From an optimization exercise on the open Yosys and OpenROAD flow, aimed at small area, a short achievable clock period and few clock cycles per item; shortcuts taken in it are not production practice.
RTL that was checked went through simulation tests only; none was proved equivalent to the original.
The series may have gaps, and a smaller design here may also do less where the tests do not look.
For runs 2 to 5, 7 and 8, only the layout was checked, not whether the RTL still works.
Power figures rest on the tool's default switching activity, not on a simulated workload.

`design/flow/design.v`:
```
module cordicp(
  x,
  clk,
  rst,
  en,
  lookup,
  y,
  valid);
input [31:0] x;
input clk;
input en;
input rst;
input [2047:0] lookup;
wire [63:0] tab [31:0];
output reg [63:0] y;
output reg valid;
reg [63:0] x_reg;
reg [4:0] counter;
reg [1:0] state;
  parameter E_IDLE  = 2'd0;
  parameter E_CALC  = 2'd1;
always @ (posedge clk) begin
  if (rst == 1'b1) begin
    x_reg <= {16'h00, x, 16'h00};
    y <= 64'h0000_0001_0000_0000;  
    counter <= 4'b0;
    valid <= 1'b0;
    state <= E_IDLE;
  end else begin
  case (state)
    E_IDLE: begin
      x_reg <= {16'h00, x, 16'h00};
      valid <= 1'b0;
      if (en == 1'b1) begin
        state <= E_CALC;
        y <= 64'h0000_0001_0000_0000;  
      end
    end
    E_CALC: begin
      counter <= counter+1;
      if (x_reg > tab[counter]) begin
        x_reg <= x_reg - tab[counter];
        if (counter < 5'd16)
          y <= y << (5'd16 - counter);
        else
          y <= y + (y >> (counter - 5'd15));
      end
      if (counter == 5'd31) begin
        state <= E_IDLE;
        valid <= 1'b1;
      end
    end
  endcase
  end
end
genvar i;
generate
  for (i=0; i<32; i=i+1) begin : U
    assign tab[31-i] = lookup[(i*64+63):i*64];
  end
endgenerate
endmodule
module cordicn(
  x,
  clk,
  rst,
  en,
  lookup,
  y,
  valid);
input [31:0] x;
input clk;
input en;
input rst;
input [2047:0] lookup;
wire [63:0] tab [31:0];
output reg [63:0] y;
output reg valid;
reg [63:0] x_reg;
reg [4:0] counter;
reg [1:0] state;
  parameter E_IDLE  = 2'd0;
  parameter E_CALC  = 2'd1;
always @ (posedge clk) begin
  if (rst == 1'b1) begin
    x_reg <= {16'h00, x, 16'h00};
    y <= 64'h0000_0001_0000_0000;  
    counter <= 4'b0;
    valid <= 1'b0;
    state <= E_IDLE;
  end else begin
  case (state)
    E_IDLE: begin
      x_reg <= {16'h00, x, 16'h00};
      valid <= 1'b0;
      if (en == 1'b1) begin
        state <= E_CALC;
        y <= 64'h0000_0001_0000_0000;  
      end
    end
    E_CALC: begin
      counter <= counter+1;
      if (x_reg > tab[counter]) begin
        x_reg <= x_reg - tab[counter];
        if (counter < 5'd16)
          y <= y >> (5'd16 - counter);
        else
          y <= y - (y >> (counter - 5'd14));
      end
      if (counter == 5'd31) begin
        state <= E_IDLE;
        valid <= 1'b1;
      end 
    end
  endcase
  end
end
genvar i;
generate
  for (i=0; i<32; i=i+1) begin : U
    assign tab[31-i] = lookup[(i*64+63):i*64];
  end
endgenerate
endmodule
module top
(
  clk,
  rst,
  x,
  en,
  epx,
  sinhx,
  coshx,
  valid
);
input             clk;
input             rst;
input      [31:0] x;
input             en;
output reg [31:0] epx;
       reg [31:0] enx;
output reg [31:0] sinhx;
output reg [31:0] coshx;
output reg        valid;
wire [2047:0] lookupp;
wire [2047:0] lookupn;
wire   [31:0] w_sinhx;
wire   [31:0] w_coshx;
wire   [63:0] w_epx;
wire   [63:0] w_enx;
wire          w_valid;
wire          validp;
wire          validn;
cordicp epos (
  .x      (x),
  .clk    (clk),
  .rst    (rst),
  .en     (en),
  .lookup (lookupp),
  .y      (w_epx),
  .valid  (validp)
);
cordicn eneg (
  .x      (x),
  .clk    (clk),
  .rst    (rst),
  .en     (en),
  .lookup (lookupn),
  .y      (w_enx),
  .valid  (validn)
);
always @ (posedge clk) begin
  if (rst == 1'b1) begin
    epx   <= 32'b0;
    enx   <= 32'b0;
    sinhx <= 32'b0;
    coshx <= 32'b0;
    valid <=  1'b0;
  end else begin
  if (validp == 1'b1)
    epx <= w_epx[47:16];
  if (validn == 1'b1)
    enx <= w_enx[47:16];
  sinhx <= w_sinhx;
  coshx <= w_coshx;
  valid <= w_valid;
  end
end
assign w_sinhx = (w_epx [47:16] - w_enx [47:16]) >> 1;
assign w_coshx = (w_epx [47:16] + w_enx [47:16]) >> 1;
assign w_valid = validn & validp;
assign lookupp = { 
  64'h0000_000B_1721_7F7D,    
  64'h0000_000A_65AF_6785,    
  64'h0000_0009_B43D_4F8D,    
  64'h0000_0009_02CB_3795,    
  64'h0000_0008_5159_1F9D,    
  64'h0000_0007_9FE7_07A6,    
  64'h0000_0006_EE74_EFAE,    
  64'h0000_0006_3D02_D7B6,    
  64'h0000_0005_8B90_BFBE,    
  64'h0000_0004_DA1E_A7C6,    
  64'h0000_0004_28AC_8FCE,    
  64'h0000_0003_773A_77D7,    
  64'h0000_0002_C5C8_5FDF,   
  64'h0000_0002_1456_47E7,   
  64'h0000_0001_62E4_2FEF,   
  64'h0000_0000_B172_17F7,   
  64'h0000_0000_67CC_8FB2,   
  64'h0000_0000_391F_EF8F,   
  64'h0000_0000_1E27_076E,  
  64'h0000_0000_0F85_1860, 
  64'h0000_0000_07E0_A6C3, 
  64'h0000_0000_03F8_1516, 
  64'h0000_0000_01FE_02A6, 
  64'h0000_0000_00FF_8055, 
  64'h0000_0000_007F_E00A,
  64'h0000_0000_003F_F801,
  64'h0000_0000_001F_FE00,
  64'h0000_0000_000F_FF80,
  64'h0000_0000_0007_FFE0,
  64'h0000_0000_0003_FFF8,
  64'h0000_0000_0001_FFFE,
  64'h0000_0000_0000_FFFF
  };
assign lookupn = {
    64'h0000_000B_1721_7F7D,      
    64'h0000_000A_65AF_6785,      
    64'h0000_0009_B43D_4F8D,      
    64'h0000_0009_02CB_3795,      
    64'h0000_0008_5159_1F9D,      
    64'h0000_0007_9FE7_07A6,      
    64'h0000_0006_EE74_EFAE,      
    64'h0000_0006_3D02_D7B6,      
    64'h0000_0005_8B90_BFBE,      
    64'h0000_0004_DA1E_A7C6,      
    64'h0000_0004_28AC_8FCE,      
    64'h0000_0003_773A_77D7,      
    64'h0000_0002_C5C8_5FDF,     
    64'h0000_0002_1456_47E7,     
    64'h0000_0001_62E4_2FEF,     
    64'h0000_0000_B172_17F7, 
    64'h0000_0000_49A5_8844, 
    64'h0000_0000_222F_1D04, 
    64'h0000_0000_1085_98B5, 
    64'h0000_0000_0820_AEC4, 
    64'h0000_0000_0408_1596,
    64'h0000_0000_0202_02AE,
    64'h0000_0000_0100_8055,
    64'h0000_0000_0080_200A,
    64'h0000_0000_0040_0801,
    64'h0000_0000_0020_0200,
    64'h0000_0000_0010_0080,
    64'h0000_0000_0008_0020,
    64'h0000_0000_0004_0008,
    64'h0000_0000_0002_0002,
    64'h0000_0000_0001_0000,
    64'h0000_0000_0000_8000
    };
endmodule
```
`design/flow/run.sh`:
```
#!/bin/bash
# synth_recipe.tcl (not shown) runs the flow's synth.tcl, then flattens the netlist and writes it again
# the make line also repeats each setting of config.mk as NAME=value (left out here)
make -C /OpenROAD-flow-scripts/flow DESIGN_CONFIG=/design/flow/config.mk WORK_HOME=/design/flow/orfs CLKGATE_MAP_FILE= SYNTH_SCRIPT=/design/flow/synth_recipe.tcl finish
```
`design/flow/config.mk`:
```
export PLATFORM = sky130hd
export DESIGN_NAME = top
export DESIGN_NICKNAME = top
export VERILOG_FILES = /design/flow/design.v
export SDC_FILE = /design/flow/constraint.sdc
export NUM_CORES = 4
export LEC_CHECK = 0
export CAP_MARGIN = 20
export CORE_MARGIN = 2
export CORE_UTILIZATION = 40
export PLACE_DENSITY = 0.6
export SLEW_MARGIN = 20
```
`design/flow/constraint.sdc`:
```
create_clock -name core_clock -period 8.0 [get_ports {clk}]
set_input_delay 1.6000 -clock core_clock [delete_from_list [all_inputs] [get_ports {clk}]]
set_output_delay 1.6000 -clock core_clock [all_outputs]
set_load 0.01 [all_outputs]
```
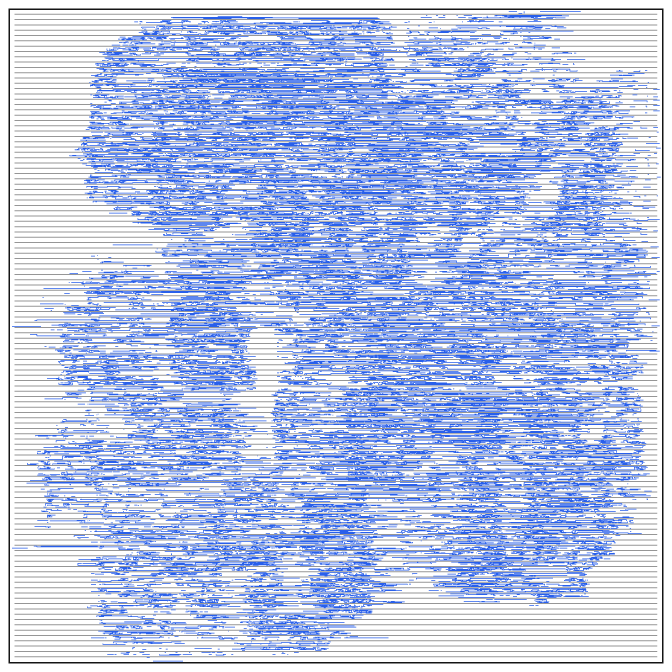
(run_1/met1.png)
Supply wires on this layer in grey.
The longest straight run is 88.3 um. The layer carries 78.3 mm of wire. The layer holds 43% of the routed length.

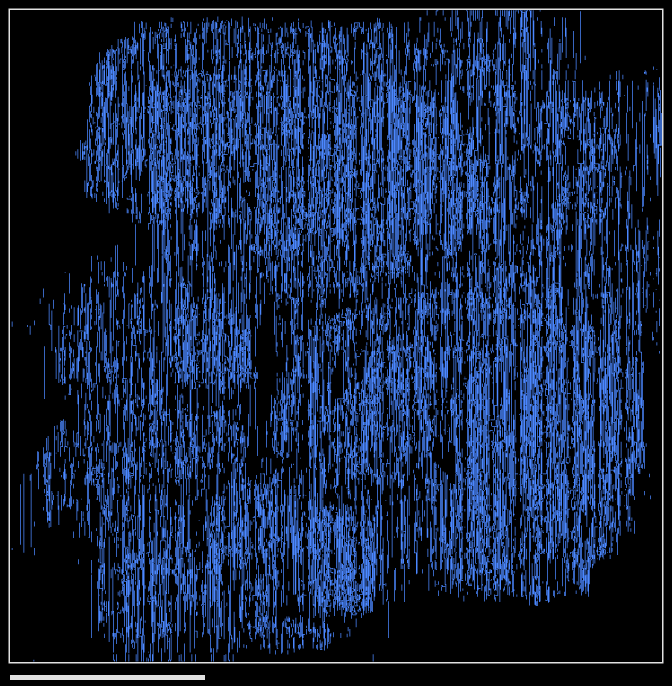
(run_1/met2.png)
The bar under the picture is 100 um long.
The layer carries 77.7 mm of wire. The longest straight run is 81.9 um.

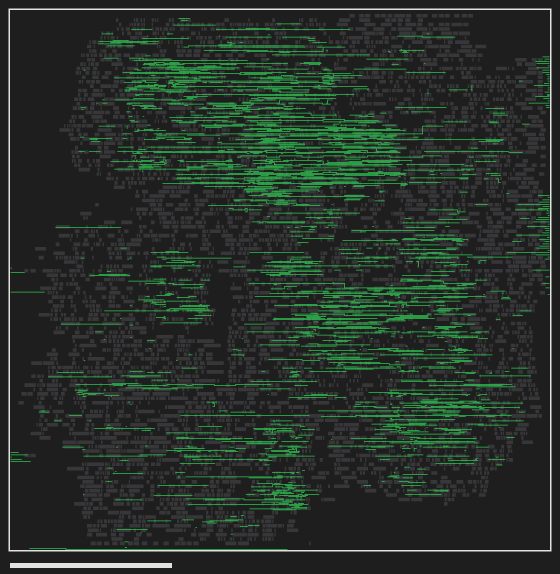
(run_1/met3.png)
The bar under the picture is 100 um long.
The longest straight run is 152 um. 819 nets have wire on it. The layer carries 18,200 um of wire.

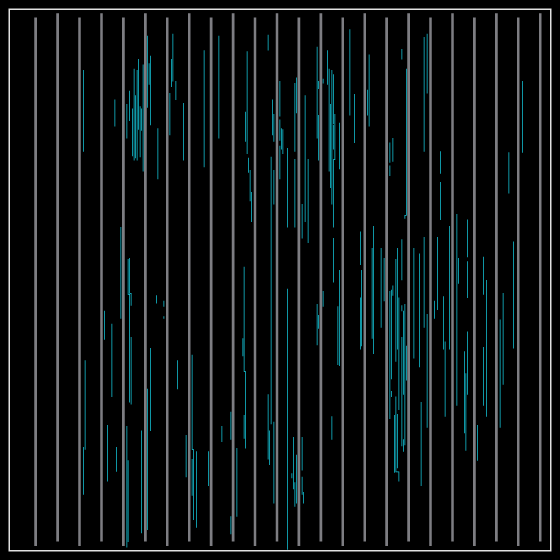
(run_1/met4.png)
Supply wires on this layer in grey.
The layer carries 6,530 um of wire. The wires run mostly vertical. The longest straight run is 165 um. 141 nets have wire on it. The layer holds 3.6% of the routed length.

==> impl_metrics.json, run 1 <==
{
  "pre_cts_slack_ns": 0.779,
  "seqCellArea_um2": 7960,
  "crit_fanout": 38,
  "detail_route.wl_per_cell_um": 24.7,
  "max-vdd-ir-drop_mv": 0.159,
  "cap_violations": 0,
  "die_w_um": 334,
  "synthCells": 6027,
  "ant_nets": 0,
  "most-common-layout-cells": "nor2_1 (798), nand2_1 (712), a21oi_1 (576), o21ai_0 (510), dfxtp_1 (294)",
  "seq_area_frac_synth": 0.182,
  "core_um2": 108000,
  "postCtsSetupRepairBufs": 0,
  "relSlewSlack": 0.136,
  "status": "no timing/DRC/antenna violations",
  "io_buffers": 129,
  "fin_nets": 6195,
  "antenna_found_initial": 2,
  "track_usage": 0.310,
  "hold_viol_final": 0,
  "htreeDepth": 2,
  "critPathTopFamily": "compound AO/OA/AOI/OAI gates",
  "placementRows": 121,
  "grt_pass1_wl_mm": 272,
  "ys_ff_latch": 365,
  "fin_crit_ns": 7.43,
  "r2r_slack_ns": 0.57,
  "fillers": 11100,
  "p_per_area_nw_per_um2": 226,
  "worst_pin_slew_ns": 1.28,
  "synth_cell_types": 89,
  "insertion_delay_ns": 0.66,
  "area_delta_synth_final_pct": 10.1,
  "max_freq_mhz": 135,
  "syn-cell-area_um2": 43600,
  "synth_edf_count": 64,
  "gp_congestion": 1.04,
  "cts_hold_buf": 0,
  "gr-total-overflow": 0,
  "p_leak_uw": 0.0197,
  "yosysWarnings": 3,
  "drc": 0,
  "num_vias": 47000
}
Testbench counts for the RTL of run 1, summed over its fixed seeds: cycles 69,640, items 2,048.
[run 1: synth_stat cells (26+ instances only)]
| cell | number |
|---|---|
| a211oi_1 | 109 |
| a21o_1 | 154 |
| a21oi_1 | 578 |
| a221oi_1 | 27 |
| a22oi_1 | 26 |
| a31oi_1 | 75 |
| and2_1 | 26 |
| and3_1 | 35 |
| buf_1 | 54 |
| clkbuf_1 | 387 |
| dfxtp_1 | 301 |
| edfxtp_1 | 64 |
| ha_1 | 278 |
| inv_1 | 133 |
| mux2_2 | 48 |
| mux2i_1 | 270 |
| mux4_2 | 114 |
| nand2_1 | 715 |
| nand2b_1 | 65 |
| nand3_1 | 115 |
| nand4_1 | 60 |
| nor2_1 | 798 |
| nor2b_1 | 36 |
| nor3_1 | 113 |
| nor4_1 | 28 |
| o211ai_1 | 92 |
| o21a_1 | 28 |
| o21ai_0 | 511 |
| o21bai_1 | 66 |
| o31ai_1 | 44 |
| or3_1 | 36 |
| xnor2_1 | 171 |
| xor2_1 | 92 |
[run 1: layout make-up]
cell class                 instances  area share
inverter                         140      0.0110
multi-input combinational       5071       0.702
timing repair buffer             248      0.0465
tap                             1414      0.0369
clock inverter                    22     0.00608
sequential                       365       0.166
clock buffer                      67      0.0311
antenna                            1   0.0000522
[run 1: routing by layer]
layer,GRT usage,vias up,part of all wire
met5,0,-,0
met4,0.0972,0,0.036
met3,0.0648,367,0.10
met2,0.474,2583,0.43
met1,0.436,22300,0.43
li1,-,21800,-
[run 1: power breakdown]
group	switching [uW]	internal, uW
registers	228	2070
clock network	1000	1450
logic	3850	2240
[run 1: logic make-up (layout without fill, tap and decap cells)]
logic type	Yosys count	in the layout	share of synthesized area
AOI/OAI and AO/OA	1952	1952	0.280
xor gates and xnor gates	263	263	0.0529
adders and majority gates	284	284	0.0826
buffers and inverters	592	477	0.0516
DFF	365	365	0.182
muxes	432	432	0.133
other	1	3	0.0000861
and+or+nand+nor	2138	2138	0.218
[run 1: worst reg2reg max path, stage by stage (launching register included)]
cell       delay, ns
dfxtp_4         0.36
buf_4           0.38
ha_1            0.72
buf_4           0.27
nor2_1          0.13
o31ai_1         0.58
o21ai_0         0.19
a311oi_1        0.54
ha_1            0.36
nand4_1         0.25
a2111oi_0       0.71
o311ai_0        0.24
buf_4           0.20
a2111oi_0       0.91
o211ai_1        0.45
nand2_1         0.58
xor2_1          0.19
o21ai_0         0.09
[run 1: per-stage QoR]
stage / power, uW / instances / instance area, um2 / hold slack, ns / utilization
3_3_place_gp: 8230 / 7238 / 46200 / 0.443 / 0.426
3_5_place_dp: 8220 / 7238 / 46200 / 0.454 / 0.426
2_1_floorplan: 6330 / 6028 / 43600 / 0.432 / -
5_1_grt: 11400 / 7328 / 48000 / 0.477 / 0.442
6_report: 10800 / 7328 / 48000 / 0.459 / 0.442
4_1_cts: 10700 / 7327 / 47900 / 0.462 / 0.442
[run 1: final timing paths]
path,start,end,cells past startpoint
max,eneg.counter[1]$_SDFFE_PP0P_,eneg.x_reg[37]$_DFFE_PP_,17
min reg2reg,eneg.x_reg[5]$_SDFFE_PP0P_,eneg.x_reg[5]$_SDFFE_PP0P_,2
min,eneg.x_reg[5]$_SDFFE_PP0P_,eneg.x_reg[5]$_SDFFE_PP0P_,2
max reg2reg,eneg.counter[1]$_SDFFE_PP0P_,eneg.x_reg[37]$_DFFE_PP_,17
## Run 2: files that changed since run 1, shown whole
==> design/flow/design.v <==
module cordicp (
  input             clk,
  input             ld,      
  input      [31:0] x,
  input             ph1,     
  input             run,     
  input      [32:0] r0,
  input      [63:0] y0,
  input      [3:0]  cnt,     
  output reg [32:0] r,
  output reg [63:0] y
);
  reg [31:0] p;
  always @(*) begin
    case (cnt)
      4'd0: p = 32'h67CC8FB2;
      4'd1: p = 32'h391FEF8F;
      4'd2: p = 32'h1E27076E;
      4'd3: p = 32'hF851860;
      4'd4: p = 32'h7E0A6C3;
      4'd5: p = 32'h3F81516;
      4'd6: p = 32'h1FE02A6;
      4'd7: p = 32'hFF8055;
      4'd8: p = 32'h7FE00A;
      4'd9: p = 32'h3FF801;
      4'd10: p = 32'h1FFE00;
      4'd11: p = 32'hFFF80;
      4'd12: p = 32'h7FFE0;
      4'd13: p = 32'h3FFF8;
      4'd14: p = 32'h1FFFE;
      4'd15: p = 32'hFFFF;
    endcase
  end
  wire [32:0] diff;
  wire        dco;
  padd #(.W(33)) sub (.a(r), .b({1'b1, ~p}), .ci(1'b1), .s(diff), .co(dco));
  wire        d  = ~diff[32];
  wire [63:0] sh = (y >> 1) >> cnt;
  wire [63:0] sum;
  wire        sco;
  padd #(.W(64)) add (.a(y), .b(sh), .ci(1'b0), .s(sum), .co(sco));
  always @(posedge clk) begin
    if (ld)            r <= {1'b0, x};
    else if (ph1)      r <= r0;
    else if (d)        r <= diff;
    if (ph1)           y <= y0;
    else if (d & run)  y <= sum;
  end
endmodule
module padd #(parameter integer W = 32) (
  input  [W-1:0] a,
  input  [W-1:0] b,
  input          ci,
  output [W-1:0] s,
  output         co
);
  localparam integer L = $clog2(W);
  wire [W-1:0] G [0:L];
  wire [W-1:0] P [0:L];
  wire [W-1:0] h = a ^ b;
  assign G[0] = (a & b) | {{(W-1){1'b0}}, h[0] & ci};
  assign P[0] = h;
  genvar l, i;
  generate
    for (l = 0; l < L; l = l + 1) begin : A
      for (i = 0; i < W; i = i + 1) begin : B
        if ((i >> l) & 1) begin : C
          localparam integer j = ((i >> l) << l) - 1;
          assign G[l+1][i] = G[l][i] | (P[l][i] & G[l][j]);
          assign P[l+1][i] = P[l][i] & P[l][j];
        end else begin : D
          assign G[l+1][i] = G[l][i];
          assign P[l+1][i] = P[l][i];
        end
      end
    end
  endgenerate
  wire [W:0] c = {G[L], ci};
  assign s  = h ^ c[W-1:0];
  assign co = c[W];
endmodule
module cordicn (
  input             clk,
  input             ph1,
  input             run,
  input      [32:0] r0,
  input      [32:0] y0,
  input      [3:0]  cnt,
  output reg [32:0] y
);
  reg [32:0] r;
  reg [31:0] p;
  always @(*) begin
    case (cnt)
      4'd0: p = 32'h49A58844;
      4'd1: p = 32'h222F1D04;
      4'd2: p = 32'h108598B5;
      4'd3: p = 32'h820AEC4;
      4'd4: p = 32'h4081596;
      4'd5: p = 32'h20202AE;
      4'd6: p = 32'h1008055;
      4'd7: p = 32'h80200A;
      4'd8: p = 32'h400801;
      4'd9: p = 32'h200200;
      4'd10: p = 32'h100080;
      4'd11: p = 32'h80020;
      4'd12: p = 32'h40008;
      4'd13: p = 32'h20002;
      4'd14: p = 32'h10000;
      4'd15: p = 32'h8000;
    endcase
  end
  wire [32:0] diff;
  wire        dco;
  padd #(.W(33)) sub (.a(r), .b({1'b1, ~p}), .ci(1'b1), .s(diff), .co(dco));
  wire        d  = ~diff[32];
  wire [32:0] sh = (y >> 2) >> cnt;
  wire [32:0] dif;
  wire        yco;
  padd #(.W(33)) sbt (.a(y), .b(~sh), .ci(1'b1), .s(dif), .co(yco));
  always @(posedge clk) begin
    if (ph1)           r <= r0;
    else if (d)        r <= diff;
    if (ph1)           y <= y0;
    else if (d & run)  y <= dif;
  end
endmodule
module top (
  input             clk,
  input             rst,
  input      [31:0] x,
  input             en,
  output     [31:0] epx,
  output     [31:0] sinhx,
  output     [31:0] coshx,
  output reg        valid
);
  reg        ph1, busy, fin;
  reg  [3:0] cnt;
  always @(posedge clk) begin
    if (rst) begin
      ph1   <= 1'b0;
      busy  <= 1'b0;
      fin   <= 1'b0;
      valid <= 1'b0;
      cnt   <= 4'd0;
    end else begin
      ph1   <= en;
      fin   <= busy & (cnt == 4'd15);
      valid <= fin;
      if (ph1) begin
        busy <= 1'b1;
        cnt  <= 4'd0;
      end else if (busy) begin
        cnt <= cnt + 4'd1;
        if (cnt == 4'd15) busy <= 1'b0;
      end
    end
  end
  wire [32:0] xr;
  wire [31:0] xv = xr[31:0];
  wire [32:0] t;            
  assign t[0] = 1'b1;
  assign t[1] = xv[20:0] >= 21'hB173;
  assign t[2] = xv[20:0] >= 21'h162E5;
  assign t[3] = xv[20:0] >= 21'h21457;
  assign t[4] = xv[20:0] >= 21'h2C5C9;
  assign t[5] = xv[20:0] >= 21'h3773B;
  assign t[6] = xv[20:0] >= 21'h428AD;
  assign t[7] = xv[20:0] >= 21'h4DA1F;
  assign t[8] = xv[20:0] >= 21'h58B91;
  assign t[9] = xv[20:0] >= 21'h63D03;
  assign t[10] = xv[20:0] >= 21'h6EE75;
  assign t[11] = xv[20:0] >= 21'h79FE8;
  assign t[12] = xv[20:0] >= 21'h8515A;
  assign t[13] = xv[20:0] >= 21'h902CC;
  assign t[14] = xv[20:0] >= 21'h9B43E;
  assign t[15] = xv[20:0] >= 21'hA65B0;
  assign t[16] = xv[20:0] >= 21'hB1722;
  assign t[17] = xv[20:0] >= 21'hBC894;
  assign t[18] = xv[20:0] >= 21'hC7A06;
  assign t[19] = xv[20:0] >= 21'hD2B78;
  assign t[20] = xv[20:0] >= 21'hDDCEA;
  assign t[21] = xv[20:0] >= 21'hE8E5C;
  assign t[22] = xv[20:0] >= 21'hF3FCF;
  assign t[23] = xv[20:0] >= 21'hFF141;
  assign t[24] = xv[20:0] >= 21'h10A2B3;
  assign t[25] = xv[20:0] >= 21'h115425;
  assign t[26] = xv[20:0] >= 21'h120597;
  assign t[27] = xv[20:0] >= 21'h12B709;
  assign t[28] = xv[20:0] >= 21'h13687B;
  assign t[29] = xv[20:0] >= 21'h1419ED;
  assign t[30] = xv[20:0] >= 21'h14CB5F;
  assign t[31] = xv[20:0] >= 21'h157CD1;
  assign t[32] = xv[20:0] >= 21'h162E43;
  wire        z = (|xv[31:21]) | t[32];
  wire [31:0] hs;           
  genvar g;
  generate
    for (g = 0; g < 32; g = g + 1) begin : H
      assign hs[g] = t[g] & ~t[g+1] & ~z;
    end
  endgenerate
  reg [32:0] cs;            
  always @(*) begin
    cs = 33'd0;
    if (hs[0]) cs = cs | 33'h1;
    if (hs[1]) cs = cs | 33'hB17217F8;
    if (hs[2]) cs = cs | 33'h162E42FF0;
    if (hs[3]) cs = cs | 33'h145647E8;
    if (hs[4]) cs = cs | 33'hC5C85FE0;
    if (hs[5]) cs = cs | 33'h1773A77D8;
    if (hs[6]) cs = cs | 33'h28AC8FCF;
    if (hs[7]) cs = cs | 33'hDA1EA7C7;
    if (hs[8]) cs = cs | 33'h18B90BFBF;
    if (hs[9]) cs = cs | 33'h3D02D7B7;
    if (hs[10]) cs = cs | 33'hEE74EFAF;
    if (hs[11]) cs = cs | 33'h19FE707A7;
    if (hs[12]) cs = cs | 33'h51591F9E;
    if (hs[13]) cs = cs | 33'h102CB3796;
    if (hs[14]) cs = cs | 33'h1B43D4F8E;
    if (hs[15]) cs = cs | 33'h65AF6786;
    if (hs[16]) cs = cs | 33'h117217F7E;
    if (hs[17]) cs = cs | 33'h1C8939775;
    if (hs[18]) cs = cs | 33'h7A05AF6D;
    if (hs[19]) cs = cs | 33'h12B77C765;
    if (hs[20]) cs = cs | 33'h1DCE9DF5D;
    if (hs[21]) cs = cs | 33'h8E5BF755;
    if (hs[22]) cs = cs | 33'h13FCE0F4C;
    if (hs[23]) cs = cs | 33'h1F1402744;
    if (hs[24]) cs = cs | 33'hA2B23F3C;
    if (hs[25]) cs = cs | 33'h154245734;
    if (hs[26]) cs = cs | 33'h5966F2C;
    if (hs[27]) cs = cs | 33'hB7088724;
    if (hs[28]) cs = cs | 33'h1687A9F1B;
    if (hs[29]) cs = cs | 33'h19ECB713;
    if (hs[30]) cs = cs | 33'hCB5ECF0B;
    if (hs[31]) cs = cs | 33'h17CD0E703;
  end
  wire [32:0] r0;
  wire        r0co;
  padd #(.W(33)) sub0 (.a({xv[16:0], 16'h0}), .b(~cs), .ci(1'b1), .s(r0), .co(r0co));
  wire [63:0] yp0 = {hs, 32'h0};
  wire [32:0] yn0;
  generate
    for (g = 0; g < 32; g = g + 1) begin : YN
      assign yn0[32-g] = hs[g];
    end
  endgenerate
  assign yn0[0] = 1'b0;
  wire [63:0] yp;
  wire [32:0] yn;
  cordicp epos (
    .clk (clk), .ld (en), .x (x), .ph1 (ph1), .run (busy), .r0 (r0), .y0 (yp0),
    .cnt (cnt), .r (xr), .y (yp)
  );
  cordicn eneg (
    .clk (clk), .ph1 (ph1), .run (busy), .r0 (r0), .y0 (yn0), .cnt (cnt), .y (yn)
  );
  wire [31:0] ep  = yp[47:16];
  wire [16:0] en_ = yn[32:16];
  wire [31:0] dif, sum;
  wire        dco, sco;
  padd #(.W(32)) osub (.a(ep), .b(~{15'h0, en_}), .ci(1'b1), .s(dif), .co(dco));
  padd #(.W(32)) oadd (.a(ep), .b({15'h0, en_}), .ci(1'b0), .s(sum), .co(sco));
  assign epx = ep;
  reg  [30:0] sh_r, ch_r;
  always @(posedge clk) begin
    sh_r <= dif[31:1];
    ch_r <= sum[31:1];
  end
  assign sinhx = {1'b0, sh_r};
  assign coshx = {1'b0, ch_r};
endmodule
==> design/flow/config.mk <==
export PLATFORM = sky130hd
export DESIGN_NAME = top
export DESIGN_NICKNAME = top
export VERILOG_FILES = /design/flow/design.v
export SDC_FILE = /design/flow/constraint.sdc
export NUM_CORES = 4
export LEC_CHECK = 0
export ABC_AREA = 1
export CAP_MARGIN = 20
export CORE_MARGIN = 2
export CORE_UTILIZATION = 40
export PLACE_DENSITY = 0.6
export SETUP_SLACK_MARGIN = 4.5
export SLEW_MARGIN = 20
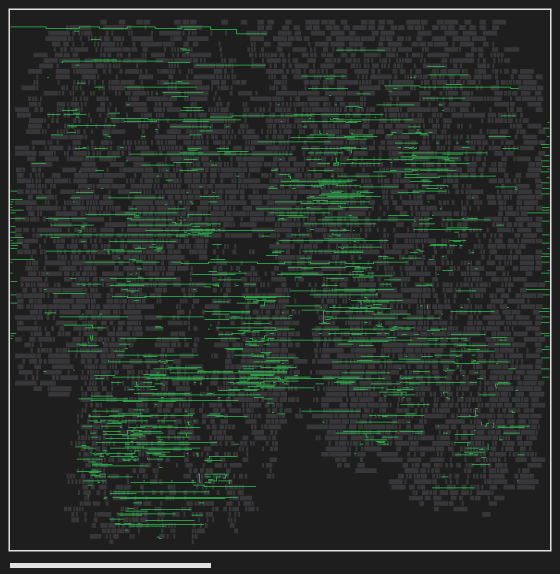
(run_2/met3.png)
The bar under the picture is 100 um long.
572 nets have wire on it. The layer holds 7.1% of the routed length. The longest straight run is 81.0 um. The layer carries 8,650 um of wire. The wires run mostly horizontal.

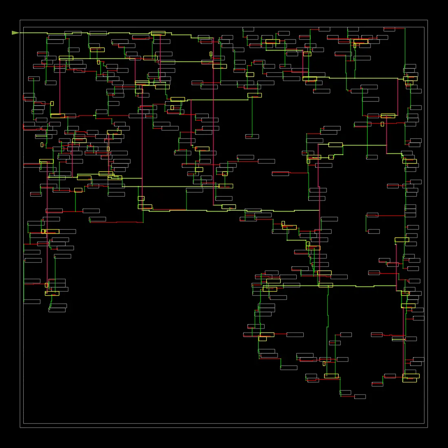
(run_2/final_clocks.png)
clock sink count: 293
Clock Latency Late Sink: 0.58 ns
CTS Buf Count: 37

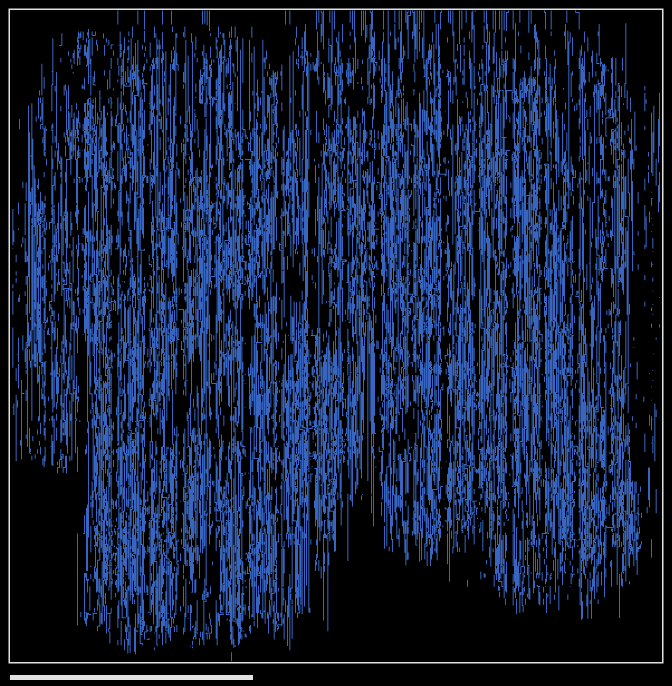
(run_2/met2.png)
The bar under the picture is 100 um long.
The layer carries 56.4 mm of wire. 4,041 nets have wire on it. The wires run mostly vertical. The layer holds 46% of the routed length.

==> impl_metrics.json, run 2 <==
{
  "status": "no timing/DRC/antenna violations",
  "holdWs_ns": 0.457,
  "n_antenna_cell": 0,
  "num_vias": 31300,
  "core_um2": 68900,
  "worst_pin_slew_ns": 1.18,
  "synth_cell_types": 66,
  "relSlewSlack": 0.209,
  "seq_area_frac_synth": 0.256,
  "crit_fanout": 4,
  "track_usage": 0.312,
  "syn-cell-area_um2": 28000,
  "synth_edf_count": 129,
  "max_freq_mhz": 211,
  "yosysMostFrequentCell": "nand2_1",
  "most-common-layout-cells": "nand2_1 (944), inv_1 (456), nor2_1 (321), buf_4 (271), nand3_1 (223)",
  "grt_pass1_wl_mm": 172,
  "ys_top_cells_by_count": "nand2_1 (1,084), inv_1 (508), nor2_1 (401)",
  "p_per_area_nw_per_um2": 273,
  "gr-usage-met3": 0.0452,
  "htreeDepth": 2,
  "die_w_um": 269,
  "gr-total-overflow": 0,
  "hold_viol_final": 0,
  "fin_crit_ns": 4.74,
  "top_usage_layer": "met2",
  "antenna_found_initial": 2,
  "synthCells": 4210,
  "area_delta_synth_final_pct": 39.9,
  "fin_nets": 4915
}
==> run 2: layout make-up <==
| type | count | area [um2] |
|---|---|---|
| multi-input combinational | 3206 | 21600 |
| timing repair buffer | 557 | 5850 |
| inverter | 538 | 2160 |
| tap | 931 | 1160 |
| sequential | 293 | 7180 |
| clock buffer | 53 | 1150 |
| clock inverter | 14 | 108 |
| fill | 6440 | 29800 |
==> run 2: critical path, delay by kind of cell (launching register included) <==
family | cells | cell delay, ns
buf+inv | 5 | 0.48
flops | 1 | 0.54
simple gates | 13 | 1.87
fa+ha+maj | 1 | 0.31
compound gates | 8 | 1.41
==> run 2: stage by stage <==
stage / power, uW / setup slack (ns) / utilization / instances / cell area, um2
floorplan: 5510 / 3.91 / - / 4211 / 28500
CTS: 9740 / 3.46 / 0.523 / 5439 / 36000
finish: 10700 / 3.26 / 0.568 / 5592 / 39200
global route: 11300 / 3.14 / 0.568 / 5592 / 39200
detailed placement: 6880 / 2.29 / 0.436 / 5117 / 30100
global placement: 6900 / 2.25 / 0.436 / 5117 / 30100
==> run 2: path summary, 6_finish.rpt <==
check / start / endpoint / slack [ns] / cells past startpoint
setup / recovery: epos.r[18]$_DFFE_PP_ / epos.r[31]$_DFFE_PP_ / 3.26 / 27
hold / removal: epos.y[0]$_SDFFE_PP0P_ / epos.y[0]$_SDFFE_PP0P_ / 0.46 / 2
setup reg to reg: epos.r[18]$_DFFE_PP_ / epos.r[31]$_DFFE_PP_ / 3.26 / 27
hold reg to reg: epos.y[0]$_SDFFE_PP0P_ / epos.y[0]$_SDFFE_PP0P_ / 0.46 / 2
==> run 2: cells by family after synthesis <==
group | share of synthesized area
AOI/OAI and AO/OA | 0.145
xor gates and xnor gates | 0.0310
adders and majority gates | 0.119
buffers and inverters | 0.106
DFF | 0.256
muxes | 0.0197
other | 0.000134
and+or+nand+nor | 0.323
==> run 2: power breakdown <==
part	switching (uW)	internal, uW
Clock	719	1040
Sequential	275	2060
Combinational	3920	2690
==> run 2: metal layers <==
layer  share of wire  vias up  routed length (um)
met5        0.000082        -                  10
met4           0.073        2                8920
met3           0.071      453                8650
met2            0.46     1491               56400
met1            0.39    14600               47400
li1                -    14800                   -
==> run 2: repair_timing <==
| action | 4_1_cts | 5_1_grt |
|---|---|---|
| buffers inserted | 241 | 137 |
| gates resized for setup | 660 | 446 |
| setup endpoints to repair | 366 | 306 |
| pin swaps | 193 | 192 |
| hold buffers | 0 | 0 |
| cloned | 14 | 16 |
==> run_2/final_all.png <==
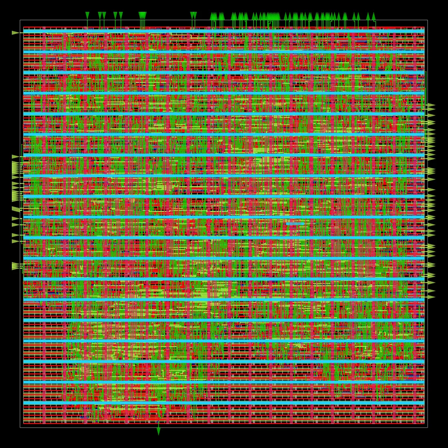

==> inputs of run 3 (changes only) <==
--- a/design/flow/config.mk
+++ b/design/flow/config.mk
@@ -10,5 +10,4 @@
 export CORE_MARGIN = 2
 export CORE_UTILIZATION = 40
 export PLACE_DENSITY = 0.6
-export SETUP_SLACK_MARGIN = 4.5
 export SLEW_MARGIN = 20
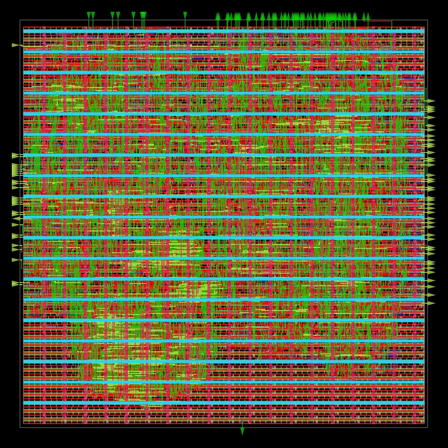
(run_3/final_all.png)
final WL: 102 mm
I/O pins: 132
fin area: 31,000 um2
Die Ht: 269 um

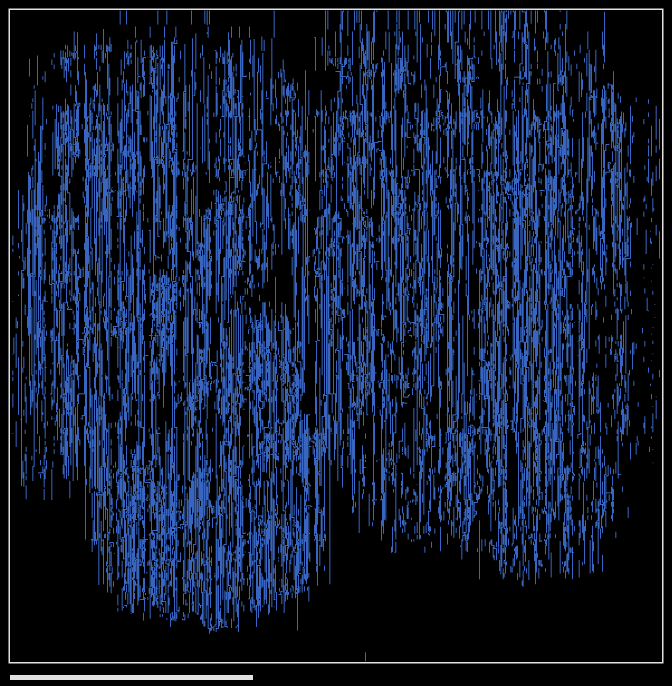
(run_3/met2.png)
The bar under the picture is 100 um long.
The wires run mostly vertical. The layer carries 47.6 mm of wire. The longest straight run is 92.5 um.

==> impl_metrics.json, run 3 <==
{
  "p_switching_uw": 3970,
  "final_common_cell": "nand2_1",
  "fillers": 7318,
  "track_usage": 0.278,
  "hold_viol_final": 0,
  "numCtsBuffers": 37,
  "yosys.area.top_type": "nand2_1",
  "synth_edf_count": 129,
  "post-route-util": 0.449,
  "swShare": 0.460,
  "max_freq_mhz": 167,
  "worst_pin_slew_ns": 1.02,
  "antenna_found_initial": 1,
  "p_per_area_nw_per_um2": 278,
  "gr-total-overflow": 0,
  "synth.area.top_cells": "nand2_1 (15%), edfxtp_1 (14%), dfxtp_1 (12%), ha_1 (9.6%), inv_1 (6.8%)",
  "worstSetupPathType": "flop to flop",
  "ys_top_cells_by_count": "nand2_1 (1,084), inv_1 (508), nor2_1 (401)",
  "grt_pass1_wl_mm": 155,
  "insertion_delay_ns": 0.57,
  "ys_ff_latch": 293,
  "fin_crit_ns": 6.00,
  "power.share.clock": 0.203,
  "yosysTopAreaCellShare": 0.145,
  "syn-cell-area_um2": 28000,
  "num_vias": 28300,
  "seqPwrFrac": 0.285,
  "die_w_um": 269,
  "cts_hold_buf": 0,
  "r2r_slack_ns": 2.00,
  "worstRegToRegCells": 27,
  "most-common-layout-cells": "nand2_1 (1,082), inv_1 (504), nor2_1 (399), o21ai_0 (366), nand3_1 (302)",
  "cts.sink_count": 293,
  "synthCells": 4210,
  "area_delta_synth_final_pct": 10.7,
  "post_cts_resized": 0,
  "postCtsSetupRepairBufs": 0,
  "hp-class": "flop to flop",
  "hold_path_depth": 2,
  "status": "no timing/DRC/antenna violations",
  "htreeDepth": 2,
  "synth_cell_types": 66,
  "crit_fanout": 40,
  "fin_nets": 4507,
  "setup_viol": 0,
  "internal_power_uw": 4650,
  "comb_power_share": 0.512
}
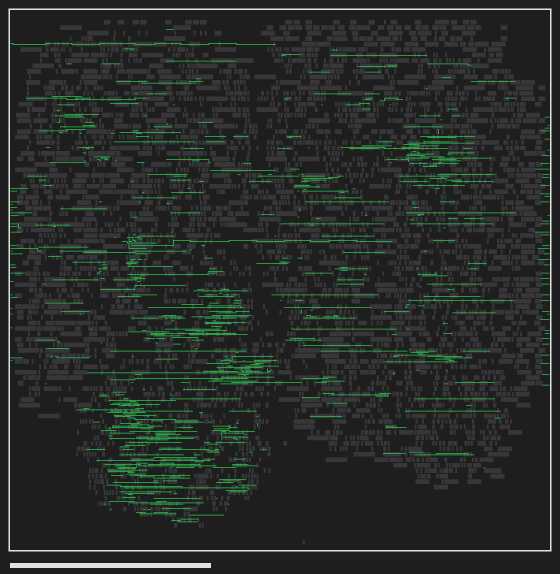
(run_3/met3.png)
The bar under the picture is 100 um long.
The longest straight run is 90.2 um. The layer holds 6.6% of the routed length.

run 3: path summary, 6_finish.rpt:
path                          startpoint                      to
setup / recovery    epos.r[20]$_DFFE_PP_    epos.r[26]$_DFFE_PP_
hold / removal    epos.y[0]$_SDFFE_PP0P_  epos.y[0]$_SDFFE_PP0P_
setup reg to reg    epos.r[20]$_DFFE_PP_    epos.r[26]$_DFFE_PP_
hold reg to reg   epos.y[0]$_SDFFE_PP0P_  epos.y[0]$_SDFFE_PP0P_
run 3: area by class of cell:
type	instances	area, um2	share of cell area
multi-input cells	3198	17900	0.577
flip-flops and latches	293	7170	0.231
inverters	538	2020	0.0653
repair buffers	157	1500	0.0485
well taps	931	1160	0.0376
clock buffers	51	1090	0.0351
clock inverters	16	154	0.00497
run 3: metrics by stage:
| stage | hold slack (ns) | setup WS (ns) | cell area [um2] | power (uW) | std cells |
|---|---|---|---|---|---|
| 2_1_floorplan | 0.388 | 3.18 | 28000 | 5430 | 4211 |
| 3_3_place_gp | 0.442 | 2.21 | 29700 | 6820 | 5117 |
| 3_5_place_dp | 0.444 | 2.24 | 29700 | 6810 | 5117 |
| 4_1_cts | 0.456 | 2.18 | 31000 | 8600 | 5184 |
| 5_1_grt | 0.478 | 1.61 | 31000 | 9290 | 5184 |
| 6_report | 0.457 | 2.00 | 31000 | 8620 | 5184 |
run 3: worst max-delay path: stages, from the launching register on:
cell and delay (ns):
edfxtp_1 0.69, inv_4 0.26, nor2_4 0.09, nand3_1 0.14, inv_1 0.04, nor2_1 0.14
nand2_1 0.11, nor2_4 0.74, nand3_1 0.49, nand2_1 0.25, nor2_1 0.08, nand2_1 0.07
nor2_1 0.07, ha_1 0.33, a21oi_1 0.22, nor2_1 0.07, nor2_1 0.20, nor2_1 0.07
nor2_1 0.24, o21ai_0 0.16, a21oi_1 0.38, inv_1 0.21, a31oi_1 0.24, nand3_1 0.11
nand3_1 0.15, nand2_1 0.07, nand2_1 0.06, nand2_1 0.05
run 3: layer usage:
layer	share of wire	wire length [um]	GRT usage	vias up
li1	-	-	-	13900
met1	0.42	42800	0.355	13000
met2	0.47	47600	0.470	1135
met3	0.066	6670	0.0403	222
met4	0.044	4490	0.112	0
met5	0	0	0	-
run 3: logic make-up after synthesis:
| family | Yosys count | share of synthesized area |
|---|---|---|
| AND/OR/NAND/NOR | 2058 | 0.323 |
| AO/OA/AOI/OAI | 737 | 0.145 |
| buffers and inverters | 720 | 0.106 |
| flip-flops | 293 | 0.256 |
| adder cells (fa/ha/maj) | 247 | 0.119 |
| XOR/XNOR | 99 | 0.0310 |
| multiplexers | 55 | 0.0197 |
| other | 1 | 0.000134 |
run 3: power groups by stage:
stage / Clock (uW) / Sequential, uW / Combinational [uW]
floorplan: 0 / 2330 / 3100
global placement: 0 / 2480 / 4340
detailed placement: 0 / 2480 / 4330
CTS: 1790 / 2450 / 4360
global route: 1840 / 2500 / 4960
finish: 1750 / 2460 / 4410
==> inputs of run 4 (changes only) <==
--- a/design/flow/design.v
+++ b/design/flow/design.v
@@ -201,45 +201,48 @@
       assign hs[g] = t[g] & ~t[g+1] & ~z;
     end
   endgenerate
-  reg [32:0] cs;            
+  reg [15:0] rlo;
+  reg [16:0] rk;
   always @(*) begin
-    cs = 33'd0;
-    if (hs[0]) cs = cs | 33'h1;
-    if (hs[1]) cs = cs | 33'hB17217F8;
-    if (hs[2]) cs = cs | 33'h162E42FF0;
-    if (hs[3]) cs = cs | 33'h145647E8;
-    if (hs[4]) cs = cs | 33'hC5C85FE0;
-    if (hs[5]) cs = cs | 33'h1773A77D8;
-    if (hs[6]) cs = cs | 33'h28AC8FCF;
-    if (hs[7]) cs = cs | 33'hDA1EA7C7;
-    if (hs[8]) cs = cs | 33'h18B90BFBF;
-    if (hs[9]) cs = cs | 33'h3D02D7B7;
-    if (hs[10]) cs = cs | 33'hEE74EFAF;
-    if (hs[11]) cs = cs | 33'h19FE707A7;
-    if (hs[12]) cs = cs | 33'h51591F9E;
-    if (hs[13]) cs = cs | 33'h102CB3796;
-    if (hs[14]) cs = cs | 33'h1B43D4F8E;
-    if (hs[15]) cs = cs | 33'h65AF6786;
-    if (hs[16]) cs = cs | 33'h117217F7E;
-    if (hs[17]) cs = cs | 33'h1C8939775;
-    if (hs[18]) cs = cs | 33'h7A05AF6D;
-    if (hs[19]) cs = cs | 33'h12B77C765;
-    if (hs[20]) cs = cs | 33'h1DCE9DF5D;
-    if (hs[21]) cs = cs | 33'h8E5BF755;
-    if (hs[22]) cs = cs | 33'h13FCE0F4C;
-    if (hs[23]) cs = cs | 33'h1F1402744;
-    if (hs[24]) cs = cs | 33'hA2B23F3C;
-    if (hs[25]) cs = cs | 33'h154245734;
-    if (hs[26]) cs = cs | 33'h5966F2C;
-    if (hs[27]) cs = cs | 33'hB7088724;
-    if (hs[28]) cs = cs | 33'h1687A9F1B;
-    if (hs[29]) cs = cs | 33'h19ECB713;
-    if (hs[30]) cs = cs | 33'hCB5ECF0B;
-    if (hs[31]) cs = cs | 33'h17CD0E703;
-  end
-  wire [32:0] r0;
+    rlo = 16'd0;
+    rk  = 17'd0;
+    if (hs[0]) begin rlo = rlo | 16'hFFFF; rk = rk | 17'h1FFFF; end
+    if (hs[1]) begin rlo = rlo | 16'hE808; rk = rk | 17'h14E8D; end
+    if (hs[2]) begin rlo = rlo | 16'hD010; rk = rk | 17'h9D1B; end
+    if (hs[3]) begin rlo = rlo | 16'hB818; rk = rk | 17'h1EBA9; end
+    if (hs[4]) begin rlo = rlo | 16'hA020; rk = rk | 17'h13A37; end
+    if (hs[5]) begin rlo = rlo | 16'h8828; rk = rk | 17'h88C5; end
+    if (hs[6]) begin rlo = rlo | 16'h7031; rk = rk | 17'h1D753; end
+    if (hs[7]) begin rlo = rlo | 16'h5839; rk = rk | 17'h125E1; end
+    if (hs[8]) begin rlo = rlo | 16'h4041; rk = rk | 17'h746F; end
+    if (hs[9]) begin rlo = rlo | 16'h2849; rk = rk | 17'h1C2FD; end
+    if (hs[10]) begin rlo = rlo | 16'h1051; rk = rk | 17'h1118B; end
+    if (hs[11]) begin rlo = rlo | 16'hF859; rk = rk | 17'h6018; end
+    if (hs[12]) begin rlo = rlo | 16'hE062; rk = rk | 17'h1AEA6; end
+    if (hs[13]) begin rlo = rlo | 16'hC86A; rk = rk | 17'hFD34; end
+    if (hs[14]) begin rlo = rlo | 16'hB072; rk = rk | 17'h4BC2; end
+    if (hs[15]) begin rlo = rlo | 16'h987A; rk = rk | 17'h19A50; end
+    if (hs[16]) begin rlo = rlo | 16'h8082; rk = rk | 17'hE8DE; end
+    if (hs[17]) begin rlo = rlo | 16'h688B; rk = rk | 17'h376C; end
+    if (hs[18]) begin rlo = rlo | 16'h5093; rk = rk | 17'h185FA; end
+    if (hs[19]) begin rlo = rlo | 16'h389B; rk = rk | 17'hD488; end
+    if (hs[20]) begin rlo = rlo | 16'h20A3; rk = rk | 17'h2316; end
+    if (hs[21]) begin rlo = rlo | 16'h8AB; rk = rk | 17'h171A4; end
+    if (hs[22]) begin rlo = rlo | 16'hF0B4; rk = rk | 17'hC031; end
+    if (hs[23]) begin rlo = rlo | 16'hD8BC; rk = rk | 17'hEBF; end
+    if (hs[24]) begin rlo = rlo | 16'hC0C4; rk = rk | 17'h15D4D; end
+    if (hs[25]) begin rlo = rlo | 16'hA8CC; rk = rk | 17'hABDB; end
+    if (hs[26]) begin rlo = rlo | 16'h90D4; rk = rk | 17'h1FA69; end
+    if (hs[27]) begin rlo = rlo | 16'h78DC; rk = rk | 17'h148F7; end
+    if (hs[28]) begin rlo = rlo | 16'h60E5; rk = rk | 17'h9785; end
+    if (hs[29]) begin rlo = rlo | 16'h48ED; rk = rk | 17'h1E613; end
+    if (hs[30]) begin rlo = rlo | 16'h30F5; rk = rk | 17'h134A1; end
+    if (hs[31]) begin rlo = rlo | 16'h18FD; rk = rk | 17'h832F; end
+  end
+  wire [16:0] rhi;
   wire        r0co;
-  padd #(.W(33)) sub0 (.a({xv[16:0], 16'h0}), .b(~cs), .ci(1'b1), .s(r0), .co(r0co));
+  padd #(.W(17)) sub0 (.a(xv[16:0]), .b(rk), .ci(1'b0), .s(rhi), .co(r0co));
+  wire [32:0] r0 = {rhi, rlo};
   wire [63:0] yp0 = {hs, 32'h0};
   wire [32:0] yn0;
   generate
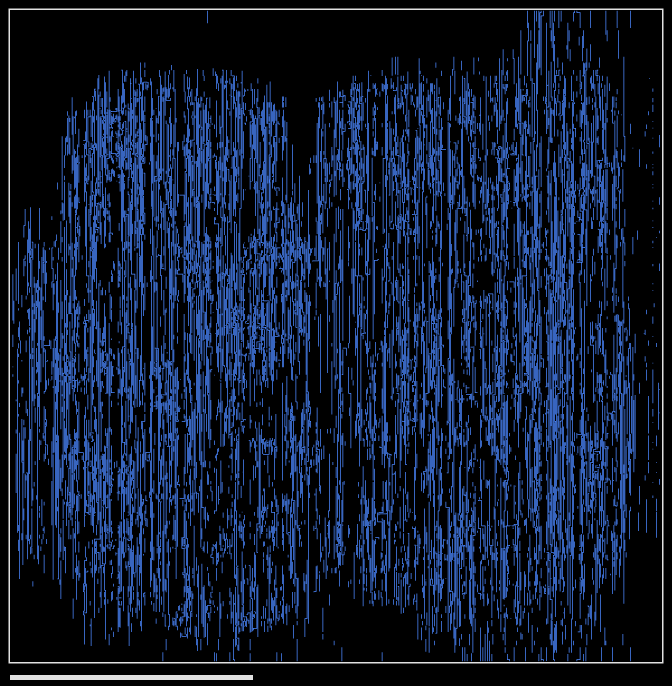
(run_4/met2.png)
The bar under the picture is 100 um long.
The longest straight run is 133 um. The layer holds 46% of the routed length. 3,517 nets have wire on it. The layer carries 46.6 mm of wire.

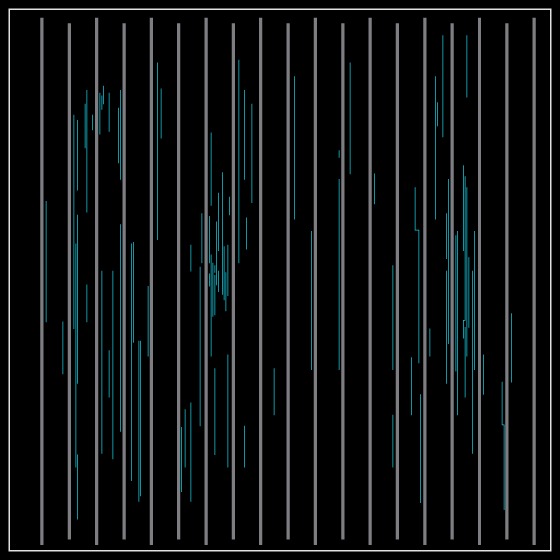
(run_4/met4.png)
Supply wires on this layer in grey.
The longest straight run is 118 um. The wires run mostly vertical.

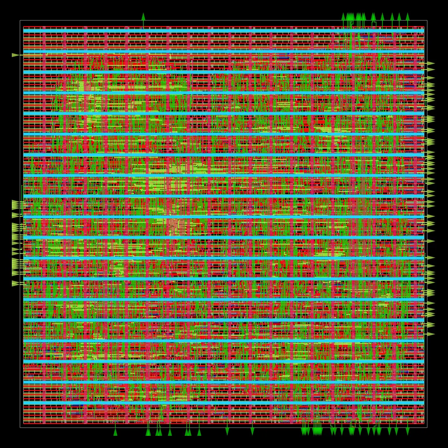
(run_4/final_all.png)
row count: 96
final WL: 100 mm
Die Ht: 268 um

==> impl_metrics.json, run 4 <==
{
  "post-route-util": 0.449,
  "fin_area_um2": 30900,
  "post_cts_resized": 0,
  "synth_fa_ha_area_frac": 0.119,
  "ys_ff_latch": 293,
  "track_usage": 0.276,
  "fin_crit_ns": 5.98,
  "postCtsSetupRepairBufs": 0,
  "power.share.clock": 0.224,
  "most-common-layout-cells": "nand2_1 (1,127), inv_1 (541), nor2_1 (390), o21ai_0 (359), nand3_1 (328)",
  "antenna_found_initial": 1,
  "yosysTopAreaCellShare": 0.152,
  "numCtsBuffers": 38,
  "htreeDepth": 2,
  "fin_nets": 4545,
  "cts.sink_count": 293,
  "final_common_cell": "nand2_1",
  "hp-class": "flop to flop",
  "synth_edf_count": 129,
  "insertion_delay_ns": 0.58,
  "internal_power_uw": 4330,
  "worstSetupPathType": "flop to flop",
  "ys_top_cells_by_count": "nand2_1 (1,128), inv_1 (544), nor2_1 (390)",
  "area_delta_synth_final_pct": 10.8,
  "synth_compound_area_frac": 0.142,
  "status": "no timing/DRC/antenna violations",
  "max_freq_mhz": 167,
  "cts_hold_buf": 0,
  "dpl_cell_area_um2": 29600,
  "yosys.area.top_type": "nand2_1",
  "r2r_slack_ns": 2.02,
  "swShare": 0.444,
  "synthMuxAreaShare": 0.0212,
  "p_per_area_nw_per_um2": 252,
  "ioPinCount": 132,
  "synthCells": 4250,
  "comb_power_share": 0.478,
  "synth_xor_area_frac": 0.0267,
  "synth_top_family_by_area": "simple AND/OR/NAND/NOR gates",
  "die_w_um": 268,
  "synth-simple-area-share": 0.326,
  "setup_viol": 0,
  "crit_fanout": 49,
  "num_vias": 28100,
  "p_switching_uw": 3460,
  "synth.area.top_cells": "nand2_1 (15%), edfxtp_1 (14%), dfxtp_1 (12%), ha_1 (9.4%), inv_1 (7.3%)"
}
run 4: cell families after synthesis:
logic type	count (synthesis)
buffers and inverters	747
other	1
DFF	293
and+or+nand+nor	2103
muxes	59
AOI/OAI and AO/OA	718
xor gates and xnor gates	85
adders and majority gates	244
run 4: critical path, cell delays in order, from the launching register on:
cell,delay (ns)
dfxtp_4,0.66
inv_1,0.36
buf_4,0.33
nand2_1,0.08
o21ai_0,0.24
mux2i_1,0.22
inv_1,0.12
o21ai_0,0.57
o21ai_0,0.22
ha_1,0.25
a21o_1,0.17
a21oi_1,0.19
o21bai_1,0.14
a21oi_1,0.19
o21bai_1,0.11
a21oi_1,0.17
nand3_2,0.63
fa_1,0.71
xnor2_1,0.17
o21ai_0,0.14
run 4: per-layer routing:
metal	share of wire	up-vias	track usage
li1	-	14000	-
met1	0.43	12800	0.360
met2	0.46	1053	0.463
met3	0.065	185	0.0378
met4	0.040	0	0.106
met5	0	-	0
run 4: final cells by class:
cell class	count	area, um2	area share
clock buffers	55	1140	0.0371
clock inverters	13	109	0.00352
inverters	571	2140	0.0694
multi-input cells	3211	17700	0.573
flip-flops and latches	293	7170	0.232
well taps	931	1160	0.0377
repair buffers	151	1460	0.0472
run 4: worst paths after layout:
path                  startpoint                    to  depth (start not counted)
min reg2reg       fin$_SDFF_PP0_      valid$_SDFF_PP0_                          2
max          cnt[0]$_SDFFE_PP0P_  epos.y[33]$_DFFE_PP_                         19
min               fin$_SDFF_PP0_      valid$_SDFF_PP0_                          2
max reg2reg  cnt[0]$_SDFFE_PP0P_  epos.y[33]$_DFFE_PP_                         19
run 4: metrics by stage:
| stage | std cells | hold slack, ns | setup slack (ns) |
|---|---|---|---|
| 2_1_floorplan | 4251 | 0.388 | 3.64 |
| 3_3_place_gp | 5157 | 0.420 | 2.16 |
| 3_5_place_dp | 5157 | 0.417 | 2.13 |
| 4_1_cts | 5225 | 0.421 | 2.11 |
| 5_1_grt | 5225 | 0.443 | 1.61 |
| 6_report | 5225 | 0.406 | 2.02 |
run 4: power by group through the flow:
stage | registers, uW | clock network, uW | logic, uW
2_1_floorplan | 2230 | 0 | 2630
3_3_place_gp | 2340 | 0 | 3670
3_5_place_dp | 2340 | 0 | 3670
4_1_cts | 2310 | 1790 | 3690
5_1_grt | 2350 | 1840 | 4190
6_report | 2320 | 1750 | 3720
==> inputs of run 5 (changes only) <==
--- a/design/flow/config.mk
+++ b/design/flow/config.mk
@@ -8,6 +8,7 @@
 export ABC_AREA = 1
 export CAP_MARGIN = 20
 export CORE_MARGIN = 2
-export CORE_UTILIZATION = 40
-export PLACE_DENSITY = 0.6
+export CORE_UTILIZATION = 50
+export PLACE_DENSITY = 0.7
+export SETUP_SLACK_MARGIN = 3.5
 export SLEW_MARGIN = 20
==> impl_metrics.json, run 5 <==
{
  "status": "no timing/DRC/antenna violations",
  "hold_path_depth": 2,
  "ioPinCount": 132,
  "synth.area.top_cells": "nand2_1 (15%), edfxtp_1 (14%), dfxtp_1 (12%), ha_1 (9.4%), inv_1 (7.3%)",
  "p_per_area_nw_per_um2": 253,
  "cts_hold_buf": 0,
  "fin_nets": 4699,
  "most-common-layout-cells": "nand2_1 (1,069), inv_1 (515), nor2_1 (335), o21ai_0 (326), nand3_1 (290)",
  "startpoint": "epos.r[16]$_DFFE_PP_",
  "rr_endpoint": "epos.r[24]$_DFFE_PP_",
  "cpMostUsedCell": "nand2_2",
  "yosysTopAreaCellShare": 0.152,
  "antenna_found_initial": 0,
  "ys_ff_latch": 293,
  "hp-class": "flop to flop",
  "placementRows": 86,
  "area_delta_synth_final_pct": 20.4,
  "synthCells": 4250,
  "cpPeakStageDelay_ns": 0.52,
  "dp_cells": 4973,
  "hold_end": "valid$_SDFF_PP0_",
  "final_common_cell": "nand2_1",
  "track_usage": 0.338,
  "dpl_cell_area_um2": 29400,
  "multiInputGateArea_um2": 19000,
  "num_vias": 29800,
  "worstHoldStart": "fin$_SDFF_PP0_",
  "htreeDepth": 2,
  "pre_cts_slack_ns": 2.39,
  "setup_viol": 0,
  "slowest_stage": "fa_2",
  "worstSetupPathType": "flop to flop",
  "ys_top_cells_by_count": "nand2_1 (1,128), inv_1 (544), nor2_1 (390)",
  "yosys.area.top_type": "nand2_1",
  "fin_area_um2": 33600
}
## run 5: layout make-up
| cell class | count | area share |
|---|---|---|
| Clock inverter | 10 | 0.00377 |
| Sequential cell | 293 | 0.214 |
| Timing Repair Buffer | 298 | 0.0858 |
| Multi-Input combinational cell | 3216 | 0.565 |
| Timing Repair inverter | 2 | 0.000522 |
| Inverter | 571 | 0.0662 |
| Tap cell | 748 | 0.0279 |
| Clock buffer | 59 | 0.0371 |
## run 5: logic make-up after synthesis
logic type	synth area share
and+or+nand+nor	0.326
buffers and inverters	0.109
AOI/OAI and AO/OA	0.142
DFF	0.257
adders and majority gates	0.119
xor gates and xnor gates	0.0267
muxes	0.0212
other	0.000135
## run 5: power breakdown
group          total (uW)  leakage (uW)  internal [uW]  switching [uW]
Combinational        4390        0.0133           1610            2780
Clock                1870      0.000682           1140             729
Sequential           2230       0.00266           2000             229
Total                8480        0.0167           4740            3740
## run 5: routing by layer
| metal | vias to the layer above | wire length, um | global-route usage |
|---|---|---|---|
| met1 | 13700 | 40500 | 0.427 |
| met5 | - | 0 | 0 |
| met4 | 0 | 6230 | 0.174 |
| met3 | 352 | 8100 | 0.0497 |
| met2 | 1483 | 46500 | 0.560 |
| li1 | 14300 | - | - |
## run 5: how the worst max path moves through the flow
stage	endpoint	slack [ns]	cells after the start
2_1_floorplan	epos.y[32]$_DFFE_PP_	3.64	26
3_3_place_gp	epos.r[25]$_DFFE_PP_	2.36	24
3_5_place_dp	epos.r[24]$_DFFE_PP_	2.39	23
4_1_cts	eneg.r[27]$_DFFE_PP_	3.42	30
5_1_grt	epos.r[24]$_DFFE_PP_	3.31	28
6_report	epos.r[24]$_DFFE_PP_	3.42	28
## run 5: what timing repair did
| item | 4_1_cts | 5_1_grt |
|---|---|---|
| gates cloned | 3 | 5 |
| pin swaps | 25 | 89 |
| gates resized for setup | 158 | 266 |
| setup buffers | 75 | 72 |
| endpoints found under the setup margin | 103 | 103 |
## run 5: through the flow
step,total power [uW],hold slack [ns],utilization
floorplan,4860,0.388,-
global placement,5940,0.405,0.533
detailed placement,5970,0.405,0.533
CTS,8110,0.417,0.580
global route,9030,0.428,0.609
finish,8480,0.409,0.609
## run 5: worst max-delay path, delay by kind of cell, from the launching register on
kind	cells	cell delay (ns)
AND/OR/NAND/NOR	19	2.19
AO/OA/AOI/OAI	1	0.06
buffers and inverters	5	0.51
adder cells (fa/ha/maj)	3	1.07
flip-flops	1	0.48
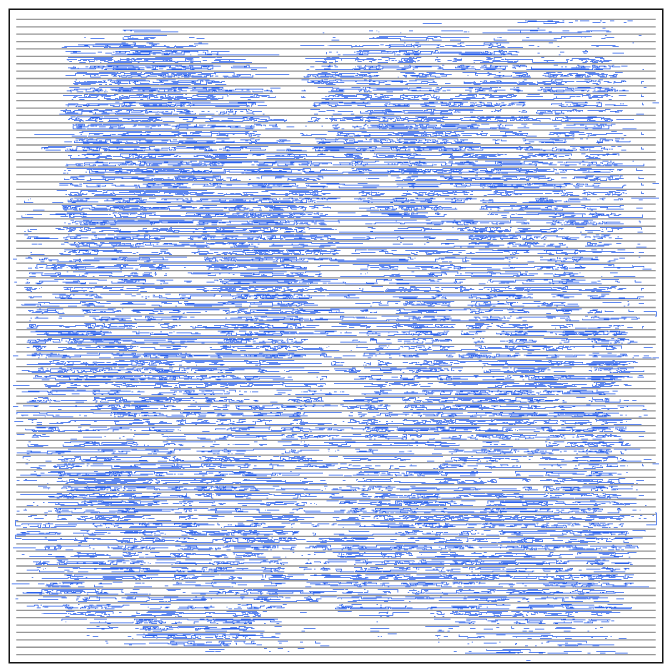
(run_5/met1.png)
Supply wires on this layer in grey.
The wires run mostly horizontal. The layer carries 40.5 mm of wire. The layer holds 40% of the routed length.

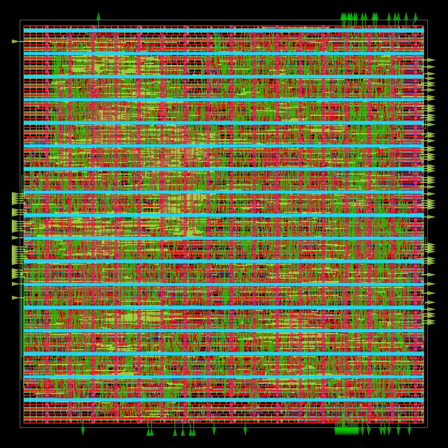
(run_5/final_all.png)
final WL: 101 mm
Final Non-Filler Cells: 5,197
Die Ht: 240 um

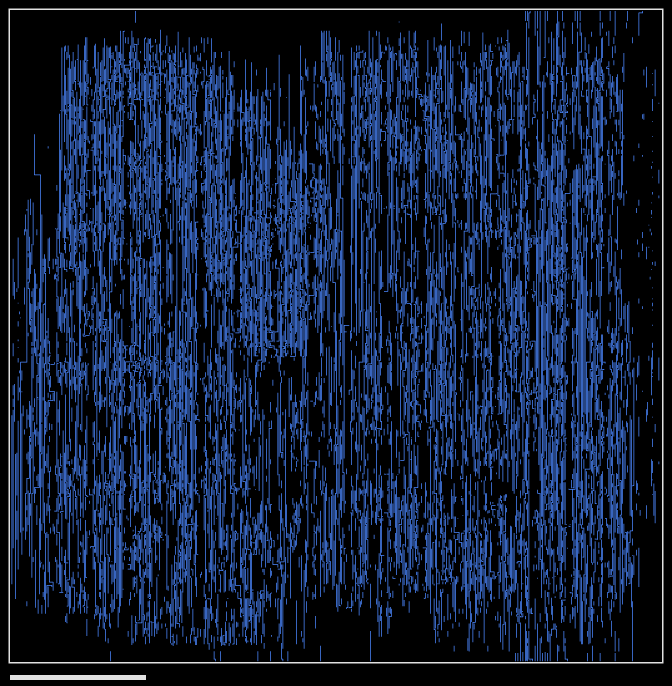
(run_5/met2.png)
The bar under the picture is 50 um long.
The longest straight run is 104 um. 3,790 nets have wire on it. The layer holds 46% of the routed length.

==> run_5/met4.png <==
Supply wires on this layer in grey.
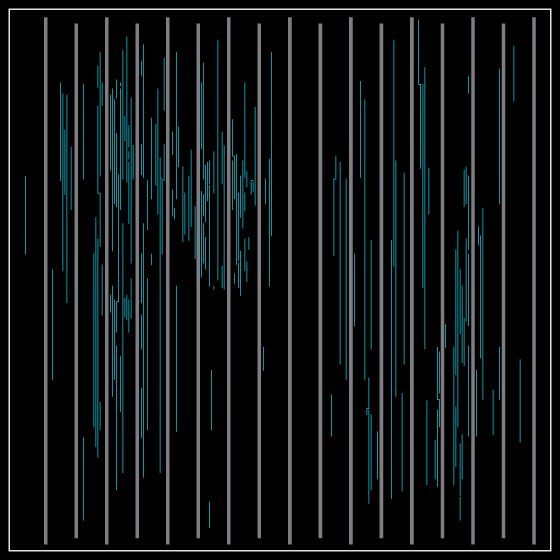

==> run 6: a larger rewrite; changed files in full <==
==> design/flow/design.v <==
module cordicp (
  input             clk,
  input             ld,      
  input      [31:0] x,
  input             ph1,     
  input      [32:0] r0,
  input      [63:0] y0,
  input      [3:0]  cnt,     
  output reg [32:0] r,
  output reg [63:0] y
);
  reg [31:0] p;
  always @(*) begin
    case (cnt)
      4'd0: p = 32'h67CC8FB2;
      4'd1: p = 32'h391FEF8F;
      4'd2: p = 32'h1E27076E;
      4'd3: p = 32'hF851860;
      4'd4: p = 32'h7E0A6C3;
      4'd5: p = 32'h3F81516;
      4'd6: p = 32'h1FE02A6;
      4'd7: p = 32'hFF8055;
      4'd8: p = 32'h7FE00A;
      4'd9: p = 32'h3FF801;
      4'd10: p = 32'h1FFE00;
      4'd11: p = 32'hFFF80;
      4'd12: p = 32'h7FFE0;
      4'd13: p = 32'h3FFF8;
      4'd14: p = 32'h1FFFE;
      4'd15: p = 32'hFFFF;
    endcase
  end
  wire [32:0] diff = r - {1'b0, p};
  wire        d    = ~diff[32];
  wire [63:0] sh   = (y >> 1) >> cnt;
  always @(posedge clk) begin
    if (ld)       r <= {1'b0, x};
    else if (ph1) r <= r0;
    else if (d)   r <= diff;
    if (ph1)      y <= y0;
    else if (d)   y <= y + sh;
  end
endmodule
module cordicn (
  input             clk,
  input             ph1,
  input      [32:0] r0,
  input      [32:0] y0,
  input      [3:0]  cnt,
  output reg [32:0] y
);
  reg [32:0] r;
  reg [31:0] p;
  always @(*) begin
    case (cnt)
      4'd0: p = 32'h49A58844;
      4'd1: p = 32'h222F1D04;
      4'd2: p = 32'h108598B5;
      4'd3: p = 32'h820AEC4;
      4'd4: p = 32'h4081596;
      4'd5: p = 32'h20202AE;
      4'd6: p = 32'h1008055;
      4'd7: p = 32'h80200A;
      4'd8: p = 32'h400801;
      4'd9: p = 32'h200200;
      4'd10: p = 32'h100080;
      4'd11: p = 32'h80020;
      4'd12: p = 32'h40008;
      4'd13: p = 32'h20002;
      4'd14: p = 32'h10000;
      4'd15: p = 32'h8000;
    endcase
  end
  wire [32:0] diff = r - {1'b0, p};
  wire        d    = ~diff[32];
  wire [32:0] sh   = (y >> 2) >> cnt;
  always @(posedge clk) begin
    if (ph1)      r <= r0;
    else if (d)   r <= diff;
    if (ph1)      y <= y0;
    else if (d)   y <= y - sh;
  end
endmodule
module top (
  input             clk,
  input             rst,
  input      [31:0] x,
  input             en,
  output     [31:0] epx,
  output     [31:0] sinhx,
  output     [31:0] coshx,
  output reg        valid
);
  reg        ph1, busy;
  reg  [3:0] cnt;
  always @(posedge clk) begin
    if (rst) begin
      ph1   <= 1'b0;
      busy  <= 1'b0;
      valid <= 1'b0;
      cnt   <= 4'd0;
    end else begin
      ph1   <= en;
      valid <= busy & (cnt == 4'd15);
      if (ph1) begin
        busy <= 1'b1;
        cnt  <= 4'd0;
      end else if (busy) begin
        cnt <= cnt + 4'd1;
        if (cnt == 4'd15) busy <= 1'b0;
      end
    end
  end
  wire [32:0] xr;
  wire [31:0] xv = xr[31:0];
  wire [32:0] t;            
  assign t[0] = 1'b1;
  assign t[1] = xv[20:0] >= 21'hB173;
  assign t[2] = xv[20:0] >= 21'h162E5;
  assign t[3] = xv[20:0] >= 21'h21457;
  assign t[4] = xv[20:0] >= 21'h2C5C9;
  assign t[5] = xv[20:0] >= 21'h3773B;
  assign t[6] = xv[20:0] >= 21'h428AD;
  assign t[7] = xv[20:0] >= 21'h4DA1F;
  assign t[8] = xv[20:0] >= 21'h58B91;
  assign t[9] = xv[20:0] >= 21'h63D03;
  assign t[10] = xv[20:0] >= 21'h6EE75;
  assign t[11] = xv[20:0] >= 21'h79FE8;
  assign t[12] = xv[20:0] >= 21'h8515A;
  assign t[13] = xv[20:0] >= 21'h902CC;
  assign t[14] = xv[20:0] >= 21'h9B43E;
  assign t[15] = xv[20:0] >= 21'hA65B0;
  assign t[16] = xv[20:0] >= 21'hB1722;
  assign t[17] = xv[20:0] >= 21'hBC894;
  assign t[18] = xv[20:0] >= 21'hC7A06;
  assign t[19] = xv[20:0] >= 21'hD2B78;
  assign t[20] = xv[20:0] >= 21'hDDCEA;
  assign t[21] = xv[20:0] >= 21'hE8E5C;
  assign t[22] = xv[20:0] >= 21'hF3FCF;
  assign t[23] = xv[20:0] >= 21'hFF141;
  assign t[24] = xv[20:0] >= 21'h10A2B3;
  assign t[25] = xv[20:0] >= 21'h115425;
  assign t[26] = xv[20:0] >= 21'h120597;
  assign t[27] = xv[20:0] >= 21'h12B709;
  assign t[28] = xv[20:0] >= 21'h13687B;
  assign t[29] = xv[20:0] >= 21'h1419ED;
  assign t[30] = xv[20:0] >= 21'h14CB5F;
  assign t[31] = xv[20:0] >= 21'h157CD1;
  assign t[32] = xv[20:0] >= 21'h162E43;
  wire        z = (|xv[31:21]) | t[32];
  wire [31:0] hs;           
  genvar g;
  generate
    for (g = 0; g < 32; g = g + 1) begin : H
      assign hs[g] = t[g] & ~t[g+1] & ~z;
    end
  endgenerate
  reg [32:0] cs;            
  integer i;
  always @(*) begin
    cs = 33'd0;
    if (hs[0]) cs = cs | 33'h1;
    if (hs[1]) cs = cs | 33'hB17217F8;
    if (hs[2]) cs = cs | 33'h162E42FF0;
    if (hs[3]) cs = cs | 33'h145647E8;
    if (hs[4]) cs = cs | 33'hC5C85FE0;
    if (hs[5]) cs = cs | 33'h1773A77D8;
    if (hs[6]) cs = cs | 33'h28AC8FCF;
    if (hs[7]) cs = cs | 33'hDA1EA7C7;
    if (hs[8]) cs = cs | 33'h18B90BFBF;
    if (hs[9]) cs = cs | 33'h3D02D7B7;
    if (hs[10]) cs = cs | 33'hEE74EFAF;
    if (hs[11]) cs = cs | 33'h19FE707A7;
    if (hs[12]) cs = cs | 33'h51591F9E;
    if (hs[13]) cs = cs | 33'h102CB3796;
    if (hs[14]) cs = cs | 33'h1B43D4F8E;
    if (hs[15]) cs = cs | 33'h65AF6786;
    if (hs[16]) cs = cs | 33'h117217F7E;
    if (hs[17]) cs = cs | 33'h1C8939775;
    if (hs[18]) cs = cs | 33'h7A05AF6D;
    if (hs[19]) cs = cs | 33'h12B77C765;
    if (hs[20]) cs = cs | 33'h1DCE9DF5D;
    if (hs[21]) cs = cs | 33'h8E5BF755;
    if (hs[22]) cs = cs | 33'h13FCE0F4C;
    if (hs[23]) cs = cs | 33'h1F1402744;
    if (hs[24]) cs = cs | 33'hA2B23F3C;
    if (hs[25]) cs = cs | 33'h154245734;
    if (hs[26]) cs = cs | 33'h5966F2C;
    if (hs[27]) cs = cs | 33'hB7088724;
    if (hs[28]) cs = cs | 33'h1687A9F1B;
    if (hs[29]) cs = cs | 33'h19ECB713;
    if (hs[30]) cs = cs | 33'hCB5ECF0B;
    if (hs[31]) cs = cs | 33'h17CD0E703;
  end
  wire [32:0] r0  = {xv[16:0], 16'h0} - cs;
  wire [63:0] yp0 = {hs, 32'h0};
  wire [32:0] yn0;
  generate
    for (g = 0; g < 32; g = g + 1) begin : YN
      assign yn0[32-g] = hs[g];
    end
  endgenerate
  assign yn0[0] = 1'b0;
  wire [63:0] yp;
  wire [32:0] yn;
  cordicp epos (
    .clk (clk), .ld (en), .x (x), .ph1 (ph1), .r0 (r0), .y0 (yp0),
    .cnt (cnt), .r (xr), .y (yp)
  );
  cordicn eneg (
    .clk (clk), .ph1 (ph1), .r0 (r0), .y0 (yn0), .cnt (cnt), .y (yn)
  );
  wire [31:0] ep = yp[47:16];
  wire [31:0] en_ = {15'h0, yn[32:16]};
  wire [31:0] dif = ep - en_;
  wire [31:0] sum = ep + en_;
  assign epx   = ep;
  assign sinhx = {1'b0, dif[31:1]};
  assign coshx = {1'b0, sum[31:1]};
endmodule
==> design/flow/config.mk <==
export PLATFORM = sky130hd
export DESIGN_NAME = top
export DESIGN_NICKNAME = top
export VERILOG_FILES = /design/flow/design.v
export SDC_FILE = /design/flow/constraint.sdc
export NUM_CORES = 4
export LEC_CHECK = 0
export CAP_MARGIN = 20
export CORE_MARGIN = 2
export CORE_UTILIZATION = 40
export PLACE_DENSITY = 0.6
export SLEW_MARGIN = 20
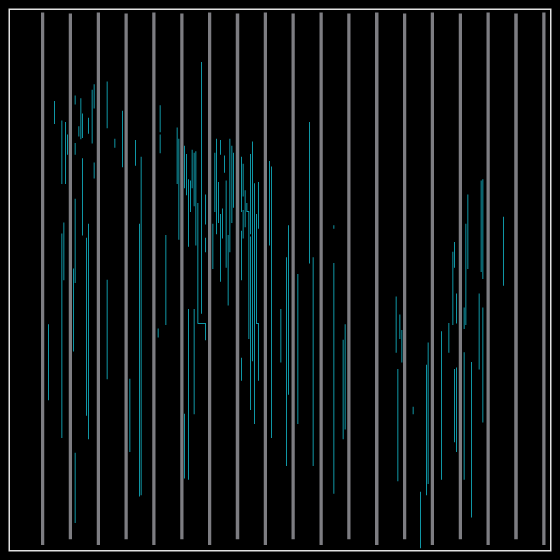
(run_6/met4.png)
Supply wires on this layer in grey.
The longest straight run is 165 um. 93 nets have wire on it. The wires run mostly vertical. The layer holds 4.8% of the routed length. The layer carries 4,620 um of wire.

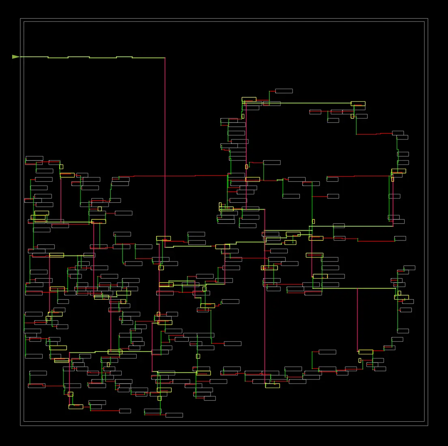
(run_6/final_clocks.png)
Clock Latency Late Sink: 0.60 ns
CTS Buf Count: 29

==> impl_metrics.json, run 6 <==
{
  "drt-vias-per-instance": 6.17,
  "cpMostUsedCell": "o21ai_0",
  "ioPinCount": 132,
  "yosys.area.top_type": "edfxtp_1",
  "fin_nets": 3628,
  "dp_cells": 4212,
  "p_per_area_nw_per_um2": 459,
  "detail_route.wl_per_cell_um": 22.5,
  "fp.dieH_um": 263,
  "total_power_uw": 13600,
  "track_usage": 0.267,
  "ys_top_cells_by_count": "nand2_1 (396), a21oi_1 (253), nor2_1 (250)",
  "synthCells": 3378,
  "area_delta_synth_final_pct": 10.3,
  "worstHoldStart": "epos.y[0]$_SDFFE_PP0P_",
  "worstSetupPathType": "flop to output pin",
  "fillers": 6828,
  "rr_endpoint": "epos.y[61]$_DFFE_PP_",
  "grt_pass1_vias": 24700,
  "cts_hold_buf": 0,
  "setup_viol": 0,
  "num_vias": 26300,
  "antenna_found_initial": 1,
  "postCtsSetupRepairBufs": 0,
  "hold_end": "epos.y[0]$_SDFFE_PP0P_",
  "drt-total-wl_mm": 96.0,
  "htreeDepth": 1,
  "ys_ff_latch": 230,
  "cpPeakStageDelay_ns": 0.68,
  "drive_gt1_frac": 0.0808,
  "post_cts_resized": 0,
  "final_common_cell": "nand2_1",
  "instances_no_fill": 4268,
  "status": "no timing/DRC/antenna violations",
  "placementRows": 95,
  "most-common-layout-cells": "nand2_1 (396), a21oi_1 (253), nor2_1 (250), o21ai_0 (242), ha_1 (217)",
  "synth.area.top_cells": "edfxtp_1 (14%), ha_1 (10%), dfxtp_1 (7.5%), mux4_2 (5.7%), nand2_1 (5.5%)"
}
Testbench counts for the RTL of run 6, summed over its fixed seeds: cycles 36,872, items 2,048.
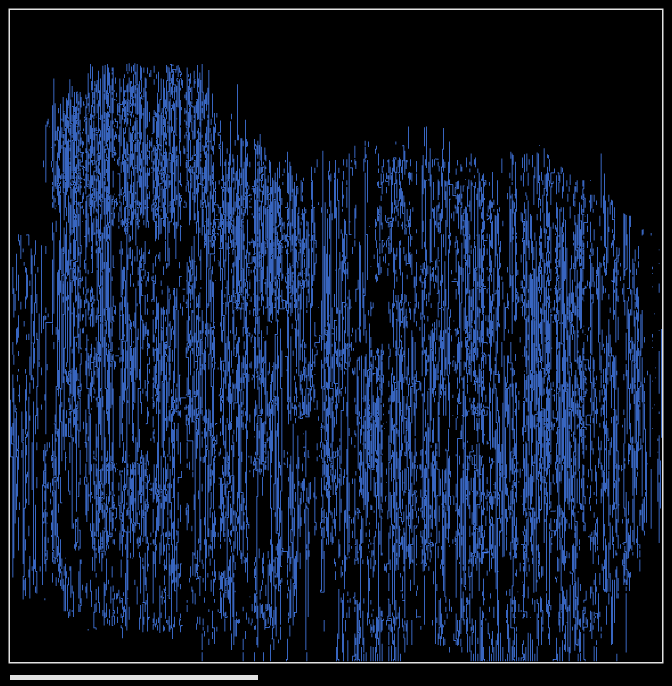
(run_6/met2.png)
The bar under the picture is 100 um long.
The longest straight run is 91.5 um. 2,996 nets have wire on it. The wires run mostly vertical. The layer holds 46% of the routed length. The layer carries 44.0 mm of wire.

==> run 6: changes by cell type in the layout (fill, tap and decap cells not counted), sizes merged, moves of 83 or more <==
| cell | delta |
|---|---|
| nand2 | -751 |
| inv | -381 |
| nand3 | -274 |
| nor2 | -164 |
| o21ai | -136 |
| buf | -111 |
| xnor2 | +83 |
==> run 6: worst max-delay path by stage <==
stage                                  from                    to  slack [ns]
floorplan               cnt[0]$_SDFFE_PP0P_  eneg.y[32]$_DFFE_PP_        1.72
global placement        cnt[0]$_SDFFE_PP0P_  epos.y[58]$_DFFE_PP_        1.33
detailed placement      cnt[0]$_SDFFE_PP0P_  epos.y[57]$_DFFE_PP_        1.35
CTS                 epos.y[17]$_SDFFE_PP0P_             sinhx[27]        0.67
global route        epos.y[17]$_SDFFE_PP0P_             sinhx[23]        0.18
finish              epos.y[17]$_SDFFE_PP0P_             sinhx[27]        0.76
==> run 6: layer usage <==
metal | routed length [um] | global-route usage
met4 | 4620 | 0.118
met2 | 44000 | 0.436
met3 | 6630 | 0.0325
met1 | 40800 | 0.355
met5 | 9 | 0
==> run 6: cells by family (layout without fill, tap and decap cells) <==
family                     count (synthesis)  count (layout)  share of synthesized area
xor gates and xnor gates                 204             204                     0.0665
DFF                                      230             230                      0.220
buffers and inverters                    402             416                     0.0643
muxes                                    160             160                     0.0930
adders and majority gates                223             223                      0.106
and+or+nand+nor                         1172            1172                      0.216
other                                      1               4                   0.000140
AOI/OAI and AO/OA                        986             986                      0.235
==> run 6: final cells by class <==
cell class,count,area (um2),share of cell area
diodes,2,5.00,0.000169
repair buffers,186,1720,0.0580
flip-flops and latches,230,5910,0.199
inverters,176,661,0.0223
well taps,873,1090,0.0369
clock inverters,19,176,0.00595
clock buffers,35,791,0.0267
multi-input cells,2747,19300,0.651
==> run 6: report_power, final <==
part	total, uW	switching [uW]	internal (uW)
Sequential	2820	833	1980
Clock	1370	592	778
Combinational	9430	5360	4070
Total	13600	6790	6830
==> run 6: critical path: cells and delay by family (launching register included) <==
kind	cells	cell delay, ns
xor gates and xnor gates	1	0.20
buffers and inverters	2	0.80
adders and majority gates	1	0.50
and+or+nand+nor	3	0.42
DFF	1	0.56
AOI/OAI and AO/OA	11	2.56
==> run 6: metrics by stage <==
step / worst slack [ns] / cell area (um2) / utilization / hold slack, ns
global placement: 1.33 / 28700 / 0.429 / 0.455
CTS: 0.674 / 29600 / 0.443 / 0.472
floorplan: 1.72 / 26900 / - / 0.441
global route: 0.180 / 29600 / 0.444 / 0.501
detailed placement: 1.35 / 28700 / 0.429 / 0.464
finish: 0.763 / 29600 / 0.444 / 0.462
==> run_6/met1.png <==
Supply wires on this layer in grey.
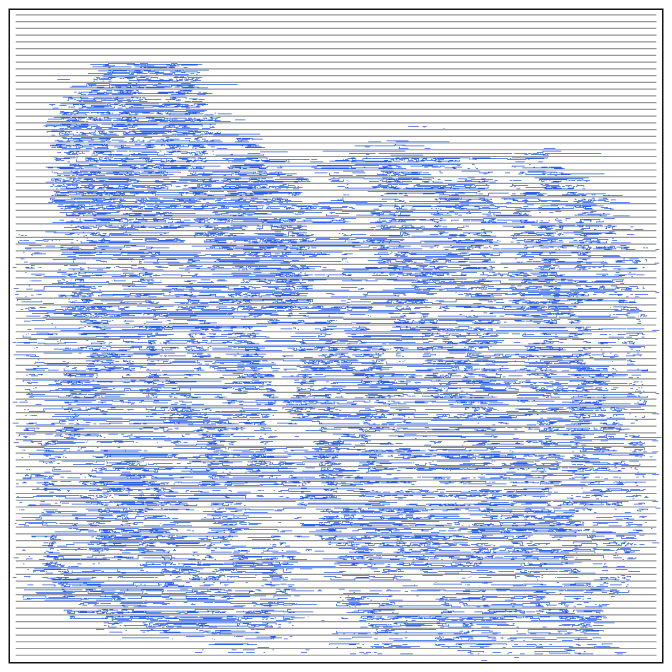

## Run 7: files that changed since run 6, shown whole
==> design/flow/design.v <==
module cordicp (
  input             clk,
  input             ph1,     
  input             run,     
  input      [32:0] r0,
  input      [63:0] y0,
  input      [3:0]  cnt,     
  input      [3:0]  sa,
  input      [3:0]  sb,
  output reg [63:0] y
);
  reg [32:0] r;
  reg [31:0] p;
  always @(*) begin
    case (cnt)
      4'd0: p = 32'h67CC8FB2;
      4'd1: p = 32'h391FEF8F;
      4'd2: p = 32'h1E27076E;
      4'd3: p = 32'hF851860;
      4'd4: p = 32'h7E0A6C3;
      4'd5: p = 32'h3F81516;
      4'd6: p = 32'h1FE02A6;
      4'd7: p = 32'hFF8055;
      4'd8: p = 32'h7FE00A;
      4'd9: p = 32'h3FF801;
      4'd10: p = 32'h1FFE00;
      4'd11: p = 32'hFFF80;
      4'd12: p = 32'h7FFE0;
      4'd13: p = 32'h3FFF8;
      4'd14: p = 32'h1FFFE;
      4'd15: p = 32'hFFFF;
    endcase
  end
  wire [32:0] diff;
  wire        dco;
  padd #(.W(33)) sub (.a(r), .b({1'b1, ~p}), .ci(1'b1), .s(diff), .co(dco));
  wire        d = ~diff[32];
  wire [63:0] v = y >> 1;
  wire [66:0] vx = {3'b0, v};
  wire [63:0] u;
  wire [75:0] ux = {12'b0, u};
  wire [63:0] sh;
  genvar i;
  generate
    for (i = 0; i < 64; i = i + 1) begin : SH
      assign u[i]  = (sa[0] & vx[i])   | (sa[1] & vx[i+1]) |
                     (sa[2] & vx[i+2]) | (sa[3] & vx[i+3]);
      assign sh[i] = (sb[0] & ux[i])   | (sb[1] & ux[i+4]) |
                     (sb[2] & ux[i+8]) | (sb[3] & ux[i+12]);
    end
  endgenerate
  wire [63:0] sum;
  wire        sco;
  padd #(.W(64)) add (.a(y), .b(sh), .ci(1'b0), .s(sum), .co(sco));
  always @(posedge clk) begin
    if (ph1)           r <= r0;
    else if (d)        r <= diff;
    if (ph1)           y <= y0;
    else if (d & run)  y <= sum;
  end
endmodule
module padd #(parameter integer W = 32) (
  input  [W-1:0] a,
  input  [W-1:0] b,
  input          ci,
  output [W-1:0] s,
  output         co
);
  localparam integer L = $clog2(W);
  wire [W-1:0] G [0:L];
  wire [W-1:0] P [0:L];
  wire [W-1:0] h = a ^ b;
  assign G[0] = (a & b) | {{(W-1){1'b0}}, h[0] & ci};
  assign P[0] = h;
  genvar l, i;
  generate
    for (l = 0; l < L; l = l + 1) begin : A
      for (i = 0; i < W; i = i + 1) begin : B
        if ((i >> l) & 1) begin : C
          localparam integer j = ((i >> l) << l) - 1;
          assign G[l+1][i] = G[l][i] | (P[l][i] & G[l][j]);
          assign P[l+1][i] = P[l][i] & P[l][j];
        end else begin : D
          assign G[l+1][i] = G[l][i];
          assign P[l+1][i] = P[l][i];
        end
      end
    end
  endgenerate
  wire [W:0] c = {G[L], ci};
  assign s  = h ^ c[W-1:0];
  assign co = c[W];
endmodule
module cordicn (
  input             clk,
  input             ph1,
  input             run,
  input      [32:0] r0,
  input      [32:0] y0,
  input      [3:0]  cnt,
  input      [3:0]  sa,
  input      [3:0]  sb,
  output reg [32:0] y
);
  reg [32:0] r;
  reg [31:0] p;
  always @(*) begin
    case (cnt)
      4'd0: p = 32'h49A58844;
      4'd1: p = 32'h222F1D04;
      4'd2: p = 32'h108598B5;
      4'd3: p = 32'h820AEC4;
      4'd4: p = 32'h4081596;
      4'd5: p = 32'h20202AE;
      4'd6: p = 32'h1008055;
      4'd7: p = 32'h80200A;
      4'd8: p = 32'h400801;
      4'd9: p = 32'h200200;
      4'd10: p = 32'h100080;
      4'd11: p = 32'h80020;
      4'd12: p = 32'h40008;
      4'd13: p = 32'h20002;
      4'd14: p = 32'h10000;
      4'd15: p = 32'h8000;
    endcase
  end
  wire [32:0] diff;
  wire        dco;
  padd #(.W(33)) sub (.a(r), .b({1'b1, ~p}), .ci(1'b1), .s(diff), .co(dco));
  wire        d = ~diff[32];
  wire [32:0] v = y >> 2;
  wire [35:0] vx = {3'b0, v};
  wire [32:0] u;
  wire [44:0] ux = {12'b0, u};
  wire [32:0] sh;
  genvar i;
  generate
    for (i = 0; i < 33; i = i + 1) begin : SH
      assign u[i]  = (sa[0] & vx[i])   | (sa[1] & vx[i+1]) |
                     (sa[2] & vx[i+2]) | (sa[3] & vx[i+3]);
      assign sh[i] = (sb[0] & ux[i])   | (sb[1] & ux[i+4]) |
                     (sb[2] & ux[i+8]) | (sb[3] & ux[i+12]);
    end
  endgenerate
  wire [32:0] dif;
  wire        yco;
  padd #(.W(33)) sbt (.a(y), .b(~sh), .ci(1'b1), .s(dif), .co(yco));
  always @(posedge clk) begin
    if (ph1)           r <= r0;
    else if (d)        r <= diff;
    if (ph1)           y <= y0;
    else if (d & run)  y <= dif;
  end
endmodule
module top (
  input             clk,
  input             rst,
  input      [31:0] x,
  input             en,
  output     [31:0] epx,
  output     [31:0] sinhx,
  output     [31:0] coshx,
  output reg        valid
);
  reg        ph1, busy, fin;
  reg  [3:0] cnt;
  reg  [3:0] sa, sb;        
  always @(posedge clk) begin
    if (rst) begin
      ph1   <= 1'b0;
      busy  <= 1'b0;
      fin   <= 1'b0;
      valid <= 1'b0;
    end else begin
      ph1   <= en;
      fin   <= busy & (cnt == 4'd15);
      valid <= fin;
      if (ph1)
        busy <= 1'b1;
      else if (cnt == 4'd15)
        busy <= 1'b0;
    end
    if (ph1) begin
      cnt <= 4'd0;
      sa  <= 4'b0001;
      sb  <= 4'b0001;
    end else begin
      cnt <= cnt + 4'd1;
      sa  <= {sa[2:0], sa[3]};
      if (sa[3]) sb <= {sb[2:0], sb[3]};
    end
  end
  wire [32:0] t;            
  assign t[0] = 1'b1;
  assign t[1] = x[20:0] >= 21'hB173;
  assign t[2] = x[20:0] >= 21'h162E5;
  assign t[3] = x[20:0] >= 21'h21457;
  assign t[4] = x[20:0] >= 21'h2C5C9;
  assign t[5] = x[20:0] >= 21'h3773B;
  assign t[6] = x[20:0] >= 21'h428AD;
  assign t[7] = x[20:0] >= 21'h4DA1F;
  assign t[8] = x[20:0] >= 21'h58B91;
  assign t[9] = x[20:0] >= 21'h63D03;
  assign t[10] = x[20:0] >= 21'h6EE75;
  assign t[11] = x[20:0] >= 21'h79FE8;
  assign t[12] = x[20:0] >= 21'h8515A;
  assign t[13] = x[20:0] >= 21'h902CC;
  assign t[14] = x[20:0] >= 21'h9B43E;
  assign t[15] = x[20:0] >= 21'hA65B0;
  assign t[16] = x[20:0] >= 21'hB1722;
  assign t[17] = x[20:0] >= 21'hBC894;
  assign t[18] = x[20:0] >= 21'hC7A06;
  assign t[19] = x[20:0] >= 21'hD2B78;
  assign t[20] = x[20:0] >= 21'hDDCEA;
  assign t[21] = x[20:0] >= 21'hE8E5C;
  assign t[22] = x[20:0] >= 21'hF3FCF;
  assign t[23] = x[20:0] >= 21'hFF141;
  assign t[24] = x[20:0] >= 21'h10A2B3;
  assign t[25] = x[20:0] >= 21'h115425;
  assign t[26] = x[20:0] >= 21'h120597;
  assign t[27] = x[20:0] >= 21'h12B709;
  assign t[28] = x[20:0] >= 21'h13687B;
  assign t[29] = x[20:0] >= 21'h1419ED;
  assign t[30] = x[20:0] >= 21'h14CB5F;
  assign t[31] = x[20:0] >= 21'h157CD1;
  assign t[32] = x[20:0] >= 21'h162E43;
  reg  [4:0]  s;
  integer j;
  always @(*) begin
    s = 5'd0;
    for (j = 1; j < 32; j = j + 1)
      if (t[j]) s = j;
  end
  reg  [4:0]  sr;
  reg         zr;           
  reg  [16:0] xr;
  always @(posedge clk) begin
    sr <= s;
    zr <= (|x[31:21]) | t[32];
    xr <= x[16:0];
  end
  reg [15:0] rlo;
  reg [16:0] rk;
  always @(*) begin
    case (sr)
      5'd0: begin rlo = 16'hFFFF; rk = 17'h1FFFF; end
      5'd1: begin rlo = 16'hE808; rk = 17'h14E8D; end
      5'd2: begin rlo = 16'hD010; rk = 17'h9D1B; end
      5'd3: begin rlo = 16'hB818; rk = 17'h1EBA9; end
      5'd4: begin rlo = 16'hA020; rk = 17'h13A37; end
      5'd5: begin rlo = 16'h8828; rk = 17'h88C5; end
      5'd6: begin rlo = 16'h7031; rk = 17'h1D753; end
      5'd7: begin rlo = 16'h5839; rk = 17'h125E1; end
      5'd8: begin rlo = 16'h4041; rk = 17'h746F; end
      5'd9: begin rlo = 16'h2849; rk = 17'h1C2FD; end
      5'd10: begin rlo = 16'h1051; rk = 17'h1118B; end
      5'd11: begin rlo = 16'hF859; rk = 17'h6018; end
      5'd12: begin rlo = 16'hE062; rk = 17'h1AEA6; end
      5'd13: begin rlo = 16'hC86A; rk = 17'hFD34; end
      5'd14: begin rlo = 16'hB072; rk = 17'h4BC2; end
      5'd15: begin rlo = 16'h987A; rk = 17'h19A50; end
      5'd16: begin rlo = 16'h8082; rk = 17'hE8DE; end
      5'd17: begin rlo = 16'h688B; rk = 17'h376C; end
      5'd18: begin rlo = 16'h5093; rk = 17'h185FA; end
      5'd19: begin rlo = 16'h389B; rk = 17'hD488; end
      5'd20: begin rlo = 16'h20A3; rk = 17'h2316; end
      5'd21: begin rlo = 16'h8AB; rk = 17'h171A4; end
      5'd22: begin rlo = 16'hF0B4; rk = 17'hC031; end
      5'd23: begin rlo = 16'hD8BC; rk = 17'hEBF; end
      5'd24: begin rlo = 16'hC0C4; rk = 17'h15D4D; end
      5'd25: begin rlo = 16'hA8CC; rk = 17'hABDB; end
      5'd26: begin rlo = 16'h90D4; rk = 17'h1FA69; end
      5'd27: begin rlo = 16'h78DC; rk = 17'h148F7; end
      5'd28: begin rlo = 16'h60E5; rk = 17'h9785; end
      5'd29: begin rlo = 16'h48ED; rk = 17'h1E613; end
      5'd30: begin rlo = 16'h30F5; rk = 17'h134A1; end
      5'd31: begin rlo = 16'h18FD; rk = 17'h832F; end
    endcase
  end
  wire [16:0] rhi;
  wire        r0co;
  padd #(.W(17)) sub0 (.a(xr), .b(rk), .ci(1'b0), .s(rhi), .co(r0co));
  wire [32:0] r0 = {rhi, rlo};
  wire [31:0] hs = zr ? 32'd0 : (32'd1 << sr);    
  wire [63:0] yp0 = {hs, 32'h0};
  wire [32:0] yn0;
  genvar g;
  generate
    for (g = 0; g < 32; g = g + 1) begin : YN
      assign yn0[32-g] = hs[g];
    end
  endgenerate
  assign yn0[0] = 1'b0;
  wire [63:0] yp;
  wire [32:0] yn;
  cordicp epos (
    .clk (clk), .ph1 (ph1), .run (busy), .r0 (r0), .y0 (yp0),
    .cnt (cnt), .sa (sa), .sb (sb), .y (yp)
  );
  cordicn eneg (
    .clk (clk), .ph1 (ph1), .run (busy), .r0 (r0), .y0 (yn0),
    .cnt (cnt), .sa (sa), .sb (sb), .y (yn)
  );
  wire [31:0] ep  = yp[47:16];
  wire [16:0] en_ = yn[32:16];
  wire [31:0] dif, sum;
  wire        dco, sco;
  padd #(.W(32)) osub (.a(ep), .b(~{15'h0, en_}), .ci(1'b1), .s(dif), .co(dco));
  padd #(.W(32)) oadd (.a(ep), .b({15'h0, en_}), .ci(1'b0), .s(sum), .co(sco));
  reg  [30:0] shr, chr;
  always @(posedge clk) begin
    shr <= dif[31:1];
    chr <= sum[31:1];
  end
  assign epx   = ep;
  assign sinhx = {1'b0, shr};
  assign coshx = {1'b0, chr};
endmodule
==> design/flow/config.mk <==
export PLATFORM = sky130hd
export DESIGN_NAME = top
export DESIGN_NICKNAME = top
export VERILOG_FILES = /design/flow/design.v
export SDC_FILE = /design/flow/constraint.sdc
export NUM_CORES = 4
export LEC_CHECK = 0
export ABC_AREA = 1
export CAP_MARGIN = 20
export CORE_MARGIN = 2
export CORE_UTILIZATION = 50
export PLACE_DENSITY = 0.7
export SETUP_SLACK_MARGIN = 4.5
export SLEW_MARGIN = 20
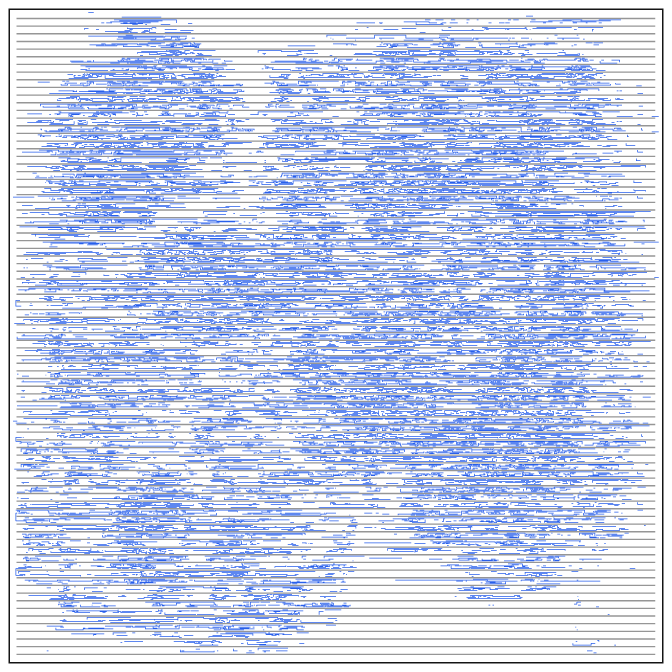
(run_7/met1.png)
Supply wires on this layer in grey.
The layer holds 35% of the routed length. 4,007 nets have wire on it. The layer carries 37.0 mm of wire. The longest straight run is 57.0 um.

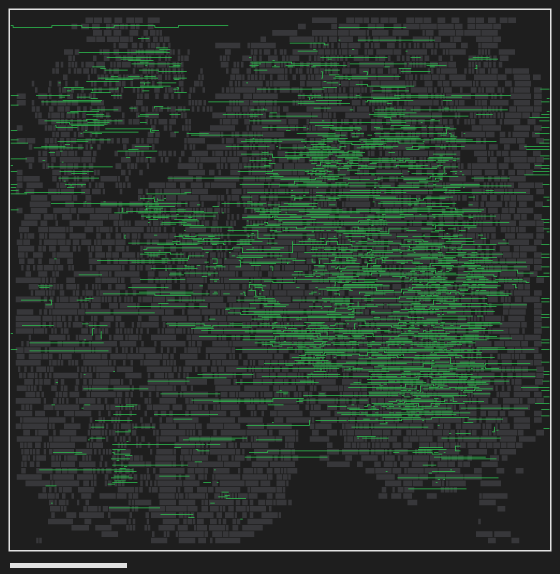
(run_7/met3.png)
The bar under the picture is 50 um long.
The layer carries 13,100 um of wire. The longest straight run is 88.6 um. The wires run mostly horizontal.

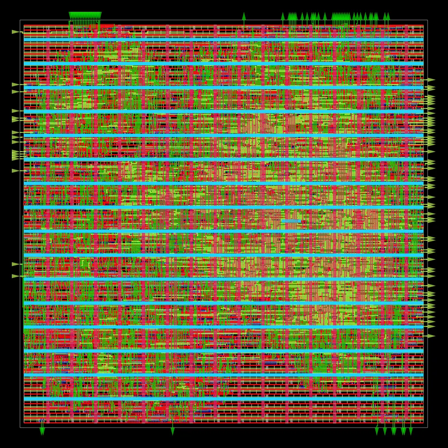
(run_7/final_all.png)
die width: 231 um
Die Ht: 231 um
fin area: 35,500 um2

==> impl_metrics.json, run 7 <==
{
  "fillers": 3911,
  "placementRows": 83,
  "p_per_area_nw_per_um2": 401,
  "cts_hold_buf": 0,
  "comb_power_share": 0.654,
  "swShare": 0.473,
  "final_common_cell": "nand2_1",
  "seqPwrFrac": 0.214,
  "worstSetupPathType": "flop to flop",
  "ys_ff_latch": 324,
  "largest_reg_flops": 64,
  "ioPinCount": 132,
  "fin_ws_ns": 3.10,
  "cpMostUsedCell": "nand2_1",
  "insertion_delay_ns": 0.61,
  "fin_nets": 4241,
  "htreeDepth": 2,
  "synthCells": 3549,
  "multiInputGateArea_um2": 18100,
  "setup_viol": 0,
  "detail_route.wl_per_cell_um": 22.3,
  "status": "no timing/DRC/antenna violations",
  "track_usage": 0.350,
  "ys_top_cells_by_count": "nand2_1 (626), inv_1 (530), nor2_1 (414)",
  "num_vias": 29000,
  "post-route-util": 0.694,
  "antenna_found_initial": 3,
  "internal_power_uw": 7510,
  "drt-total-wl_mm": 104,
  "most-common-layout-cells": "nand2_1 (536), inv_1 (484), nor2_1 (354), buf_4 (239), ha_1 (199)",
  "area_delta_synth_final_pct": 37.3,
  "holdWs_ns": 0.409,
  "p_switching_uw": 6730,
  "yosys.area.top_type": "edfxtp_1",
  "drt-vias-per-instance": 6.21,
  "drive_gt1_frac": 0.260
}
[run 7: cell count changes in the layout (fill, tap and decap cells not counted), sizes merged, moves of 93 or more]
cell   previous run  this run
o22ai            30       185
nor2            251       422
buf              57       379
inv             185       550
dfxtp           101       194
nand2           396       673
[run 7: cells by family after synthesis]
family,synth area share
buffers and inverters,0.110
xor gates and xnor gates,0.0325
and+or+nand+nor,0.221
adders and majority gates,0.130
DFF,0.301
other,0.000145
AOI/OAI and AO/OA,0.206
[run 7: power by group through the flow]
stage	clock (uW)	sequential, uW	combinational (uW)
finish	1880	3050	9310
global route	1950	3100	10100
CTS	1880	3010	7880
detailed placement	0	3050	6520
global placement	0	3040	6420
floorplan	0	2940	4950
[run 7: per-stage QoR]
step	instances	power (uW)	instance area, um2
finish	4670	14200	35500
global placement	4223	9450	27700
CTS	4549	12800	33200
detailed placement	4223	9570	27700
floorplan	3550	7890	26400
global route	4669	15100	35500
[run 7: timing repair]
item / 4_1_cts / 5_1_grt
endpoints found under the setup margin: 290 / 292
pin swaps: 153 / 143
gates resized for setup: 545 / 335
buffers inserted: 220 / 109
cloned: 34 / 11
[run 7: layer usage]
layer	global-route usage	part of all wire
met3	0.0842	0.13
met1	0.428	0.35
met4	0.230	0.084
met5	0	0.000086
met2	0.549	0.44
[run 7: cell type report]
type,count,area share
clock inverter,20,0.00637
clock buffer,52,0.0318
inverter,543,0.0600
tap,680,0.0239
timing repair inverter,15,0.00606
antenna,1,0.0000704
timing repair buffer,499,0.144
sequential,324,0.220
multi-input combinational,2536,0.508
[run 7: critical path: cells and delay by family, from the launching register on]
family	cells	cell delay (ns)
AO/OA/AOI/OAI	9	2.19
adder cells (fa/ha/maj)	1	0.43
buffers and inverters	4	0.66
flip-flops	1	0.37
AND/OR/NAND/NOR	10	0.95
[run 7: final timing paths]
check / from / to / slack, ns / cells past startpoint
max: sa[0]$_SDFF_PP1_ / epos.y[50]$_DFFE_PP_ / 3.10 / 24
min reg2reg: fin$_SDFF_PP0_ / valid$_SDFF_PP0_ / 0.41 / 2
min: fin$_SDFF_PP0_ / valid$_SDFF_PP0_ / 0.41 / 2
max reg2reg: sa[0]$_SDFF_PP1_ / epos.y[50]$_DFFE_PP_ / 3.10 / 24
==> inputs of run 8 (changes only) <==
--- a/design/flow/config.mk
+++ b/design/flow/config.mk
@@ -10,5 +10,5 @@
 export CORE_MARGIN = 2
 export CORE_UTILIZATION = 50
 export PLACE_DENSITY = 0.7
-export SETUP_SLACK_MARGIN = 4.5
+export SETUP_SLACK_MARGIN = 4.0
 export SLEW_MARGIN = 20
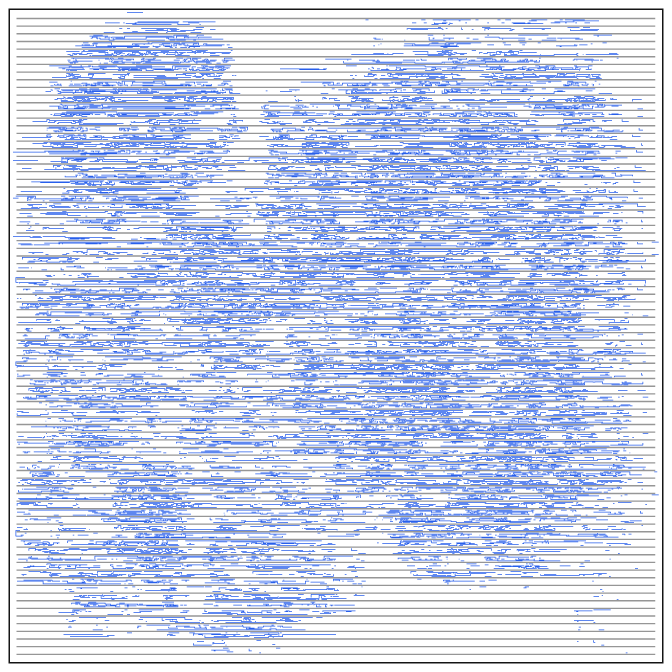
(run_8/met1.png)
Supply wires on this layer in grey.
3,852 nets have wire on it. The longest straight run is 54.3 um. The wires run mostly horizontal. The layer carries 34.2 mm of wire.

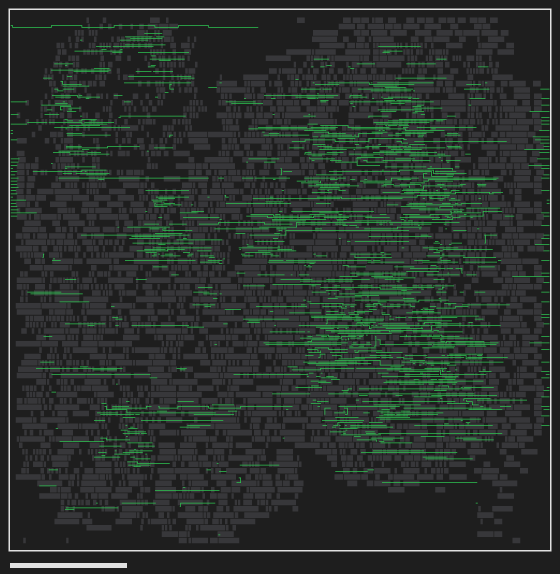
(run_8/met3.png)
The bar under the picture is 50 um long.
The wires run mostly horizontal. The layer carries 8,960 um of wire. The layer holds 10% of the routed length. 586 nets have wire on it. The longest straight run is 64.2 um.

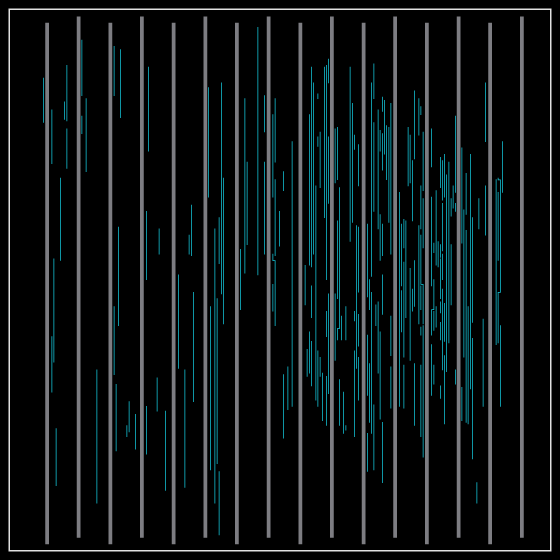
(run_8/met4.png)
Supply wires on this layer in grey.
The layer holds 6.8% of the routed length. The longest straight run is 118 um. The layer carries 6,140 um of wire. The wires run mostly vertical. 157 nets have wire on it.

==> impl_metrics.json, run 8 <==
{
  "drt-vias-per-instance": 6.03,
  "clock_skew_ns": 0.0358,
  "cts.sink_count": 324,
  "worstSetupPathType": "flop to flop",
  "num_vias": 27200,
  "p_switching_uw": 5880,
  "placementRows": 83,
  "swShare": 0.458,
  "largest_reg_flops": 64,
  "status": "no timing/DRC/antenna violations",
  "drive_gt1_frac": 0.195,
  "synth.area.top_cells": "edfxtp_1 (15%), dfxtp_1 (15%), ha_1 (10%), nand2_1 (9.1%), inv_1 (7.7%)",
  "antenna_found_initial": 0,
  "track_usage": 0.314,
  "most-common-layout-cells": "nand2_1 (578), inv_1 (499), nor2_1 (372), ha_1 (201)",
  "clk_pin_slew_ns": 0.06,
  "cts_hold_buf": 0,
  "fin_nets": 4081,
  "worst_pin_slew_ns": 0.960,
  "n_antenna_cell": 0,
  "yosys.area.top_type": "edfxtp_1",
  "holdWs_ns": 0.404,
  "p_per_area_nw_per_um2": 392,
  "detail_route.wl_per_cell_um": 19.9,
  "fp.dieH_um": 231,
  "core_um2": 51200,
  "synthCells": 3549,
  "drt-total-wl_mm": 89.8,
  "cts_root_buf": "clkbuf_16",
  "dpl_cell_area_um2": 27500,
  "die_w_um": 231,
  "ys_top_cells_by_count": "nand2_1 (626), inv_1 (530), nor2_1 (414)",
  "r2r_slack_ns": 3.55,
  "ys_ff_latch": 324,
  "total_power_uw": 12800,
  "yosysWarnings": 7,
  "seqPwrFrac": 0.236,
  "ioPinCount": 132,
  "gr-total-overflow": 0,
  "final_common_cell": "nand2_1",
  "insertion_delay_ns": 0.60,
  "fin_area_um2": 32700,
  "fillers": 4394,
  "comb_power_share": 0.611,
  "setup_viol": 0,
  "synth_edf_count": 130,
  "area_delta_synth_final_pct": 26.3,
  "htreeDepth": 2,
  "internal_power_uw": 6950
}
## run 8: cell type report
class	count	area (um2)	share of cell area
inverters	543	2120	0.0649
clock inverters	15	218	0.00666
flip-flops and latches	324	7820	0.239
well taps	680	851	0.0260
multi-input cells	2525	17000	0.519
repair inverters	10	138	0.00421
repair buffers	355	3350	0.102
clock buffers	59	1220	0.0373
## run 8: repair_timing
item,4_1_cts,5_1_grt
pin swaps,61,132
hold endpoints to repair,0,0
gates cloned,12,6
buffers inserted,83,113
resized for setup,248,291
endpoints found under the setup margin,212,250
## run 8: worst max-delay path, cell delays in order, from the launching register on
cell and delay (ns):
dfxtp_4 0.45, clkinv_8 0.12, buf_4 0.17, o22ai_1 0.10, a221oi_1 0.65, o221ai_1 0.24
ha_1 0.45, nand2_1 0.10, nor3_1 0.16, inv_1 0.10, o21ai_1 0.38, nand2_2 0.29
nand3_4 0.21, buf_12 0.16, inv_4 0.03, fa_2 0.51, o21ai_1 0.05
## run 8: power by group through the flow
stage               Sequential, uW  Combinational (uW)  Clock (uW)
floorplan                     2940                4870           0
detailed placement            3040                6420           0
global placement              3030                6330           0
finish                        3030                7840        1950
global route                  3090                8660        2040
CTS                           3020                6950        1990
## run 8: cell families (layout without fill, tap and decap cells)
| group | count (synthesis) | after routing | synth area share |
|---|---|---|---|
| fa+ha+maj | 247 | 247 | 0.130 |
| simple gates | 1343 | 1346 | 0.221 |
| xor+xnor | 96 | 96 | 0.0325 |
| flops | 324 | 324 | 0.301 |
| other cells | 1 | 2 | 0.000145 |
| buf+inv | 704 | 982 | 0.110 |
| compound gates | 834 | 834 | 0.206 |
## run 8: per-stage QoR
step / instances / utilization / setup slack (ns)
after floorplan: 3550 / - / 3.74
after global placement: 4223 / 0.536 / 2.81
after detailed placement: 4223 / 0.536 / 2.72
after CTS: 4392 / 0.598 / 3.81
after global routing: 4511 / 0.638 / 3.36
final: 4511 / 0.638 / 3.55
## run 8: final timing paths
path                                       start                    to  cells past startpoint
worst max-delay path            sa[0]$_SDFF_PP1_  epos.y[32]$_DFFE_PP_                     16
worst min register to register    fin$_SDFF_PP0_      valid$_SDFF_PP0_                      2
worst min-delay path              fin$_SDFF_PP0_      valid$_SDFF_PP0_                      2
worst max register to register  sa[0]$_SDFF_PP1_  epos.y[32]$_DFFE_PP_                     16
## run 8: layer usage
layer / global-route usage / up-vias / routed length [um]
li1: - / 12600 / -
met1: 0.391 / 12500 / 34200
met2: 0.513 / 1695 / 40500
met3: 0.0567 / 453 / 8960
met4: 0.174 / 0 / 6140
met5: 0 / - / 0

==> notes/layouts.md <==
Pictures saved along the way, in no particular order.

Clock wiring as the flow saved it.
(a)
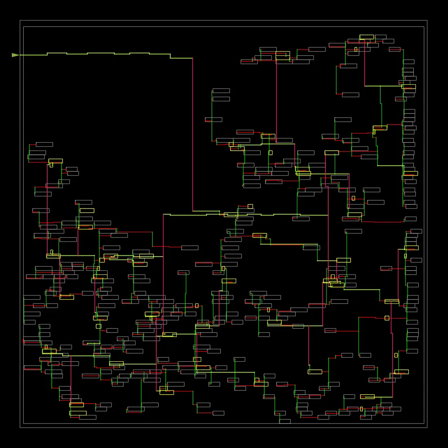
(b)
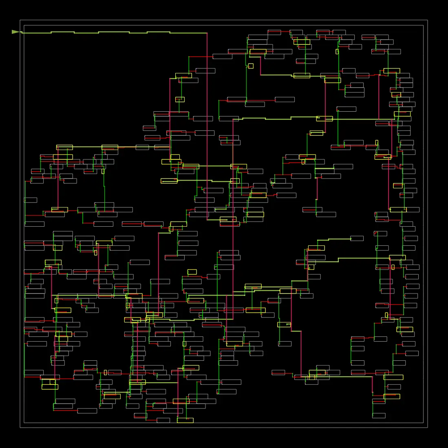
(c)
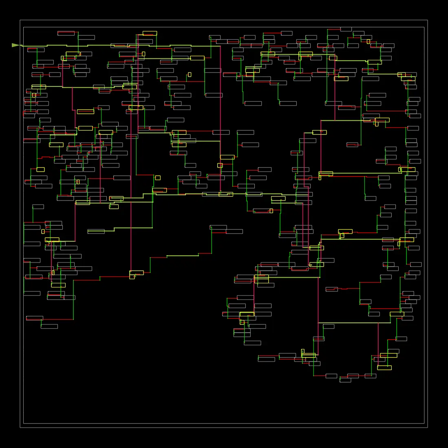
(d)
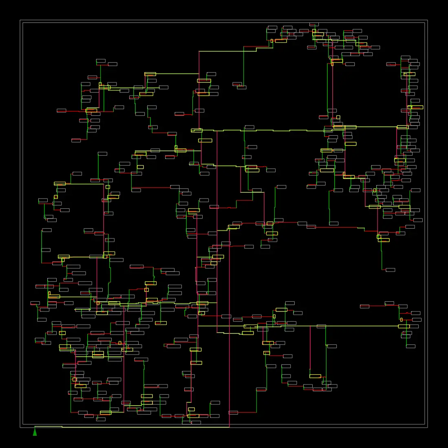
(c) -> run 3
(d) -> run 1
(b) -> run 8
(a) -> run 4

## re-timing with driven ports
The flow's constraints put no driver on any port. The routed layouts listed below were extracted and timed again, unchanged, in two steps. Step 1 sets driving cells, clkbuf_16 on the clock port and buf_2 on the other inputs (assumed; they add their load-dependent delay and slew). Step 2 adds t to the input delays and takes it off the output delays; t is the mean of the earliest and latest rising clock arrival at the registers after step 1. Input paths then give back, and output paths get back, about the clock's delay inside the block. a / b / c = no drivers / after step 1 / after step 2; a / b = the first two.
run	t (ns)	setup slack, ns	worst register clock-pin slew, ns	pins driven straight from the clock port
run 1	0.715	0.567 / 0.567 / 0.567	0.07 / 0.07	1
run 2	0.630	3.256 / 3.256 / 3.256	0.07 / 0.07	1
run 3	0.617	2.002 / 2.002 / 2.002	0.07 / 0.07	1
run 4	0.619	2.022 / 2.022 / 2.022	0.07 / 0.07	1
run 5	0.627	3.420 / 3.420 / 3.321	0.07 / 0.07	1
run 6	0.658	0.763 / 0.697 / 1.191	0.07 / 0.07	1
run 7	0.647	3.102 / 3.102 / 3.102	0.07 / 0.07	1
run 8	0.645	3.552 / 3.552 / 3.552	0.06 / 0.06	1
After both steps setup and hold are still met in every run listed. The setup slack of run 5, which loses most, moves by 0.000 ns with the drivers and by -0.099 ns with both steps.
